Source: an optimization exercise on an open RTL-to-GDS flow (aim: small area). Production flows keep margins and buffers that such runs may drop. RTL that was checked went through simulation tests only; none was proved equivalent to the original. Not every run is shown, and edits may drop behaviour that the tests do not exercise. The RTL of runs 1 and 4 was laid out without a check of its function. No activity file was given, so power comes from the tool's default toggle rates.

**Run 1: PDN straps and rails**

The bar under the picture is 200 µm long. Pins as bars on the die edge.
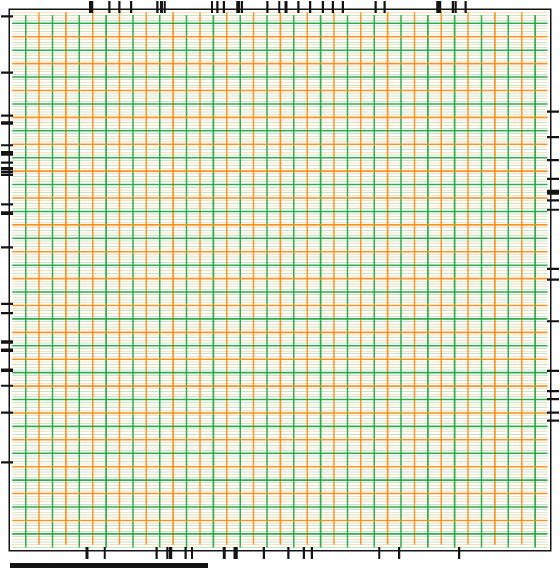
**Run 1: cell classes on the final placement**

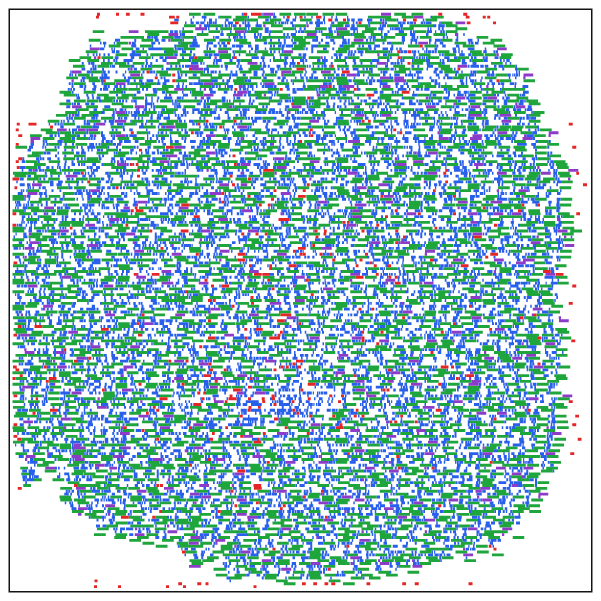
**Run 1: clock network drawn from the DEF**

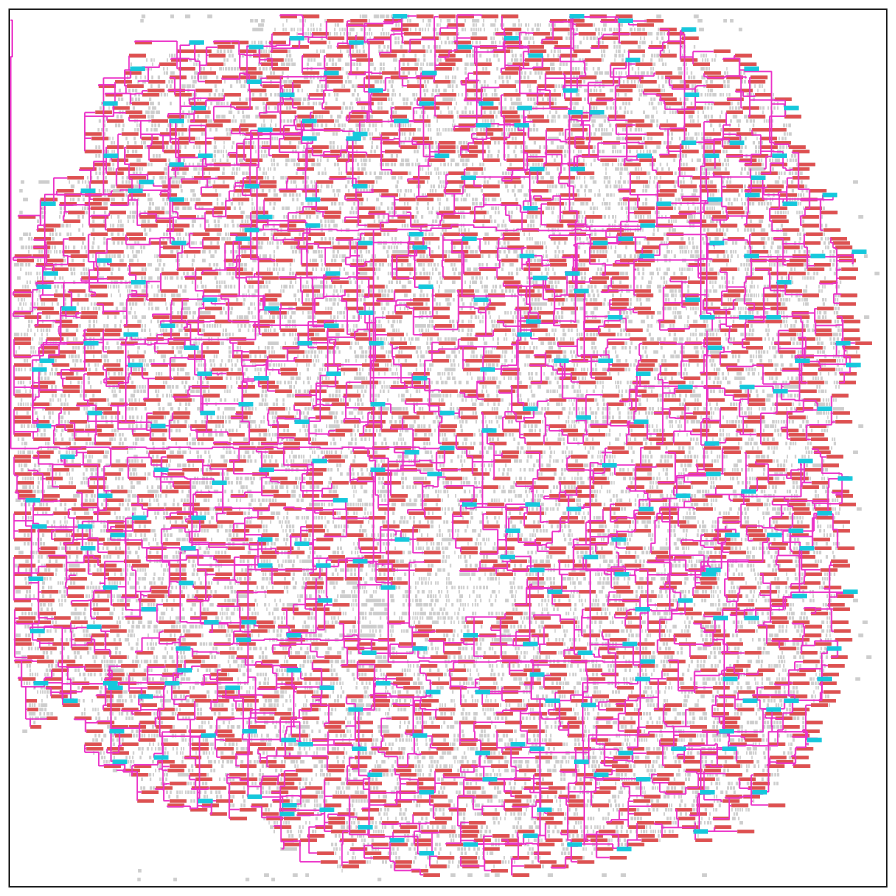
==> flow/run.sh <==
#!/bin/bash
# synth_recipe.tcl (not shown) runs the flow's synth.tcl, then flattens the netlist and writes it again
# the make line also repeats each setting of config.mk as NAME=value (left out here)
make -C /OpenROAD-flow-scripts/flow DESIGN_CONFIG=/design/flow/config.mk WORK_HOME=/design/flow/orfs CLKGATE_MAP_FILE= SYNTH_SCRIPT=/design/flow/synth_recipe.tcl finish
==> flow/config.mk <==
export PLATFORM = sky130hd
export DESIGN_NAME = crosspoint
export DESIGN_NICKNAME = crosspoint
export VERILOG_FILES = /design/flow/design.v
export SDC_FILE = /design/flow/constraint.sdc
export NUM_CORES = 8
export LEC_CHECK = 0
export ABC_AREA = 1
export CAP_MARGIN = 20
export CORE_MARGIN = 2
export CORE_UTILIZATION = 45
export SLEW_MARGIN = 20
==> flow/constraint.sdc <==
create_clock -name core_clock -period 10.0 [get_ports {clk_}]
set_input_delay 2.0000 -clock core_clock [delete_from_list [all_inputs] [get_ports {clk_}]]
set_output_delay 2.0000 -clock core_clock [all_outputs]
set_load 0.01 [all_outputs]
==> flow/design.v <==
module crosspoint
(
  input clk_,
  input dat,
  input clear,
  input [47:0] inp,
  output [47:0] outp
);
  reg [48*49-1:0] matrix;
  wire [48:0] inp_one = {inp, 1'b1};
  reg [3:0] bit_count;
  reg [11:0] addr;
  always @(posedge clk_) begin
    if (clear) begin
      bit_count <= 0;
    end else if (bit_count == 12) begin
      matrix[addr] <= dat;
    end else begin
      addr <= {dat, addr[11:1]};
      bit_count <= bit_count + 1;
    end
  end
  generate
    genvar i;
    for (i = 0; i < 48; i = i + 1) begin
      assign outp[i] = |(matrix[i*49 +: 49] & inp_one);
    end
  endgenerate
endmodule
==> impl_metrics.py, run 1 <==
metrics = {
    "outcome": {
        "status": "complete, no violations",
    },
    "logic_synthesis": {
        "synth_top_area_share_pct": 53.58,
        "ys_seq_area_share_pct": 53.64,
        "synth_mux_area_share_pct": 0.09821,
        "syn_nets": 15160,
        "synthArstFlopShare_pct": 0,
        "yosys-top-cells-area": "edfxtp_1 54%, o21ai_0 14%, nand2_1 6.9%",
        "synth_cell_type_count": 48,
        "ys.flop_type": "edfxtp_1",
        "synth-seq-cells": 2368,
        "synth_cells": 15100,
        "synth_xor_area_share_pct": 0.07649,
        "ys_warn_count": 1,
    },
    "routing": {
        "ant_nets": 0,
        "via_per_inst": 7.165,
        "wl_per_cell_um": 37.59,
        "wirelength_um": 702000,
        "drt_pass1_iterations": 10,
    },
    "clock_tree": {
        "cts_setup_buffers": 0,
        "post_cts_resized": 0,
        "clk_path_buf_depth": 4,
        "clk_pin_slew_ns": 0.06,
        "cts-buffers-inserted": 282,
        "cts_tree": "yes",
    },
    "critical_path": {
        "start_kind": "primary input",
        "reg2regPathDepth": 15,
        "cp_max_fo": 21,
        "cp-end-kind": "output pin",
        "path_class": "in -> out",
        "r2r_start": "addr[0]",
        "cp.arrival_ns": 6.33,
    },
    "min_path": {
        "holdCritStartpoint": "addr[4]",
        "whs_path_depth": 0,
    },
    "global_routing": {
        "grtUsageTotal_pct": 45.24,
        "grt_pass1_vias": 117100,
        "grt_pass1_wl_um": 955600,
        "grt_max_degree": 239,
    },
    "pwr": {
        "p_seq_share_pct": 46.9,
        "vdd_drop_max_mv": 0.1310,
        "total_power_uw": 22940,
        "p_leak_uw": 0.04572,
        "power_density_nw_per_um2": 158.1,
        "p_int_uw": 16500,
    },
    "sta": {
        "fmax_mhz": 120.0,
        "finalMaxSlewViolations": 0,
        "finalSetupViolations": 0,
        "rsz0062_at_grt": "no",
        "finalWorstSetupSlack_ns": 1.666,
        "period_minus_slack_ns": 8.334,
        "fin_setup_tns_ns": 0,
    },
    "placement": {
        "place_ws_ns": 2.017,
        "place_hpwl_um": 459700,
        "gp_congestion": 1.070,
        "port_buffers": 98,
    },
    "final_layout": {
        "fillers": 28040,
        "layout_common_cells": "3623 x o21ai_0, 2431 x nand2_1, 2364 x edfxtp_1",
        "area_growth_pct": 9.468,
        "fin_nets": 14490,
        "drive_above_1_share_pct": 5.765,
    },
    "floorplanning": {
        "ios": 99,
        "fp.dieW_um": 546.6,
        "core_area_um2": 293300,
    },
    "run": {
        "cap_viol_max_count": 0,
    },
}
## Picture notes: 'PDN straps and rails'
| net | colour |
|---|---|
| VSS | green |
| VDD | orange |
met5 straps: 39
met1 rails: 200

## Picture notes: 'cell classes on the final placement'
| class | colour | cells |
|---|---|---|
| sequential cells | green | 2368 |
| combinational and other logic | blue | 11368 |
| clock drivers and dummy loads | purple | 510 |
| remaining buffers and delay cells | red | 411 |

## Picture notes: 'clock network drawn from the DEF'
[clock drivers] cyan | count: 282
[clock wires] magenta | length: 35.9 mm
[flip-flops] red | count: 2368
flops lie: all over the die

-- run 1: flip-flops by register name, summed over array words and instances, names as in the netlist --
signal	count
addr	12
bit_count	4
matrix	2352
-- run 1: layout make-up --
| class | count | area [µm²] | area share [%] |
|---|---|---|---|
| Antenna cell | 99 | 247.7 | 0.1708 |
| Clock buffer | 351 | 7380 | 5.088 |
| Clock inverter | 159 | 1237 | 0.8532 |
| Inverter | 792 | 3039 | 2.095 |
| Multi-Input combinational cell | 10580 | 53300 | 36.75 |
| Sequential cell | 2368 | 71070 | 49.00 |
| Tap cell | 3919 | 4903 | 3.381 |
| Timing Repair Buffer | 411 | 3857 | 2.660 |
-- run 1: per-layer routing --
layer	up-vias	track usage (%)	routed length, µm
met5	-	0.6331	466
met4	54	39.38	75280
met3	3112	19.50	125000
met2	13490	59.01	269400
met1	63010	56.51	231900
li1	54140	-	-
-- run 1: worst max path at each step --
stage	startpoint	to	slack (ns)	cells past startpoint
finish	inp[6]	outp[8]	1.67	8
floorplan	clear	bit_count[1]	-28.18	2
global placement	inp[6]	outp[8]	2.06	8
CTS	inp[6]	outp[25]	2.00	9
detailed placement	inp[6]	outp[25]	2.02	9
global route	inp[6]	outp[8]	1.99	8
-- run 1: metrics by stage --
| stage | util [%] | area, µm² | hold WS, ns |
|---|---|---|---|
| floorplan | - | 132500 | 0.4510 |
| global placement | 46.40 | 136100 | 0.4741 |
| detailed placement | 46.40 | 136100 | 0.4929 |
| CTS | 49.34 | 144700 | 0.4981 |
| global route | 49.38 | 144800 | 0.5067 |
| finish | 49.45 | 145000 | 0.5024 |
-- run 1: power by group through the flow --
stage	Clock (µW)	Combinational [µW]	Sequential, µW
final	10200	1950	10800
after global routing	10500	1860	10800
after CTS	10100	1760	10800
after detailed placement	0	1760	11000
after global placement	0	1760	11000
after floorplan	0	873	11000
-- run 1: cells in the mapped netlist (114+ instances only) --
library cell  number
nor2_1           919
edfxtp_1        2364
inv_1            771
a22o_1           394
clkbuf_1        1008
buf_1            226
nand3_1         1354
nand4_1          726
nand2_1         2438
a221oi_1         364
o21ai_0         3623
nor3_1           264
o21ai_1          185
buf_2            114
-- run 1: worst max-delay path: stages --
cell	delay [ns]
buf_4	0.36
buf_4	0.38
a22o_1	0.28
a221oi_1	0.30
nand4_1	0.42
nor4_1	1.02
nand3_1	0.80
clkdlybuf4s50_1	0.68
-- run 1: cells by family (layout without fill, tap and decap cells) --
group | count (synthesis) | after routing
XOR/XNOR | 6 | 6
AND/OR/NAND/NOR | 5816 | 5816
buffers and inverters | 2154 | 1713
AO/OA/AOI/OAI | 4735 | 4735
other | 0 | 99
flip-flops | 2368 | 2368
multiplexers | 13 | 13
adder cells (fa/ha/maj) | 6 | 6
## Run 2: files that changed since run 1, shown whole
removed: flow/run.sh
==> flow/design.v <==
module crosspoint
(
  input clk_,
  input dat,
  input clear,
  input [47:0] inp,
  output [47:0] outp
);
  reg [48*49-1:0] cfg;
  reg [3:0] bit_count;
  reg [11:0] addr;
  wire full = (bit_count == 12);
  wire we = ~clear & full;
  always @(posedge clk_) begin
    if (clear) begin
      bit_count <= 0;
    end else if (!full) begin
      addr <= {dat, addr[11:1]};
      bit_count <= bit_count + 1;
    end
  end
  function [48*49-1:0] inverted;
    input dummy;
    integer k;
    begin
      for (k = 0; k < 48*49; k = k + 1)
        inverted[k] = (k % 49 == 0);
    end
  endfunction
  localparam [48*49-1:0] INV = inverted(1'b0);
  wire [63:0] msel;
  wire [36:0] g1, g0;
  wire [37*64-1:0] g1x, g0x;
  genvar a, i;
  generate
    for (a = 0; a < 64; a = a + 1) begin : g_m
      assign msel[a] = (addr[5:0] == a);
    end
    for (a = 0; a < 37; a = a + 1) begin : g_g
      assign g1[a] = we & dat & (addr[11:6] == a);
      assign g0[a] = we & ~dat & (addr[11:6] == a);
      assign g1x[a*64 +: 64] = {64{g1[a]}};
      assign g0x[a*64 +: 64] = {64{g0[a]}};
    end
  endgenerate
  wire [37*64-1:0] w1 = g1x & {37{msel}};
  wire [37*64-1:0] w0 = g0x & {37{msel}};
  wire [48*49-1:0] set = (w1[48*49-1:0] & ~INV) | (w0[48*49-1:0] & INV);
  wire [48*49-1:0] rst = (w0[48*49-1:0] & ~INV) | (w1[48*49-1:0] & INV);
  always @(posedge clk_)
    cfg <= (cfg & ~rst) | set;
  generate
    for (i = 0; i < 48; i = i + 1) begin : g_o
      assign outp[i] = ~cfg[i*49] | (|(cfg[i*49+1 +: 48] & inp));
    end
  endgenerate
endmodule
==> flow/flow/run.sh <==
#!/bin/bash
# Layout with a hand-mapped netlist: run the standard synthesis (for its
# registers), replace its combinational logic by gen_netlist.py's, then run
# the standard ORFS steps from there.
set -euo pipefail
cd "$(dirname "$0")/.."
R=orfs/results/${FLOW_PLATFORM}/crosspoint/base
bash standard.sh synth > synth_standard.log 2>&1
cp -p $R/1_2_yosys.v $R/1_2_yosys.standard.v
python3 flow/gen_netlist.py $R/1_2_yosys.standard.v $R/1_2_yosys.hand.v > gen_netlist.log 2>&1
sleep 1
cp $R/1_2_yosys.hand.v $R/1_2_yosys.v
bash standard.sh finish > layout.log 2>&1
==> flow/flow/gen_netlist.py <==
#!/usr/bin/env python3
"""Write a hand-mapped netlist of crosspoint that keeps the registers of the
standard synthesis (same instance names, cell types and Q nets) and replaces
all combinational logic.

usage: gen_netlist.py STANDARD_NETLIST OUT_NETLIST
"""
import re
import sys

L = "sky130_fd_sc_hd__"
NO, NS = 48, 49
NBITS = NO * NS


def parse_flops(path):
    """{q net: (cell type, instance name)} of the standard netlist's flip-flops."""
    text = open(path).read()
    flops = {}
    for m in re.finditer(r"\n\s*(" + L + r"\w+)\s+(\\\S+|\w+)\s*\((.*?)\);", text, re.S):
        cell, inst, body = m.groups()
        if "df" not in cell:
            continue
        pins = dict(re.findall(r"\.(\w+)\(([^()]*?)\s*\)", body))
        q = pins["Q"].strip()
        flops[q] = (cell, inst)
    return flops


class Net:
    def __init__(self):
        self.cells = []
        self.wires = []
        self.n = 0

    def wire(self, hint="n"):
        self.n += 1
        w = f"{hint}_{self.n}"
        self.wires.append(w)
        return w

    def cell(self, kind, out_pin, pins, out=None, hint="n", name=None):
        if out is None:
            out = self.wire(hint)
        self.n += 1
        inst = name or f"g_{self.n}"
        conns = ", ".join(f".{p}({v})" for p, v in list(pins.items()) + [(out_pin, out)])
        self.cells.append(f"  {L}{kind} {inst} ({conns});")
        return out


def esc(name):
    return name if re.fullmatch(r"[A-Za-z_]\w*", name) else name + " "


def main():
    std, out = sys.argv[1], sys.argv[2]
    flops = parse_flops(std)

    def q(name):
        key = "\\" + name
        if key not in flops:
            raise SystemExit(f"register {name} not in the standard netlist")
        return esc(key)

    nl = Net()
    regs = []  # (cell, inst, pins)

    bc = [q(f"bit_count[{k}]") for k in range(4)]
    ad = [q(f"addr[{k}]") for k in range(12)]
    cfg = [q(f"cfg[{a}]") for a in range(NBITS)]
    expected = set(["\\bit_count[%d]" % k for k in range(4)] + ["\\addr[%d]" % k for k in range(12)]
                   + ["\\cfg[%d]" % a for a in range(NBITS)])
    if set(flops) != expected:
        raise SystemExit("unexpected registers: %s" % sorted(set(flops) ^ expected)[:10])

    # protocol: bit counter 0..12 and address shift register
    n32 = nl.cell("nand2_1", "Y", {"A": bc[3], "B": bc[2]})
    full = nl.cell("nor3_1", "Y", {"A": n32, "B": bc[1], "C": bc[0]}, hint="full")
    nfull = nl.cell("inv_1", "Y", {"A": full})
    bcn = [None] * 4
    bcn[0] = nl.cell("nor3_1", "Y", {"A": "clear", "B": full, "C": bc[0]})
    x1 = nl.cell("xnor2_1", "Y", {"A": bc[1], "B": bc[0]})
    bcn[1] = nl.cell("nor2_1", "Y", {"A": "clear", "B": x1})
    t2 = nl.cell("nand2_1", "Y", {"A": bc[1], "B": bc[0]})
    x2 = nl.cell("xor2_1", "X", {"A": bc[2], "B": t2})
    bcn[2] = nl.cell("nor2_1", "Y", {"A": "clear", "B": x2})
    t3 = nl.cell("nand3_1", "Y", {"A": bc[2], "B": bc[1], "C": bc[0]})
    x3 = nl.cell("xor2_1", "X", {"A": bc[3], "B": t3})
    bcn[3] = nl.cell("nor2_1", "Y", {"A": "clear", "B": x3})
    inc = nl.cell("nor2_1", "Y", {"A": "clear", "B": full}, hint="inc")
    ndat = nl.cell("inv_1", "Y", {"A": "dat"})
    wd = nl.cell("nor3_1", "Y", {"A": "clear", "B": nfull, "C": ndat}, hint="wd")
    wn = nl.cell("nor3_1", "Y", {"A": "clear", "B": nfull, "C": "dat"}, hint="wn")
    for k in range(4):
        regs.append((k, "bit_count", {"D": bcn[k]}))
    for k in range(12):
        regs.append((k, "addr", {"D": ad[k + 1] if k < 11 else "dat", "DE": inc}))

    na = [nl.cell("inv_1", "Y", {"A": ad[k]}, hint="na") for k in range(12)]

    def lit(k, v):
        return ad[k] if v else na[k]

    def dec3(base, val, extra=None, kind=None):
        pins = {"A": lit(base, val & 1), "B": lit(base + 1, (val >> 1) & 1), "C": lit(base + 2, (val >> 2) & 1)}
        if extra is not None:
            pins["D"] = extra
            return nl.cell("nand4_1", "Y", pins)
        return nl.cell("nand3_1", "Y", pins)

    nL = [dec3(0, v) for v in range(8)]
    nH = [dec3(3, v) for v in range(8)]
    c = [nl.cell("nor2_1", "Y", {"A": nL[y & 7], "B": nH[y >> 3]}, hint="c") for y in range(64)]
    nGL = [dec3(6, v) for v in range(8)]
    ngroups = (NBITS + 63) // 64
    nhs = [dec3(9, v, wd) for v in range((ngroups + 7) // 8)]
    nhc = [dec3(9, v, wn) for v in range((ngroups + 7) // 8)]
    rs = [nl.cell("nor2_1", "Y", {"A": nGL[x & 7], "B": nhs[x >> 3]}, hint="rs") for x in range(ngroups)]
    rc = [nl.cell("nor2_1", "Y", {"A": nGL[x & 7], "B": nhc[x >> 3]}, hint="rc") for x in range(ngroups)]

    # configuration bits: D = Q & ~clear_sel | set_sel
    for a in range(NBITS):
        x, y = a >> 6, a & 63
        inverted = a % NS == 0
        s, r = (rc[x], rs[x]) if inverted else (rs[x], rc[x])
        k = nl.cell("nand2_1", "Y", {"A": r, "B": c[y]})
        d = nl.cell("a22o_1", "X", {"A1": cfg[a], "A2": k, "B1": s, "B2": c[y]})
        regs.append((a, "cfg", {"D": d}))

    # outputs: outp[i] = ~cfg[49i] | OR_j cfg[49i+j] & inp[j-1]
    for i in range(NO):
        b = [cfg[i * NS + j] for j in range(NS)]
        ys = []
        for k in range(16):
            ys.append(nl.cell("a222oi_1", "Y", {
                "A1": b[3 * k + 1], "A2": f"inp[{3 * k}]",
                "B1": b[3 * k + 2], "B2": f"inp[{3 * k + 1}]",
                "C1": b[3 * k + 3], "C2": f"inp[{3 * k + 2}]"}))
        hs = [nl.cell("nand4_1", "Y", dict(zip("ABCD", ys[4 * m:4 * m + 4]))) for m in range(4)]
        z = nl.cell("nor4_1", "Y", dict(zip("ABCD", hs)))
        nl.cell("nand2_1", "Y", {"A": z, "B": b[0]}, out=f"outp[{i}]")

    lines = ["module crosspoint(clk_, dat, clear, inp, outp);",
             "  input clk_;", "  input dat;", "  input clear;",
             "  input [47:0] inp;", "  output [47:0] outp;"]
    for k in range(4):
        lines.append(f"  wire {bc[k]};")
    for k in range(12):
        lines.append(f"  wire {ad[k]};")
    for a in range(NBITS):
        lines.append(f"  wire {cfg[a]};")
    for w in nl.wires:
        lines.append(f"  wire {w};")
    for idx, base, pins in regs:
        cell, inst = flops["\\%s[%d]" % (base, idx)]
        qn = q(f"{base}[{idx}]")
        conns = ", ".join([".CLK(clk_)"] + [f".{p}({v})" for p, v in pins.items()] + [f".Q({qn})"])
        if cell.startswith(L + "edfxtp") != ("DE" in pins):
            raise SystemExit(f"register {inst} is a {cell}")
        lines.append(f"  {cell} {esc(inst)} ({conns});")
    lines += nl.cells
    lines.append("endmodule")
    open(out, "w").write("\n".join(lines) + "\n")


main()
==> flow/standard.sh <==
#!/bin/bash
# synth_recipe.tcl (not shown) runs the flow's synth.tcl, then flattens the netlist and writes it again
# the make line also repeats each setting of config.mk as NAME=value (left out here)
make -C /OpenROAD-flow-scripts/flow DESIGN_CONFIG=/design/flow/config.mk WORK_HOME=/design/flow/orfs CLKGATE_MAP_FILE= SYNTH_SCRIPT=/design/flow/synth_recipe.tcl "${@:-finish}"
==> flow/config.mk <==
export PLATFORM = sky130hd
export DESIGN_NAME = crosspoint
export DESIGN_NICKNAME = crosspoint
export VERILOG_FILES = /design/flow/design.v
export SDC_FILE = /design/flow/constraint.sdc
export NUM_CORES = 8
export LEC_CHECK = 0
export ABC_AREA = 1
export CAP_MARGIN = 20
export CORE_MARGIN = 2
export CORE_UTILIZATION = 55
export PLACE_DENSITY = 0.65
export SLEW_MARGIN = 20
**Run 2: PDN straps and rails**

The bar under the picture is 100 µm long. Pins as bars on the die edge.
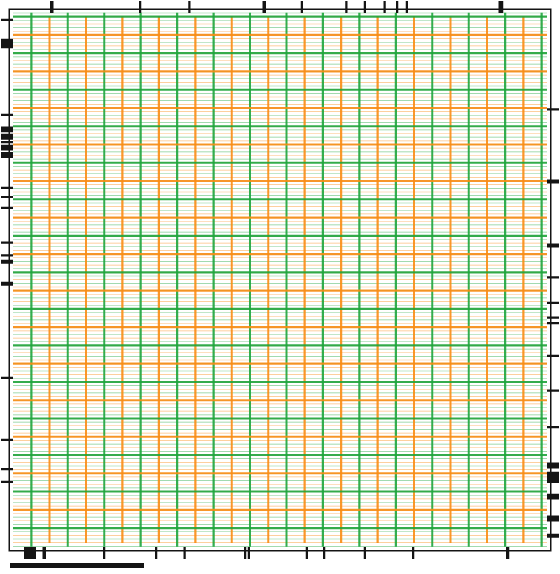
| net | colour |
|---|---|
| VSS | green |
| VDD | orange |
signal pins: 99
met1 rails: 147
rows: 146
met5 straps: 29
met4 straps: 29

**Run 2: clock network drawn from the DEF**

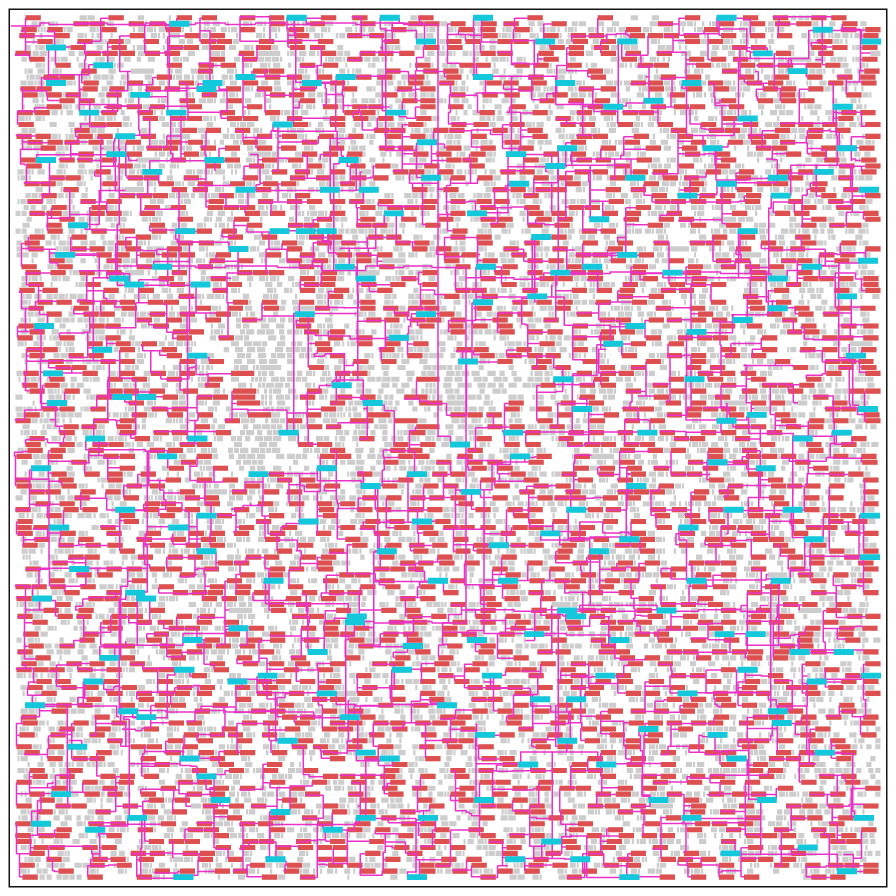
[flip-flops] red | count: 2368
[clock wires] magenta | length: 27.1 mm
[clock drivers] cyan | count: 233
flops lie: all over the die

**Run 2: routing congestion map**

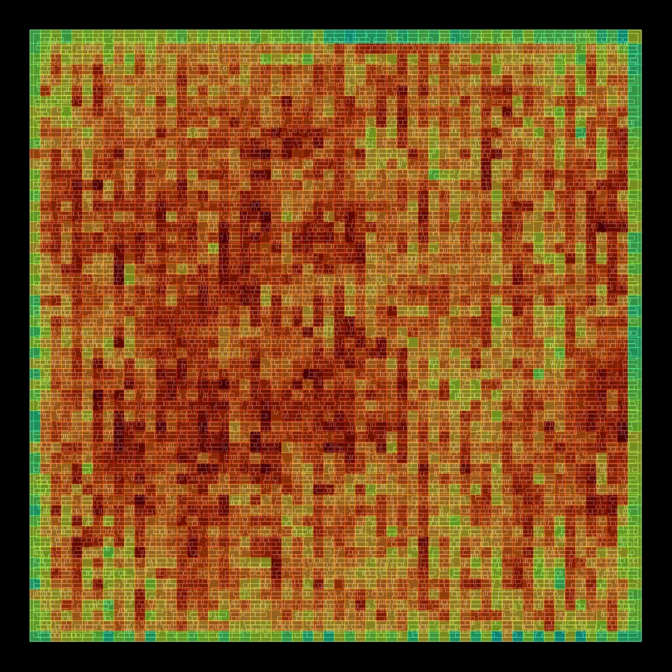
Final Util: 64.47%
routing usage on met2: 68.29%
Total Routing Usage GR: 47.93%
GR Layer Usage met3: 14.58%
GR Util met1: 62.78%

**Run 2: wiring by layer**

The bar under the picture is 100 µm long. Two of the layers only.
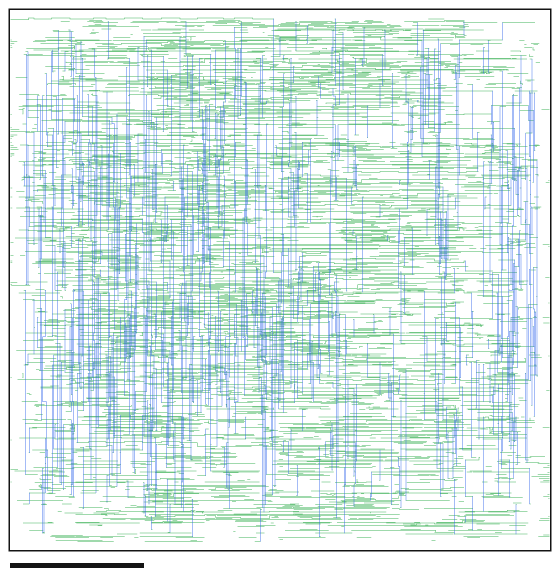
| layer | colour | wire length |
|---|---|---|
| metal 3 | green | 62.2 mm |
| metal 4 | blue | 31.3 mm |

==> run 2 against run 1 <==
  * Clock-buffer cell count rose by 9
  * Critical endpoint is now outp[16]
  * Maximum frequency up 15%
  * Highest routed layer unchanged
  * Still clean
  * Largest power group unchanged
  * Sequential cell count is the same
  * Non-clock buffer count is 64 lower
==> impl_metrics.py, run 2 <==
metrics = {
    "floorplanning": {
        "ios": 99,
        "start_util_pct": 55.22,
        "fp.dieW_um": 402.1,
        "dieHeight_um": 402.1,
        "die_area_um2": 161700,
        "num_rows": 146,
        "core_area_um2": 157800,
    },
    "clock_tree": {
        "cts_setup_buffers": 0,
        "insertion_delay_ns": 0.89,
        "cts_tree": "yes",
        "post_cts_resized": 0,
        "cts-root-buf": "clkbuf_16",
        "hold_buffers": 0,
        "clk_pin_slew_ns": 0.06,
        "htreeDepth": 4,
        "cts-buffers-inserted": 233,
        "cts_sinks": 2368,
        "clk_path_buf_depth": 3,
    },
    "pwr": {
        "power_density_nw_per_um2": 190.4,
        "p_seq_share_pct": 48.8,
        "p_int_uw": 14980,
        "power_frac_comb_pct": 2.8,
        "p_leak_uw": 0.03524,
        "power_switching_share_pct": 22.70,
        "vdd_drop_max_mv": 0.1990,
        "clock_power_share_pct": 48.5,
        "total_power_uw": 19380,
        "p_switching_uw": 4399,
    },
    "critical_path": {
        "r2r_slack_ns": 5.36,
        "cp.arrival_ns": 5.23,
        "crit_chain": "buf_4 > buf_4 > buf_4 > a222oi_1 > nand4_1 > nor4_1 > nand2_1 > clkdlybuf4s50_1",
        "path_common_cell": "buf_4",
        "start_kind": "primary input",
        "cpMaxStageDelayCell": "nor4_1",
        "cp-end-kind": "output pin",
        "cp_max_fo": 20,
        "critPathRequiredTime_ns": 8.00,
        "path_class": "in -> out",
        "max_stage_delay_ns": 0.84,
    },
    "final_layout": {
        "largest_reg_flops": 2352,
        "fillers": 12470,
        "multiInputGateArea_um2": 40610,
        "drive_above_1_share_pct": 9.044,
        "layout_common_cells": "2402 x nand2_1, 2356 x dfxtp_1, 2352 x a22o_1",
        "fin_nets": 8961,
        "final_common_cell": "nand2_1",
        "area_growth_pct": 16.76,
        "reg.largest.list": "cfg: 2352 flops, addr: 12 flops, bit_count: 4 flops",
        "regArea_um2": 47530,
        "top_register": "cfg",
        "final_cell_area_um2": 101800,
    },
    "routing": {
        "wl_per_cell_um": 36.04,
        "drc": 0,
        "vias": 84670,
        "ant_nets": 0,
        "drt_pass1_iterations": 13,
        "via_per_inst": 7.568,
        "wirelength_um": 403200,
        "drt_iter0_markers": 16680,
    },
    "logic_synthesis": {
        "netlist_area_um2": 87150,
        "syn_nets": 8379,
        "ys_warn_count": 1,
        "syn_area_per_cell_um2": 10.46,
        "synth_cells": 8328,
    },
    "outcome": {
        "status": "complete, no violations",
    },
    "global_routing": {
        "grt_max_degree": 65,
        "antenna_found_initial": 12,
        "grt_pass1_vias": 77810,
        "grt_pass1_wl_um": 568800,
        "grt_overflow_total": 0,
    },
    "sta": {
        "rsz0062_at_grt": "no",
        "finalCritPeriodShare_pct": 72.33,
        "finalMaxSlewViolations": 0,
        "fin_setup_tns_ns": 0,
        "fmax_mhz": 138.3,
        "finalSetupViolations": 0,
        "tightest_slew_ns": 1.235,
        "final_hold_viol_count": 0,
        "fin_skew_ns": 0.02293,
        "max_slew_margin_pct": 17.68,
        "period_minus_slack_ns": 7.233,
    },
    "placement": {
        "port_buffers": 98,
        "place_hpwl_um": 229000,
        "postPlaceCellArea_um2": 93540,
        "gp_congestion": 0.9097,
    },
    "run": {
        "cap_viol_max_count": 0,
    },
    "min_path": {
        "hold_path.class": "reg -> reg",
    },
}
[run 2: metal layers]
layer / track usage [%] / routed length [µm]
met1: 62.78 / 145800
met2: 68.29 / 164000
met3: 14.58 / 62190
met4: 31.23 / 31260
met5: 0 / 41
[run 2: layout make-up]
| cell class | instances | area share, % |
|---|---|---|
| Antenna cell | 5 | 0.01230 |
| Sequential cell | 2368 | 46.71 |
| Inverter | 14 | 0.05164 |
| Timing Repair Buffer | 347 | 2.729 |
| Clock inverter | 76 | 0.9616 |
| Multi-Input combinational cell | 5946 | 39.91 |
| Tap cell | 2072 | 2.548 |
| Clock buffer | 360 | 7.086 |
[run 2: path summary, 6_finish.rpt]
kind,from,endpoint,cells past startpoint
max reg2reg,bit_count[2],cfg[1372],10
max,inp[18],outp[16],8
min reg2reg,cfg[115],cfg[115],1
min,cfg[115],cfg[115],1
[run 2: through the flow]
stage	setup WS (ns)	hold WS, ns	instances
2_1_floorplan	4.776	0.4480	8328
3_3_place_gp	2.777	0.4594	10740
3_5_place_dp	2.989	0.4626	10750
4_1_cts	2.978	0.4804	11180
5_1_grt	2.909	0.4876	11180
6_report	2.767	0.4795	11190
[run 2: power groups by stage]
stage / Sequential (µW) / Combinational, µW / Clock [µW]
floorplan: 9660 / 50.0 / 0
global placement: 9660 / 479 / 0
detailed placement: 9660 / 484 / 0
CTS: 9450 / 484 / 9380
global route: 9440 / 499 / 9750
finish: 9450 / 534 / 9400
[run 2: critical path, delay by kind of cell]
family                 cells  cell delay [ns]
AO/OA/AOI/OAI              1             0.48
AND/OR/NAND/NOR            3             1.24
buffers and inverters      4             1.46
==> run 3, diff against run 2 <==
--- a/flow/flow/run.sh
+++ b/flow/flow/run.sh
@@ -10,4 +10,4 @@
 python3 flow/gen_netlist.py $R/1_2_yosys.standard.v $R/1_2_yosys.hand.v > gen_netlist.log 2>&1
 sleep 1
 cp $R/1_2_yosys.hand.v $R/1_2_yosys.v
-bash standard.sh finish > layout.log 2>&1
+bash standard.sh "CTS_ARGS=-sink_clustering_enable -repair_clock_nets -dont_use_dummy_load -buf_list {sky130_fd_sc_hd__clkbuf_4 sky130_fd_sc_hd__clkbuf_8} -root_buf sky130_fd_sc_hd__clkbuf_8 -sink_clustering_size 12 -sink_clustering_max_diameter 40" "BUFFER_PORTS_ARGS=-buffer_cell sky130_fd_sc_hd__buf_1" finish > layout.log 2>&1
**Run 3: wiring by layer**

The bar under the picture is 100 µm long. Two of the layers only.
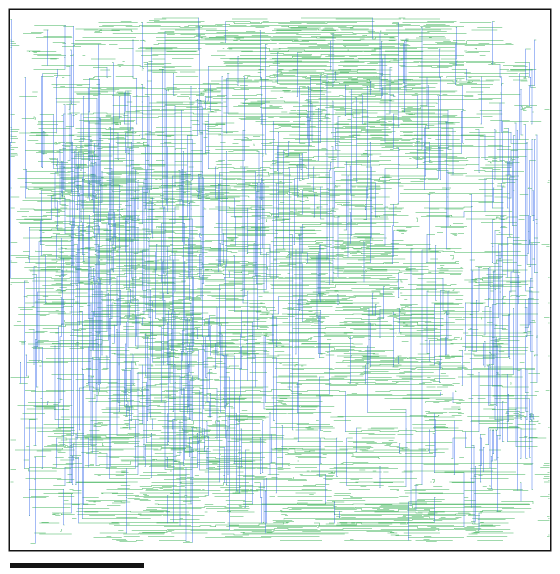
| layer | colour | wire length |
|---|---|---|
| metal 3 | green | 61.7 mm |
| metal 4 | blue | 29.2 mm |

**Run 3: cell classes on the final placement**

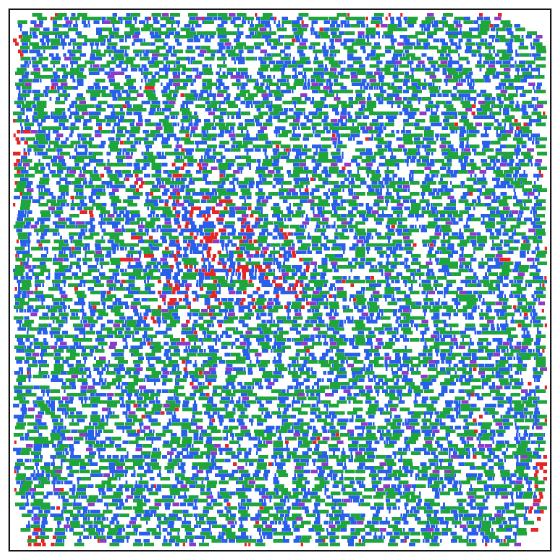
| class | colour | cells |
|---|---|---|
| sequential cells | green | 2368 |
| clock drivers | purple | 324 |
| remaining buffers and delay cells | red | 357 |
| combinational and other logic | blue | 5960 |

==> run 3 against run 2 <==
  * Still clean
  * Critical path depth fell by 1
  * Sequential share of layout area rose by 1.8 points
  * Total power fell by 16%
  * Clock-buffer cell count fell by 36
  * Maximum frequency fell by 2.1%
  * Non-clock buffer count rose by 10
  * Via count fell by 0.57%
  * Setup slack got worse by 0.16 ns
  * Combinational power fell by 2%
  * Critical path type unchanged
  * Critical endpoint is now outp[27]
  * Largest power group unchanged
==> impl_metrics.py, run 3 <==
metrics = {
    "final_layout": {
        "fin_nets": 9062,
        "final_cell_area_um2": 97890,
        "fillers": 13120,
        "drive_above_1_share_pct": 8.536,
        "largest_reg_flops": 2352,
        "layout_common_cells": "2402 x nand2_1, 2356 x dfxtp_1, 2352 x a22o_1",
        "final_common_cell": "nand2_1",
        "reg.largest.list": "cfg: 2352 flops, addr: 12 flops, bit_count: 4 flops",
        "area_growth_pct": 12.32,
        "top_register": "cfg",
    },
    "clock_tree": {
        "hold_buffers": 0,
        "clk_pin_slew_ns": 0.05,
        "clk_path_buf_depth": 4,
        "cts-root-buf": "clkbuf_8",
        "cts_setup_buffers": 0,
        "htreeDepth": 5,
        "post_cts_resized": 0,
        "cts_sinks": 2368,
        "cts_tree": "yes",
        "insertion_delay_ns": 1.08,
        "cts-buffers-inserted": 324,
    },
    "pwr": {
        "vdd_drop_max_mv": 0.1541,
        "p_leak_uw": 0.03341,
        "power_density_nw_per_um2": 166.5,
    },
    "sta": {
        "finalCritPeriodShare_pct": 73.90,
        "fin_setup_tns_ns": 0,
        "max_slew_margin_pct": 15.22,
        "rsz0062_at_grt": "no",
        "tightest_slew_ns": 1.272,
        "finalMaxSlewViolations": 0,
        "finalSetupViolations": 0,
        "period_minus_slack_ns": 7.390,
        "fin_skew_ns": 0.05878,
        "final_hold_viol_count": 0,
        "fmax_mhz": 135.3,
    },
    "run": {
        "cap_viol_max_count": 0,
    },
    "logic_synthesis": {
        "netlist_area_um2": 87150,
        "ys_warn_count": 1,
        "syn_nets": 8379,
        "synth_cells": 8328,
    },
    "routing": {
        "wirelength_um": 395400,
        "ant_nets": 0,
        "drt_iter0_markers": 16740,
        "wl_per_cell_um": 35.66,
        "drc": 0,
        "vias": 84190,
        "via_per_inst": 7.593,
        "drt_pass1_iterations": 12,
    },
    "floorplanning": {
        "num_rows": 146,
        "die_area_um2": 161700,
        "core_area_um2": 157800,
        "ios": 99,
        "fp.dieW_um": 402.1,
        "dieHeight_um": 402.1,
        "start_util_pct": 55.22,
    },
    "outcome": {
        "status": "complete, no violations",
    },
    "critical_path": {
        "cp-end-kind": "output pin",
        "r2r_slack_ns": 5.81,
        "path_class": "in -> out",
        "critPathRequiredTime_ns": 8.00,
        "cp_max_fo": 26,
        "reg2regPathDepth": 7,
        "start_kind": "primary input",
        "cp.arrival_ns": 5.39,
    },
    "placement": {
        "place_hpwl_um": 223500,
        "gp_congestion": 0.9102,
        "port_buffers": 98,
        "postPlaceCellArea_um2": 93270,
    },
    "global_routing": {
        "grt_pass1_vias": 76780,
        "antenna_found_initial": 9,
        "grt_pass1_wl_um": 559500,
        "grt_overflow_total": 0,
        "grt_max_degree": 65,
    },
    "min_path": {
        "whs_path_depth": 1,
        "hold_path.class": "reg -> reg",
    },
}
**Run 3: clock network drawn from the DEF**

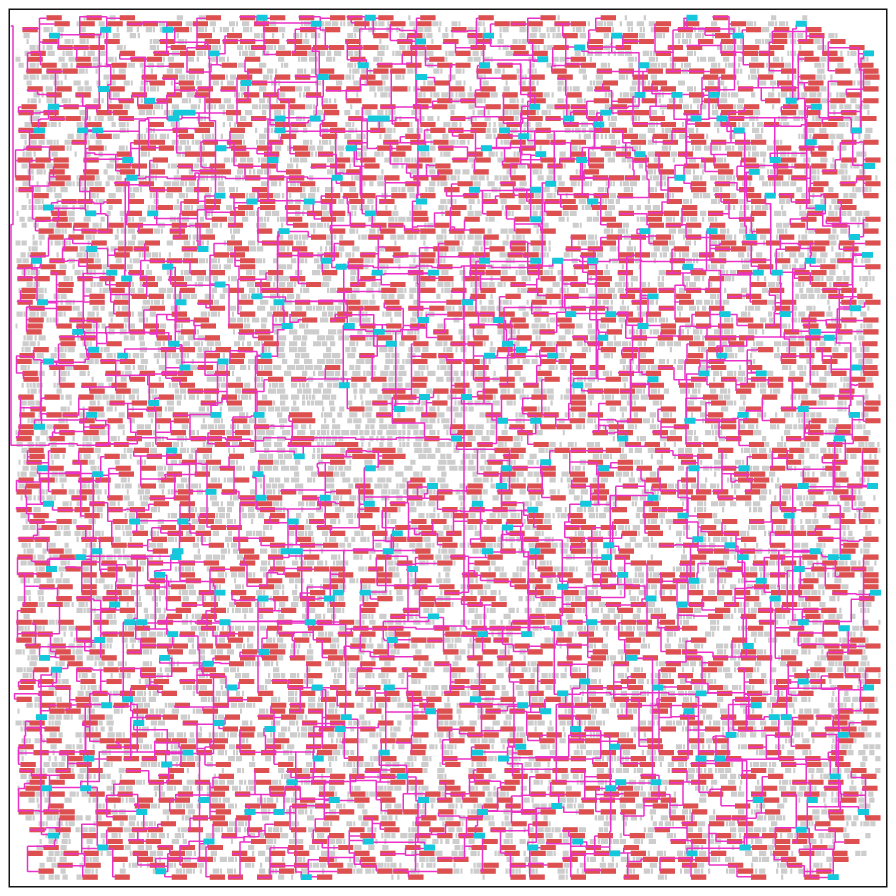
[clock drivers] cyan | count: 324
[flip-flops] red | count: 2368
[clock wires] magenta | length: 28.2 mm
flops lie: all over the die
routed clock nets: 325

**Run 3: routing congestion map**

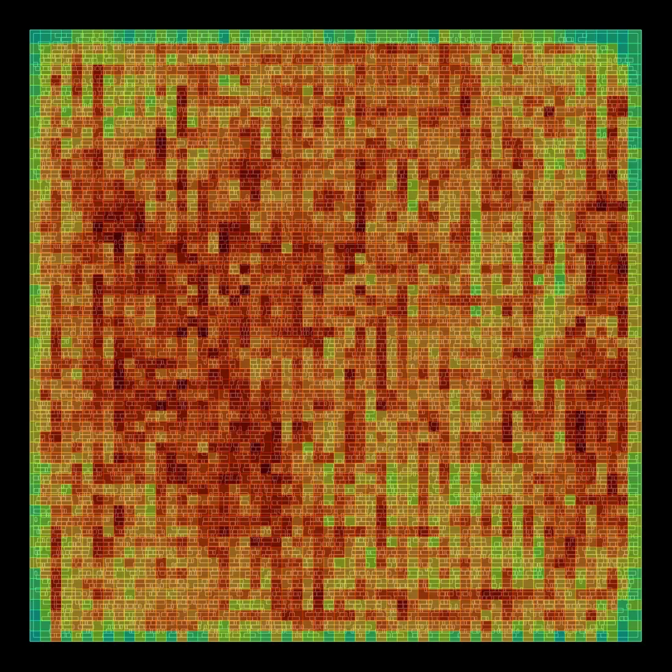
GRT Max-Usage Layer: met2
GR Util met1: 62.55%
GR Layer Usage met3: 13.62%
Total Routing Usage GR: 46.94%
routing usage on met2: 66.89%

run 3: final timing paths:
kind	startpoint	endpoint
min	cfg[1728]	cfg[1728]
min reg2reg	cfg[1728]	cfg[1728]
max	inp[12]	outp[27]
max reg2reg	addr[4]	cfg[170]
run 3: area by class of cell:
cell class | count | area [µm²] | area share [%]
clock buffers | 324 | 4459 | 4.556
flip-flops and latches | 2368 | 47530 | 48.55
diodes | 7 | 17.52 | 0.01789
well taps | 2072 | 2592 | 2.648
multi-input cells | 5946 | 40600 | 41.48
repair buffers | 357 | 2638 | 2.694
inverters | 14 | 52.55 | 0.05368
run 3: power breakdown:
| group | internal (µW) | leakage (µW) | total, µW | switching, µW |
|---|---|---|---|---|
| Sequential | 9440 | 0.0191 | 9450 | 5.21 |
| Combinational | 39.5 | 0.0120 | 523 | 484 |
| Clock | 2870 | 0.00233 | 6330 | 3460 |
| Total | 12400 | 0.0334 | 16300 | 3950 |
run 3: routing by layer:
layer  GRT usage [%]  up-vias  wire (µm)  part of all wire [%]
li1                -    34820          -                     -
met1           62.55    40800     144000                    36
met2           66.89     7047     160400                    41
met3           13.62     1513      61680                    16
met4           28.98       12      29180                   7.4
met5               0        -         71                 0.018
run 3: metrics by stage:
| stage | cells | setup WS, ns | hold WS [ns] | util, % | power (µW) |
|---|---|---|---|---|---|
| 3_3_place_gp | 10740 | 2.945 | 0.4593 | 59.03 | 10130 |
| 4_1_cts | 11070 | 2.949 | 0.4775 | 61.92 | 16250 |
| 3_5_place_dp | 10750 | 2.949 | 0.4622 | 59.09 | 10130 |
| 2_1_floorplan | 8328 | 4.776 | 0.4480 | - | 9708 |
| 5_1_grt | 11080 | 2.748 | 0.4851 | 62.01 | 16610 |
| 6_report | 11090 | 2.610 | 0.4740 | 62.02 | 16300 |
run 3: critical path, stage by stage:
cell	delay (ns)
clkbuf_4	0.47
buf_4	0.45
a222oi_1	0.78
nand4_1	0.23
nor4_1	0.98
nand2_1	0.23
buf_1	0.20
==> run 4: a larger rewrite; changed files in full <==
==> flow/design.v <==
module crosspoint
(
  input clk_,
  input dat,
  input clear,
  input [47:0] inp,
  output [47:0] outp
);
  reg [48*49-1:0] cfg;
  reg [3:0] bit_count;
  reg [6:0] hi;
  reg [5:0] res;
  wire full = (bit_count == 12);
  wire we = ~clear & full;
  wire [6:0] res49 = {1'b0, res} + 7'd49;
  wire [5:0] half = res[0] ? res49[6:1] : res[5:1];
  wire [6:0] sum = half + (dat ? 7'd39 : 7'd0);
  wire [5:0] res_next = (sum >= 7'd49) ? (sum - 7'd49) : sum[5:0];
  always @(posedge clk_) begin
    if (clear) begin
      bit_count <= 0;
      res <= 0;
    end else if (!full) begin
      hi <= {dat, hi[6:1]};
      res <= res_next;
      bit_count <= bit_count + 1;
    end
  end
  function [48*49-1:0] inverted;
    input dummy;
    integer k;
    begin
      for (k = 0; k < 48*49; k = k + 1)
        inverted[k] = (k % 49 == 0);
    end
  endfunction
  localparam [48*49-1:0] INV = inverted(1'b0);
  wire [48:0] csel;
  wire [73:0] h1, h0;
  wire [74*32-1:0] h1x, h0x;
  genvar a, i;
  generate
    for (a = 0; a < 49; a = a + 1) begin : g_c
      assign csel[a] = (res == a);
    end
    for (a = 0; a < 74; a = a + 1) begin : g_h
      assign h1[a] = we & dat & (hi == a);
      assign h0[a] = we & ~dat & (hi == a);
      assign h1x[a*32 +: 32] = {32{h1[a]}};
      assign h0x[a*32 +: 32] = {32{h0[a]}};
    end
  endgenerate
  wire [48*49-1:0] cx = {48{csel}};
  wire [48*49-1:0] w1 = h1x[48*49-1:0] & cx;
  wire [48*49-1:0] w0 = h0x[48*49-1:0] & cx;
  wire [48*49-1:0] set = (w1 & ~INV) | (w0 & INV);
  wire [48*49-1:0] rst = (w0 & ~INV) | (w1 & INV);
  always @(posedge clk_)
    cfg <= (cfg & ~rst) | set;
  generate
    for (i = 0; i < 48; i = i + 1) begin : g_o
      assign outp[i] = ~cfg[i*49] | (|(cfg[i*49+1 +: 48] & inp));
    end
  endgenerate
endmodule
==> flow/flow/run.sh <==
#!/bin/bash
# Layout with a hand-mapped netlist: run the standard synthesis (for its
# registers and protocol logic), replace the configuration array and output
# logic by gen_netlist.py's, then run the standard ORFS steps from there.
set -euo pipefail
cd "$(dirname "$0")/.."
R=orfs/results/${FLOW_PLATFORM}/crosspoint/base
bash standard.sh synth > synth_standard.log 2>&1
cp -p $R/1_2_yosys.v $R/1_2_yosys.standard.v
python3 flow/gen_netlist.py mod49 $R/1_2_yosys.standard.v $R/1_2_yosys.hand.v > gen_netlist.log 2>&1
sleep 1
cp $R/1_2_yosys.hand.v $R/1_2_yosys.v
CTS="-sink_clustering_enable -repair_clock_nets -dont_use_dummy_load"
CTS="$CTS -buf_list {sky130_fd_sc_hd__clkbuf_4 sky130_fd_sc_hd__clkbuf_8} -root_buf sky130_fd_sc_hd__clkbuf_8"
CTS="$CTS -sink_clustering_size 12 -sink_clustering_max_diameter 40"
bash standard.sh "CTS_ARGS=$CTS" "BUFFER_PORTS_ARGS=-buffer_cell sky130_fd_sc_hd__buf_1" finish > layout.log 2>&1
==> flow/flow/gen_netlist.py <==
#!/usr/bin/env python3
"""Write a hand-mapped netlist of crosspoint from its standard synthesis.

The standard netlist's registers are kept as they are (instance names, cell
types, Q nets), and so is the logic that feeds the protocol registers (all
registers but cfg[*]). The configuration array, its write decoders and the
output logic are replaced:

  bit a (cfg[a], stored inverted when a % 49 == 0):
    u = o21ai(ncol[Y], nra[X], Q);  D = o21ai(ncol[Y], nrb[X], u)
    -> D = Q when the column line is off, else (Q & nra) | ~nrb
  row i: outp[i] = ~cfg[49i] | OR_j cfg[49i+j] & inp[j-1], as 16 a222oi,
    4 nand4, a nor4 and a nand2.

usage: gen_netlist.py SCHEME STANDARD_NETLIST OUT_NETLIST
  SCHEME grid64: X = a[11:6] (group), Y = a[5:0]  (registers addr[11:0])
  SCHEME mod49:  X = a[11:5] (run),   Y = a mod 49 (registers hi[6:0], res[5:0])
"""
import re
import sys

L = "sky130_fd_sc_hd__"
NO, NS = 48, 49
NBITS = NO * NS
OUTPINS = ("X", "Y", "Q", "Q_N", "HI", "LO", "COUT", "SUM")


def parse(path):
    text = open(path).read()
    cells = []
    for m in re.finditer(r"\n\s*(" + L + r"\w+)\s+(\\\S+|\w+)\s*\((.*?)\);", text, re.S):
        cell, inst, body = m.groups()
        pins = {p: v.strip() for p, v in re.findall(r"\.(\w+)\(([^()]*?)\)", body)}
        cells.append((cell, inst, pins))
    assigns = re.findall(r"\n\s*assign\s+(.*?)\s*=\s*(.*?)\s*;", text)
    return cells, assigns


class Net:
    def __init__(self):
        self.lines = []
        self.wires = []
        self.n = 0

    def cell(self, kind, out_pin, pins, out=None, hint="n"):
        self.n += 1
        if out is None:
            out = f"{hint}_{self.n}"
            self.wires.append(out)
        conns = ", ".join(f".{p}({v})" for p, v in list(pins.items()) + [(out_pin, out)])
        self.lines.append(f"  {L}{kind} hc_{self.n} ({conns});")
        return out


def esc(name):
    return name if re.fullmatch(r"[A-Za-z_]\w*", name) else name + " "


def main():
    scheme, std, out = sys.argv[1:4]
    cells, assigns = parse(std)
    if assigns:
        raise SystemExit("the standard netlist has assign statements: %s" % assigns[:3])
    regs = {}
    drv = {}
    for c in cells:
        for p, v in c[2].items():
            if p in OUTPINS:
                drv[v] = c
        if "__df" in c[0] or "__edf" in c[0]:
            regs[c[2]["Q"]] = c
    cfgq = {}
    for q, c in regs.items():
        m = re.fullmatch(r"\\cfg\[(\d+)\]", q)
        if m:
            if c[0] != L + "dfxtp_1":
                raise SystemExit(f"{c[1]} is a {c[0]}")
            cfgq[int(m.group(1))] = c
    if sorted(cfgq) != list(range(NBITS)):
        raise SystemExit("cfg registers missing")

    # logic feeding the protocol registers, copied from the standard netlist
    keep = {}
    todo = []
    for q, c in regs.items():
        if q.startswith("\\cfg["):
            continue
        keep[c[1]] = c
        todo += [v for p, v in c[2].items() if p not in OUTPINS and p != "CLK"]
    while todo:
        v = todo.pop()
        c = drv.get(v)
        if c is None or c[1] in keep:
            continue
        if "__df" in c[0] or "__edf" in c[0]:
            continue
        keep[c[1]] = c
        todo += [w for p, w in c[2].items() if p not in OUTPINS]
    for c in keep.values():
        for v in c[2].values():
            if re.search(r"\bcfg\[", v) and not re.fullmatch(r"\\cfg\[\d+\]", v):
                raise SystemExit("unexpected net " + v)
    ctrl_nets = set()
    for c in keep.values():
        ctrl_nets.update(c[2].values())

    def q(name):
        key = "\\" + name
        if key not in regs:
            raise SystemExit(f"register {name} not in the standard netlist")
        return esc(key)

    nl = Net()
    bc = [q(f"bit_count[{k}]") for k in range(4)]
    cfg = [q(f"cfg[{a}]") for a in range(NBITS)]

    # write enables: wd = ~clear & full & dat, wn = ~clear & full & ~dat
    n32 = nl.cell("nand2_1", "Y", {"A": bc[3], "B": bc[2]})
    nfull = nl.cell("or3_1", "X", {"A": n32, "B": bc[1], "C": bc[0]})
    ndat = nl.cell("inv_1", "Y", {"A": "dat"})
    wd = nl.cell("nor3_1", "Y", {"A": "clear", "B": nfull, "C": ndat}, hint="wd")
    wn = nl.cell("nor3_1", "Y", {"A": "clear", "B": nfull, "C": "dat"}, hint="wn")

    inv_cache = {}

    def lit(net, v):
        if v:
            return net
        if net not in inv_cache:
            inv_cache[net] = nl.cell("inv_1", "Y", {"A": net}, hint="ni")
        return inv_cache[net]

    def and_hi(lits, hint):
        """active-high AND of literals [(net, value)] (value 0: net inverted)."""
        ins = [lit(nt, 1 - v) for nt, v in lits]  # nor of complements
        kind = {1: "inv_1", 2: "nor2_1", 3: "nor3_1", 4: "nor4_1"}[len(ins)]
        pins = dict(zip("ABCD", ins))
        return nl.cell(kind, "Y", pins, hint=hint)

    def nand_of(ins, hint):
        kind = {2: "nand2_1", 3: "nand3_1", 4: "nand4_1"}[len(ins)]
        return nl.cell(kind, "Y", dict(zip("ABCD", ins)), hint=hint)

    def bits(nets, val):
        return [(nets[k], (val >> k) & 1) for k in range(len(nets))]

    if scheme == "grid64":
        ad = [q(f"addr[{k}]") for k in range(12)]
        nx, ny = (NBITS + 63) // 64, 64
        xof = lambda a: a >> 6
        yof = lambda a: a & 63
        lo = [and_hi(bits(ad[0:3], v), "ylo") for v in range(8)]
        hi = [and_hi(bits(ad[3:6], v), "yhi") for v in range(8)]
        ncol = [nand_of([lo[y & 7], hi[y >> 3]], "ncol") for y in range(ny)]
        p1 = [and_hi(bits(ad[6:9], v), "xlo") for v in range(8)]
        nxh = (nx + 7) // 8
        ps = [and_hi(bits(ad[9:12], v) , "xs") for v in range(nxh)]
        # fold the write enables into the high predecode
        ps1 = [nl.cell("and2_0", "X", {"A": p, "B": wd}, hint="xs1") for p in ps]
        ps0 = [nl.cell("and2_0", "X", {"A": p, "B": wn}, hint="xs0") for p in ps]
        nset = [nand_of([p1[x & 7], ps1[x >> 3]], "nset") for x in range(nx)]
        nclr = [nand_of([p1[x & 7], ps0[x >> 3]], "nclr") for x in range(nx)]
    elif scheme == "mod49":
        hi7 = [q(f"hi[{k}]") for k in range(7)]
        res = [q(f"res[{k}]") for k in range(6)]
        nx, ny = (NBITS + 31) // 32, NS
        xof = lambda a: a >> 5
        yof = lambda a: a % NS
        lo = [and_hi(bits(res[0:3], v), "ylo") for v in range(8)]
        hi = [and_hi(bits(res[3:6], v), "yhi") for v in range(7)]
        ncol = [nand_of([lo[y & 7], hi[y >> 3]], "ncol") for y in range(ny)]
        p1 = [and_hi(bits(hi7[0:3], v), "xlo") for v in range(8)]
        p2 = [and_hi(bits(hi7[3:5], v), "xmid") for v in range(4)]
        nxh = (nx + 31) // 32
        p3 = [and_hi(bits(hi7[5:7], v), "xs") for v in range(nxh)]
        p31 = [nl.cell("and2_0", "X", {"A": p, "B": wd}, hint="xs1") for p in p3]
        p30 = [nl.cell("and2_0", "X", {"A": p, "B": wn}, hint="xs0") for p in p3]
        nset = [nand_of([p1[x & 7], p2[(x >> 3) & 3], p31[x >> 5]], "nset") for x in range(nx)]
        nclr = [nand_of([p1[x & 7], p2[(x >> 3) & 3], p30[x >> 5]], "nclr") for x in range(nx)]
    else:
        raise SystemExit("unknown scheme " + scheme)

    dnet = {}
    for a in range(NBITS):
        x, y = xof(a), yof(a)
        inverted = a % NS == 0
        nra, nrb = (nset[x], nclr[x]) if inverted else (nclr[x], nset[x])
        u = nl.cell("o21ai_0", "Y", {"A1": ncol[y], "A2": nra, "B1": cfg[a]}, hint="u")
        dnet[a] = nl.cell("o21ai_0", "Y", {"A1": ncol[y], "A2": nrb, "B1": u}, hint="d")

    for i in range(NO):
        b = [cfg[i * NS + j] for j in range(NS)]
        ys = []
        for k in range(16):
            ys.append(nl.cell("a222oi_1", "Y", {
                "A1": b[3 * k + 1], "A2": f"inp[{3 * k}]",
                "B1": b[3 * k + 2], "B2": f"inp[{3 * k + 1}]",
                "C1": b[3 * k + 3], "C2": f"inp[{3 * k + 2}]"}, hint="t"))
        hs = [nl.cell("nand4_1", "Y", dict(zip("ABCD", ys[4 * m:4 * m + 4])), hint="g") for m in range(4)]
        z = nl.cell("nor4_1", "Y", dict(zip("ABCD", hs)), hint="z")
        nl.cell("nand2_1", "Y", {"A": z, "B": b[0]}, out=f"outp[{i}]")

    ports = {"clk_", "dat", "clear"} | {f"inp[{k}]" for k in range(48)} | {f"outp[{k}]" for k in range(48)}
    wires = set()
    for c in keep.values():
        wires.update(v for v in c[2].values())
    wires.update(esc(c[2]["Q"]).strip() for c in cfgq.values())
    wires = sorted(w for w in wires if w not in ports and not re.fullmatch(r"\d+'[bh][0-9a-fA-F]+", w))
    lines = ["module crosspoint(clk_, dat, clear, inp, outp);",
             "  input clk_;", "  input dat;", "  input clear;",
             "  input [47:0] inp;", "  output [47:0] outp;"]
    lines += [f"  wire {esc(w)};" for w in wires]
    lines += [f"  wire {w};" for w in nl.wires]
    for c in keep.values():
        conns = ", ".join(f".{p}({esc(v)})" for p, v in c[2].items())
        lines.append(f"  {c[0]} {esc(c[1])} ({conns});")
    for a in range(NBITS):
        c = cfgq[a]
        lines.append(f"  {c[0]} {esc(c[1])} (.CLK(clk_), .D({dnet[a]}), .Q({cfg[a]}));")
    lines += nl.lines
    lines.append("endmodule")
    open(out, "w").write("\n".join(lines) + "\n")


main()
**Run 4: cell classes on the final placement**

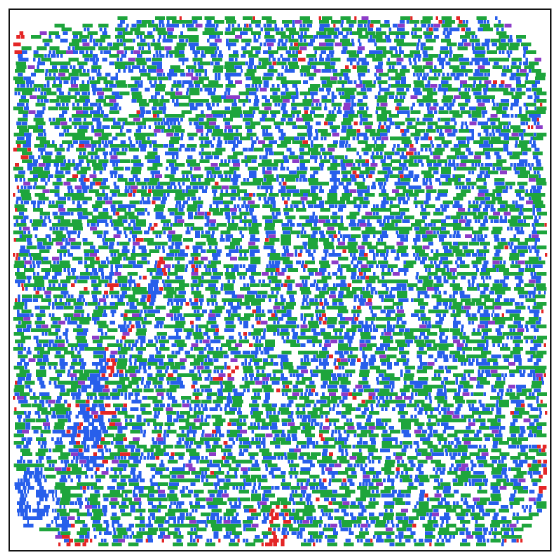
| class | colour | cells |
|---|---|---|
| remaining buffers and delay cells | red | 290 |
| sequential cells | green | 2369 |
| combinational and other logic | blue | 6145 |
| clock drivers | purple | 304 |

**Run 4: wiring by layer**

The bar under the picture is 100 µm long. Two of the layers only.
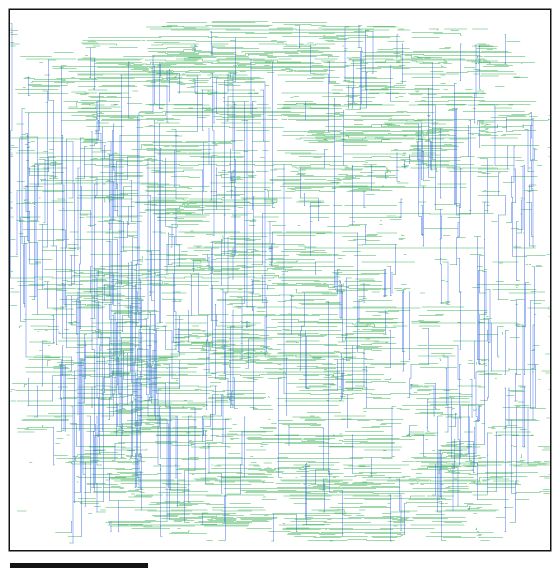
| layer | colour | wire length |
|---|---|---|
| metal 3 | green | 44.5 mm |
| metal 4 | blue | 21.1 mm |

**Run 4: clock network drawn from the DEF**

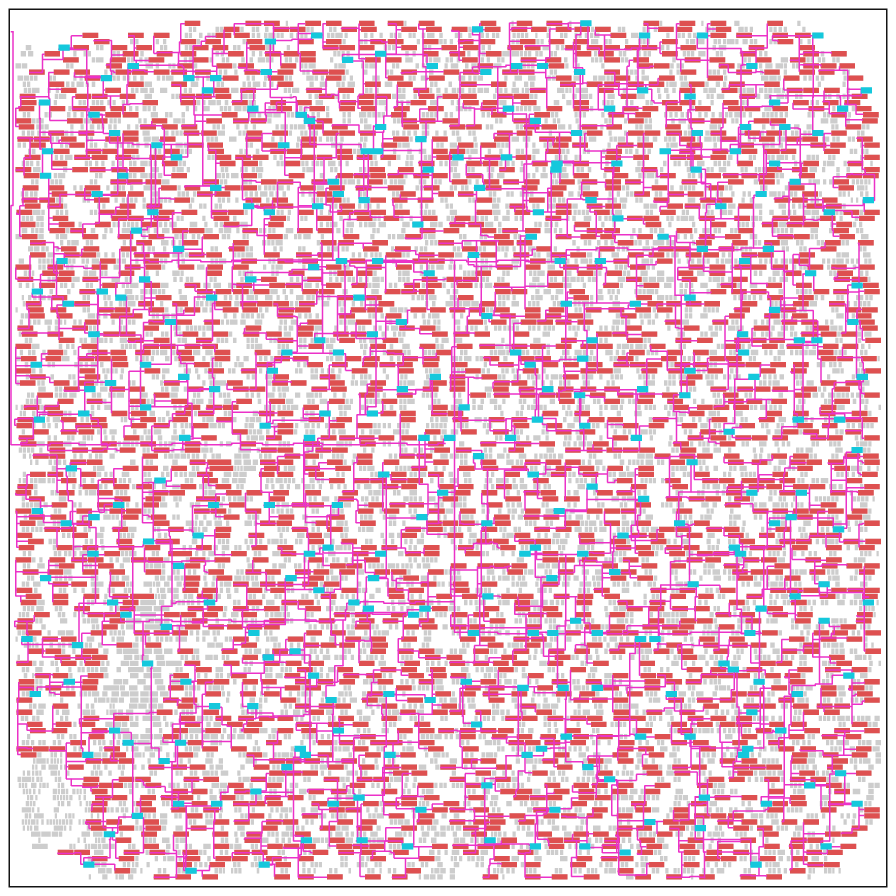
[flip-flops] red | count: 2369
[clock drivers] cyan | count: 304
[clock wires] magenta | length: 26.3 mm
routed clock nets: 305
flops lie: all over the die

**Run 4: supply voltage drop heat map**

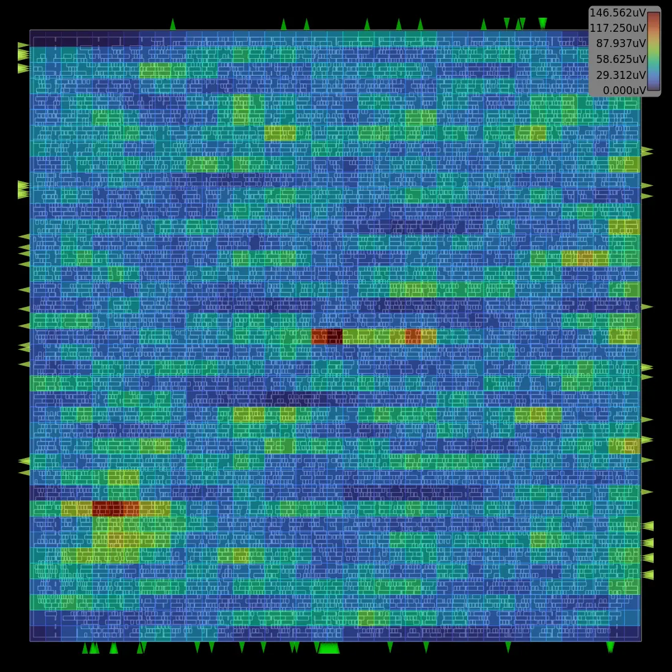
NetSw: 4620 µW
P_int: 12320 µW

==> run 4 against run 3 <==
  * Still clean
  * Sequential share of layout area grew 3.1 points
  * First-iteration DRC count is 10% lower
  * Sequential power rose by 0.4%
  * Register-to-register slack about the same
  * Setup slack gained 0.35 ns
  * Wire length fell by 16%
  * Maximum frequency increased by 5.0%
  * Final cell count shrank 0.36%
  * Critical path type unchanged
==> impl_metrics.py, run 4 <==
metrics = {
    "outcome": {
        "status": "complete, no violations",
    },
    "logic_synthesis": {
        "syn_area_per_cell_um2": 9.663,
        "ys_warn_count": 1,
        "synth_cells": 8516,
        "netlist_area_um2": 82290,
        "syn_nets": 8578,
    },
    "final_layout": {
        "fin_nets": 9172,
        "final_common_cell": "o21ai_0",
        "top_register": "cfg",
        "area_growth_pct": 11.64,
        "reg.largest.list": "cfg: 2352 flops, hi: 7 flops, res: 6 flops",
        "layout_common_cells": "4709 x o21ai_0, 2362 x dfxtp_1, 768 x a222oi_1",
        "largest_reg_flops": 2352,
        "fillers": 12830,
        "drive_above_1_share_pct": 7.598,
    },
    "clock_tree": {
        "htreeDepth": 5,
        "clk_pin_slew_ns": 0.04,
        "clk_path_buf_depth": 4,
        "cts-buffers-inserted": 304,
        "hold_buffers": 0,
        "cts_tree": "yes",
        "cts_setup_buffers": 0,
        "cts_sinks": 2369,
        "cts-root-buf": "clkbuf_8",
        "insertion_delay_ns": 1.03,
        "post_cts_resized": 0,
    },
    "run": {
        "cap_viol_max_count": 0,
    },
    "critical_path": {
        "r2r_end": "cfg[920]",
        "r2r_slack_ns": 5.81,
        "max_stage_delay_ns": 0.90,
        "r2r_start": "bit_count[2]",
        "cp.arrival_ns": 5.04,
        "cpMaxStageDelayCell": "a222oi_1",
        "cp_max_fo": 27,
        "reg2regPathDepth": 8,
        "cp-end-kind": "output pin",
        "critPathBufInv": 3,
        "critPathRequiredTime_ns": 8.00,
        "crit_family": "buffers and inverters",
        "path_class": "in -> out",
        "start_kind": "primary input",
        "crit_chain": "clkbuf_4 > buf_4 > a222oi_1 > nand4_1 > nor4_1 > nand2_1 > buf_1",
    },
    "floorplanning": {
        "start_util_pct": 55.53,
        "dieHeight_um": 390.8,
        "num_rows": 141,
        "fp.dieW_um": 390.8,
        "die_area_um2": 152700,
        "core_area_um2": 148200,
        "ios": 99,
    },
    "global_routing": {
        "antenna_found_initial": 13,
        "grt_pass1_wl_um": 483400,
        "grt_pass1_vias": 73610,
        "grt_max_degree": 97,
        "grtUsageTotal_pct": 42.21,
        "grt_overflow_total": 0,
    },
    "sta": {
        "rsz0062_at_grt": "no",
        "finalMaxSlewViolations": 0,
        "final_hold_viol_count": 0,
        "finalSetupViolations": 0,
        "period_minus_slack_ns": 7.039,
        "max_slew_margin_pct": 17.68,
        "fin_setup_tns_ns": 0,
        "fmax_mhz": 142.1,
        "tightest_slew_ns": 1.235,
        "fin_skew_ns": 0.07573,
        "finalCritPeriodShare_pct": 70.39,
        "finalWorstSetupSlack_ns": 2.961,
    },
    "min_path": {
        "holdCritStartpoint": "cfg[431]",
        "whs_path_depth": 2,
        "hold_end": "cfg[431]",
        "hold_path.class": "reg -> reg",
    },
    "pwr": {
        "vdd_drop_max_mv": 0.1387,
        "p_leak_uw": 0.03061,
        "power_density_nw_per_um2": 184.3,
    },
    "placement": {
        "port_buffers": 98,
        "place_ws_ns": 3.145,
        "place_hpwl_um": 194400,
        "gp_congestion": 0.8987,
    },
    "routing": {
        "via_per_inst": 7.348,
        "vias": 81180,
        "drc": 0,
        "drt_iter0_markers": 15060,
        "wirelength_um": 333900,
        "ant_nets": 0,
        "drt_pass1_iterations": 11,
        "wl_per_cell_um": 30.22,
    },
}
-- run 4: routing by layer --
metal	routed length (µm)	track usage (%)	up-vias	share of wire, %
li1	-	-	35350	-
met1	125700	55.87	38930	38
met2	142400	63.52	5665	43
met3	44520	9.457	1220	13
met4	21100	24.22	14	6.3
met5	104	0	-	0.031
-- run 4: worst max-delay path by stage --
stage	startpoint	end	slack, ns	depth (start not counted)
floorplan	inp[9]	outp[0]	5.19	4
detailed placement	inp[27]	outp[15]	3.14	7
finish	inp[28]	outp[15]	2.96	7
global placement	inp[27]	outp[15]	3.06	7
CTS	inp[27]	outp[15]	3.15	7
global route	inp[27]	outp[15]	3.07	7
-- run 4: final cells by class --
cell class / instances / area, µm² / area share, %
multi-input combinational: 6103 / 35510 / 38.65
tap: 1930 / 2415 / 2.628
sequential: 2369 / 47500 / 51.70
antenna: 10 / 25.02 / 0.02724
inverter: 42 / 157.7 / 0.1716
timing repair buffer: 290 / 2083 / 2.268
clock buffer: 304 / 4184 / 4.554
-- run 4: worst min-delay path, delay by kind of cell, from the launching register on --
kind           cells  cell delay, ns
flip-flops         1            0.31
AO/OA/AOI/OAI      2            0.13
-- run 4: metrics by stage --
| stage | instance area, µm² | hold slack [ns] | power, µW | std cells | utilization [%] |
|---|---|---|---|---|---|
| floorplan | 82290 | 0.4480 | 10130 | 8516 | - |
| global placement | 87090 | 0.4578 | 11040 | 10720 | 58.77 |
| detailed placement | 87280 | 0.4675 | 11060 | 10730 | 58.90 |
| CTS | 91470 | 0.4784 | 16860 | 11030 | 61.72 |
| global route | 91850 | 0.4951 | 17340 | 11040 | 61.98 |
| finish | 91870 | 0.4757 | 16940 | 11050 | 62.00 |
-- run 4: power breakdown --
group | total (µW) | internal [µW] | switching [µW]
sequential | 9490 | 9450 | 45.0
clock | 5980 | 2700 | 3280
combinational | 1460 | 168 | 1300
==> run 5, diff against run 4 <==
==> flow/design.v (replaced) <==
module crosspoint
(
  input clk_,
  input dat,
  input clear,
  input [47:0] inp,
  output [47:0] outp
);
  reg [48*49-1:0] cfg;
  reg [3:0] bit_count;
  reg [11:0] addr;
  wire full = (bit_count == 12);
  wire we = ~clear & full;
  always @(posedge clk_) begin
    if (clear) begin
      bit_count <= 0;
    end else if (!full) begin
      addr <= {dat, addr[11:1]};
      bit_count <= bit_count + 1;
    end
  end
  function [48*49-1:0] inverted;
    input dummy;
    integer k;
    begin
      for (k = 0; k < 48*49; k = k + 1)
        inverted[k] = (k % 49 == 0);
    end
  endfunction
  localparam [48*49-1:0] INV = inverted(1'b0);
  wire [63:0] msel;
  wire [36:0] g1, g0;
  wire [37*64-1:0] g1x, g0x;
  genvar a, i;
  generate
    for (a = 0; a < 64; a = a + 1) begin : g_m
      assign msel[a] = (addr[5:0] == a);
    end
    for (a = 0; a < 37; a = a + 1) begin : g_g
      assign g1[a] = we & dat & (addr[11:6] == a);
      assign g0[a] = we & ~dat & (addr[11:6] == a);
      assign g1x[a*64 +: 64] = {64{g1[a]}};
      assign g0x[a*64 +: 64] = {64{g0[a]}};
    end
  endgenerate
  wire [37*64-1:0] w1 = g1x & {37{msel}};
  wire [37*64-1:0] w0 = g0x & {37{msel}};
  wire [48*49-1:0] set = (w1[48*49-1:0] & ~INV) | (w0[48*49-1:0] & INV);
  wire [48*49-1:0] rst = (w0[48*49-1:0] & ~INV) | (w1[48*49-1:0] & INV);
  always @(posedge clk_)
    cfg <= (cfg & ~rst) | set;
  generate
    for (i = 0; i < 48; i = i + 1) begin : g_o
      assign outp[i] = ~cfg[i*49] | (|(cfg[i*49+1 +: 48] & inp));
    end
  endgenerate
endmodule
--- a/flow/flow/run.sh
+++ b/flow/flow/run.sh
@@ -7,7 +7,7 @@
 R=orfs/results/${FLOW_PLATFORM}/crosspoint/base
 bash standard.sh synth > synth_standard.log 2>&1
 cp -p $R/1_2_yosys.v $R/1_2_yosys.standard.v
-python3 flow/gen_netlist.py mod49 $R/1_2_yosys.standard.v $R/1_2_yosys.hand.v > gen_netlist.log 2>&1
+python3 flow/gen_netlist.py grid64 $R/1_2_yosys.standard.v $R/1_2_yosys.hand.v > gen_netlist.log 2>&1
 sleep 1
 cp $R/1_2_yosys.hand.v $R/1_2_yosys.v
 CTS="-sink_clustering_enable -repair_clock_nets -dont_use_dummy_load"
**Run 5: wiring by layer**

The bar under the picture is 100 µm long. Two of the layers only.
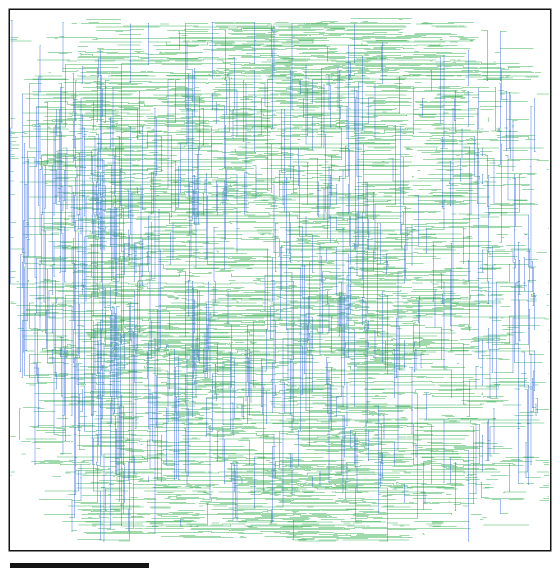
| layer | colour | wire length |
|---|---|---|
| metal 3 | green | 66.5 mm |
| metal 4 | blue | 27.9 mm |

**Run 5: clock network drawn from the DEF**

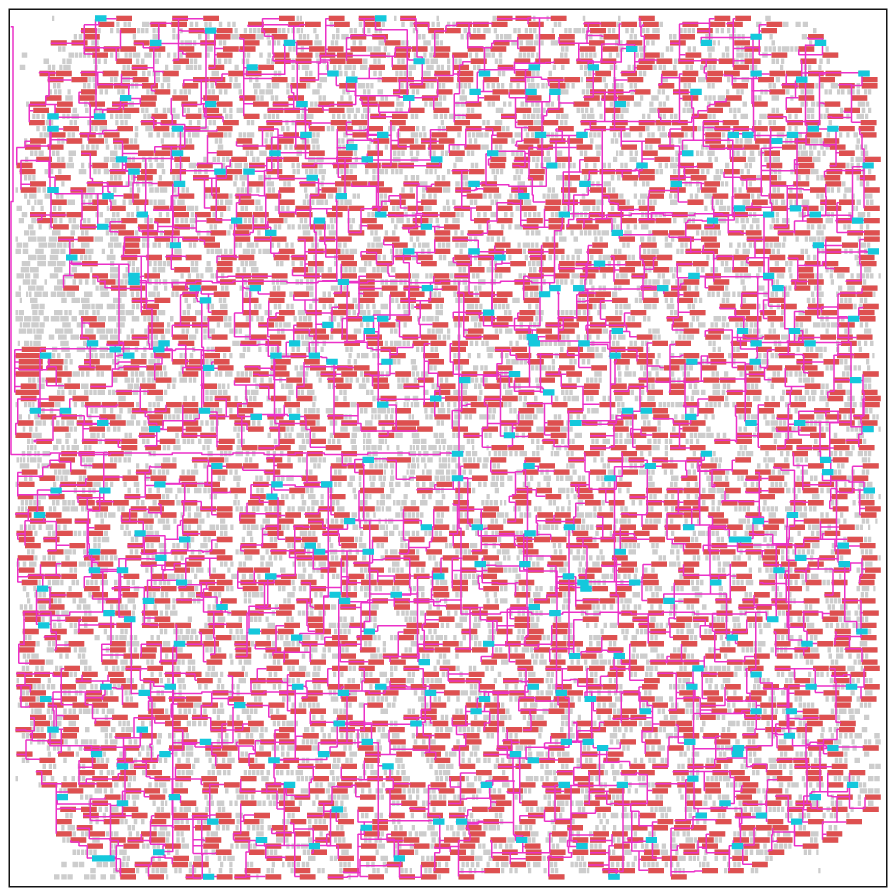
[clock wires] magenta | length: 26.0 mm
[flip-flops] red | count: 2368
[clock drivers] cyan | count: 303
routed clock nets: 304
flops lie: all over the die

==> run 5 against run 4 <==
  * Still clean
  * Sequential share of layout area grew 0.67 points
  * Critical path depth unchanged
  * Wire length rose by 16%
  * Register-to-register slack better by 0.06 ns
  * Global-route usage grew 7.1 points
  * Combinational power decreased by 65%
  * Design area is 1.2% lower
  * Non-clock buffer count grew 15
  * Sequential power fell by 0.4%
  * Clock skew shrank 0.012 ns
  * Critical endpoint is now outp[1]
==> impl_metrics.py, run 5 <==
metrics = {
    "final_layout": {
        "fin_util_pct": 61.61,
        "area_growth_pct": 11.58,
        "fin_nets": 9005,
        "regArea_um2": 47530,
        "fillers": 12690,
        "final_cell_area_um2": 90760,
        "largest_reg_flops": 2352,
        "multiInputGateArea_um2": 34430,
        "top_register": "cfg",
        "drive_above_1_share_pct": 7.464,
        "fin_cells": 10900,
        "final_common_cell": "o21ai_0",
        "reg.largest.list": "cfg: 2352 flops, addr: 12 flops, bit_count: 4 flops",
        "layout_common_cells": "4706 x o21ai_0, 2356 x dfxtp_1, 768 x a222oi_1",
    },
    "floorplanning": {
        "num_rows": 141,
        "die_area_um2": 151000,
        "core_area_um2": 147300,
        "start_util_pct": 55.22,
        "fp.dieW_um": 388.6,
        "dieHeight_um": 388.6,
        "ios": 99,
    },
    "critical_path": {
        "start_kind": "primary input",
        "crit_path_end": "outp[1]",
        "r2r_start": "bit_count[2]",
        "path_class": "in -> out",
        "cpMaxStageDelayCell": "a222oi_1",
        "critPathRequiredTime_ns": 8.00,
        "cp_max_fo": 26,
        "crit_family": "simple AND/OR/NAND/NOR gates",
        "cp.arrival_ns": 5.18,
        "crit_chain": "clkbuf_4 > buf_4 > a222oi_1 > nand4_1 > nor4_1 > nand2_1 > buf_1",
        "cp.depth": 7,
        "cp-end-kind": "output pin",
        "r2r_end": "cfg[1543]",
        "startpoint": "inp[15]",
        "max_stage_delay_ns": 0.86,
        "r2r_slack_ns": 5.87,
        "critPathBufInv": 3,
        "reg2regPathDepth": 8,
    },
    "placement": {
        "dp.cells": 10580,
        "gp_congestion": 0.9160,
        "postPlaceCellArea_um2": 86510,
        "port_buffers": 98,
        "place_hpwl_um": 210700,
    },
    "global_routing": {
        "grt_pass1_vias": 74070,
        "antenna_found_initial": 21,
        "grt_max_degree": 75,
        "grt_overflow_total": 0,
        "grt_pass1_wl_um": 539800,
    },
    "pwr": {
        "power_density_nw_per_um2": 176.1,
        "p_leak_uw": 0.03069,
        "vdd_drop_max_mv": 0.1231,
    },
    "clock_tree": {
        "insertion_delay_ns": 1.01,
        "cts_sinks": 2368,
        "htreeDepth": 5,
        "post_cts_resized": 0,
        "clk_pin_slew_ns": 0.04,
        "cts-root-buf": "clkbuf_8",
        "clk_path_buf_depth": 4,
        "cts_tree": "yes",
        "hold_buffers": 0,
        "cts-buffers-inserted": 303,
        "cts_setup_buffers": 0,
    },
    "outcome": {
        "status": "complete, no violations",
    },
    "sta": {
        "fin_setup_tns_ns": 0,
        "finalCritPeriodShare_pct": 71.81,
        "period_minus_slack_ns": 7.181,
        "fin_skew_ns": 0.06354,
        "finalSetupViolations": 0,
        "finalMaxSlewViolations": 0,
        "final_hold_viol_count": 0,
        "fmax_mhz": 139.3,
        "max_slew_margin_pct": 13.80,
        "rsz0062_at_grt": "no",
        "tightest_slew_ns": 1.293,
    },
    "routing": {
        "vias": 84150,
        "wirelength_um": 387700,
        "via_per_inst": 7.721,
        "drt_iter0_markers": 18530,
        "wl_per_cell_um": 35.57,
        "drt_pass1_iterations": 14,
        "ant_nets": 0,
        "drc": 0,
    },
    "logic_synthesis": {
        "netlist_area_um2": 81340,
        "synth_cells": 8342,
        "syn_nets": 8395,
        "ys_warn_count": 1,
        "syn_area_per_cell_um2": 9.751,
    },
    "run": {
        "cap_viol_max_count": 0,
    },
    "min_path": {
        "hold_path.class": "reg -> reg",
    },
}
**Run 5: cell classes on the final placement**

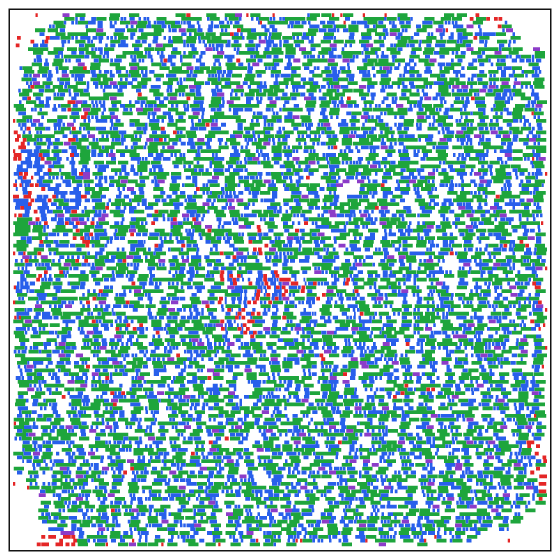
| class | colour | cells |
|---|---|---|
| combinational and other logic | blue | 5974 |
| remaining buffers and delay cells | red | 305 |
| sequential cells | green | 2368 |
| clock drivers | purple | 303 |

**Run 5: routing congestion map**

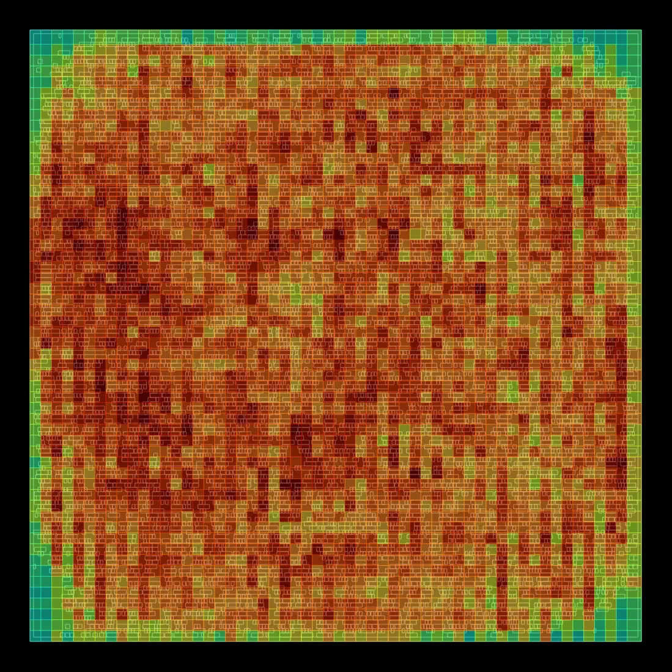
routing usage on met2: 69.75%
Total Routing Usage GR: 49.26%

run 5: layer usage:
metal / vias up / GRT usage, % / wire (µm)
li1: 34710 / - / -
met1: 40170 / 65.56 / 137600
met5: - / 0 / 115
met4: 14 / 29.97 / 27870
met2: 7660 / 69.75 / 155600
met3: 1593 / 15.34 / 66530
run 5: power breakdown:
| group | switching [µW] | total, µW | leakage, µW | internal (µW) |
|---|---|---|---|---|
| logic | 477 | 515 | 0.00943 | 38.6 |
| registers | 7.35 | 9450 | 0.0191 | 9440 |
| clock network | 3330 | 6020 | 0.00218 | 2690 |
run 5: worst register-to-register path: cells and delay by family (launching register included):
kind                   cells  cell delay (ns)
flip-flops                 1             0.41
AND/OR/NAND/NOR            5             2.69
buffers and inverters      1             0.48
AO/OA/AOI/OAI              2             0.38
run 5: how the worst min path moves through the flow:
stage / startpoint / endpoint / slack (ns) / cells past startpoint
after floorplan: cfg[1002] / cfg[1002] / 0.45 / 2
after global placement: cfg[977] / cfg[977] / 0.46 / 2
after detailed placement: cfg[1075] / cfg[1075] / 0.47 / 2
after CTS: cfg[1485] / cfg[1485] / 0.48 / 2
after global routing: cfg[728] / cfg[728] / 0.50 / 2
final: cfg[382] / cfg[382] / 0.48 / 2
run 5: area by class of cell:
type / count / share of cell area [%]
Antenna cell: 19 / 0.05238
Clock buffer: 303 / 4.595
Inverter: 17 / 0.07031
Multi-Input combinational cell: 5957 / 37.93
Sequential cell: 2368 / 52.36
Tap cell: 1930 / 2.661
Timing Repair Buffer: 305 / 2.328
run 5: per-stage QoR:
| stage | setup WS (ns) | total power, µW | hold WS (ns) |
|---|---|---|---|
| floorplan | 5.193 | 9697 | 0.4480 |
| global placement | 3.183 | 10120 | 0.4573 |
| detailed placement | 3.296 | 10120 | 0.4678 |
| CTS | 3.296 | 15880 | 0.4787 |
| global route | 3.178 | 16260 | 0.4951 |
| finish | 2.819 | 15980 | 0.4796 |

==> gallery <==
Supply voltage drop heat map.
panel A
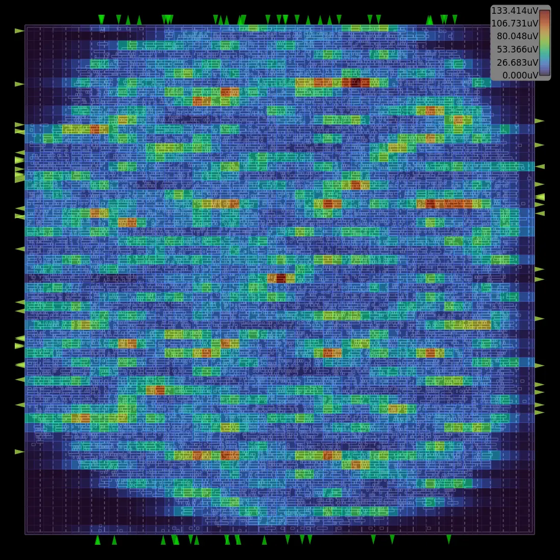
panel B
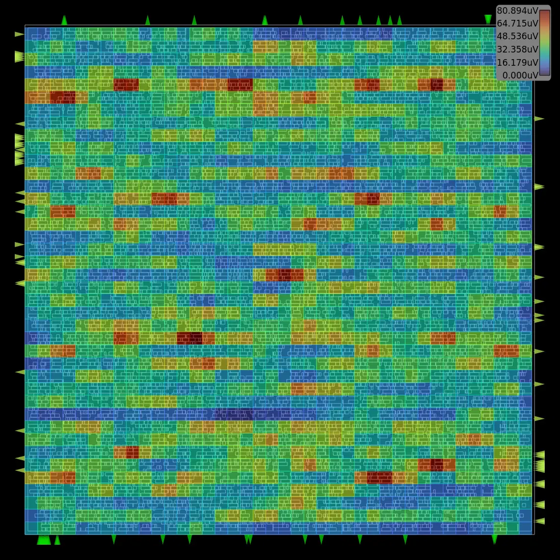
panel C
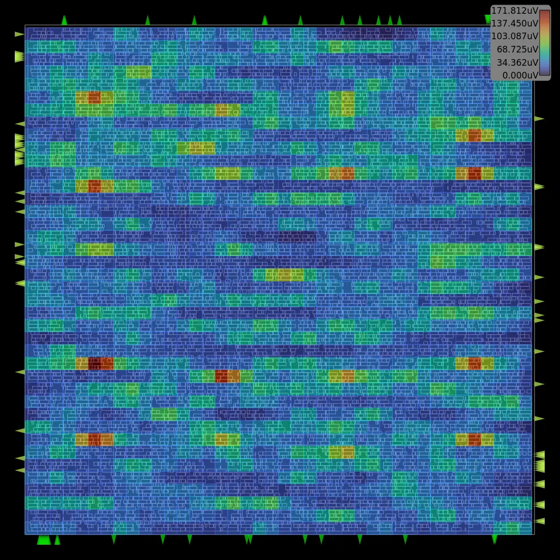
panel A -> run 1
panel B -> run 3
panel C -> run 2

==> re-timing with driven ports <==
How much do the figures lean on ideal ports? The routed layouts below were timed once more, with nothing changed but the port constraints. Step 1 assumes that a clkbuf_16 drives the clock port and a buf_2 every other input. Step 2 times the ports against the registers' clock, not the clock port: input delays grow and output delays shrink by t, the midpoint of the rising clock arrivals with the driver on. a / b / c = ideal / step 1 / step 2; a / b = the first two.
| run | shift t [ns] | slack for setup (ns) | worst hold slack (ns) |
|---|---|---|---|
| run 1 | 1.067 | 1.666 / 1.613 / 1.613 | 0.502 / 0.502 / 0.502 |
| run 2 | 0.980 | 2.767 / 2.740 / 2.740 | 0.479 / 0.479 / 0.479 |
| run 3 | 1.120 | 2.610 / 2.586 / 2.586 | 0.474 / 0.474 / 0.474 |
| run 4 | 1.081 | 2.961 / 2.936 / 2.936 | 0.476 / 0.476 / 0.476 |
| run 5 | 1.083 | 2.819 / 2.794 / 2.794 | 0.480 / 0.480 / 0.480 |
After both steps every run listed still meets setup and hold. The setup slack of run 1, which loses most, moves by -0.053 ns with the drivers and by -0.053 ns with both steps.
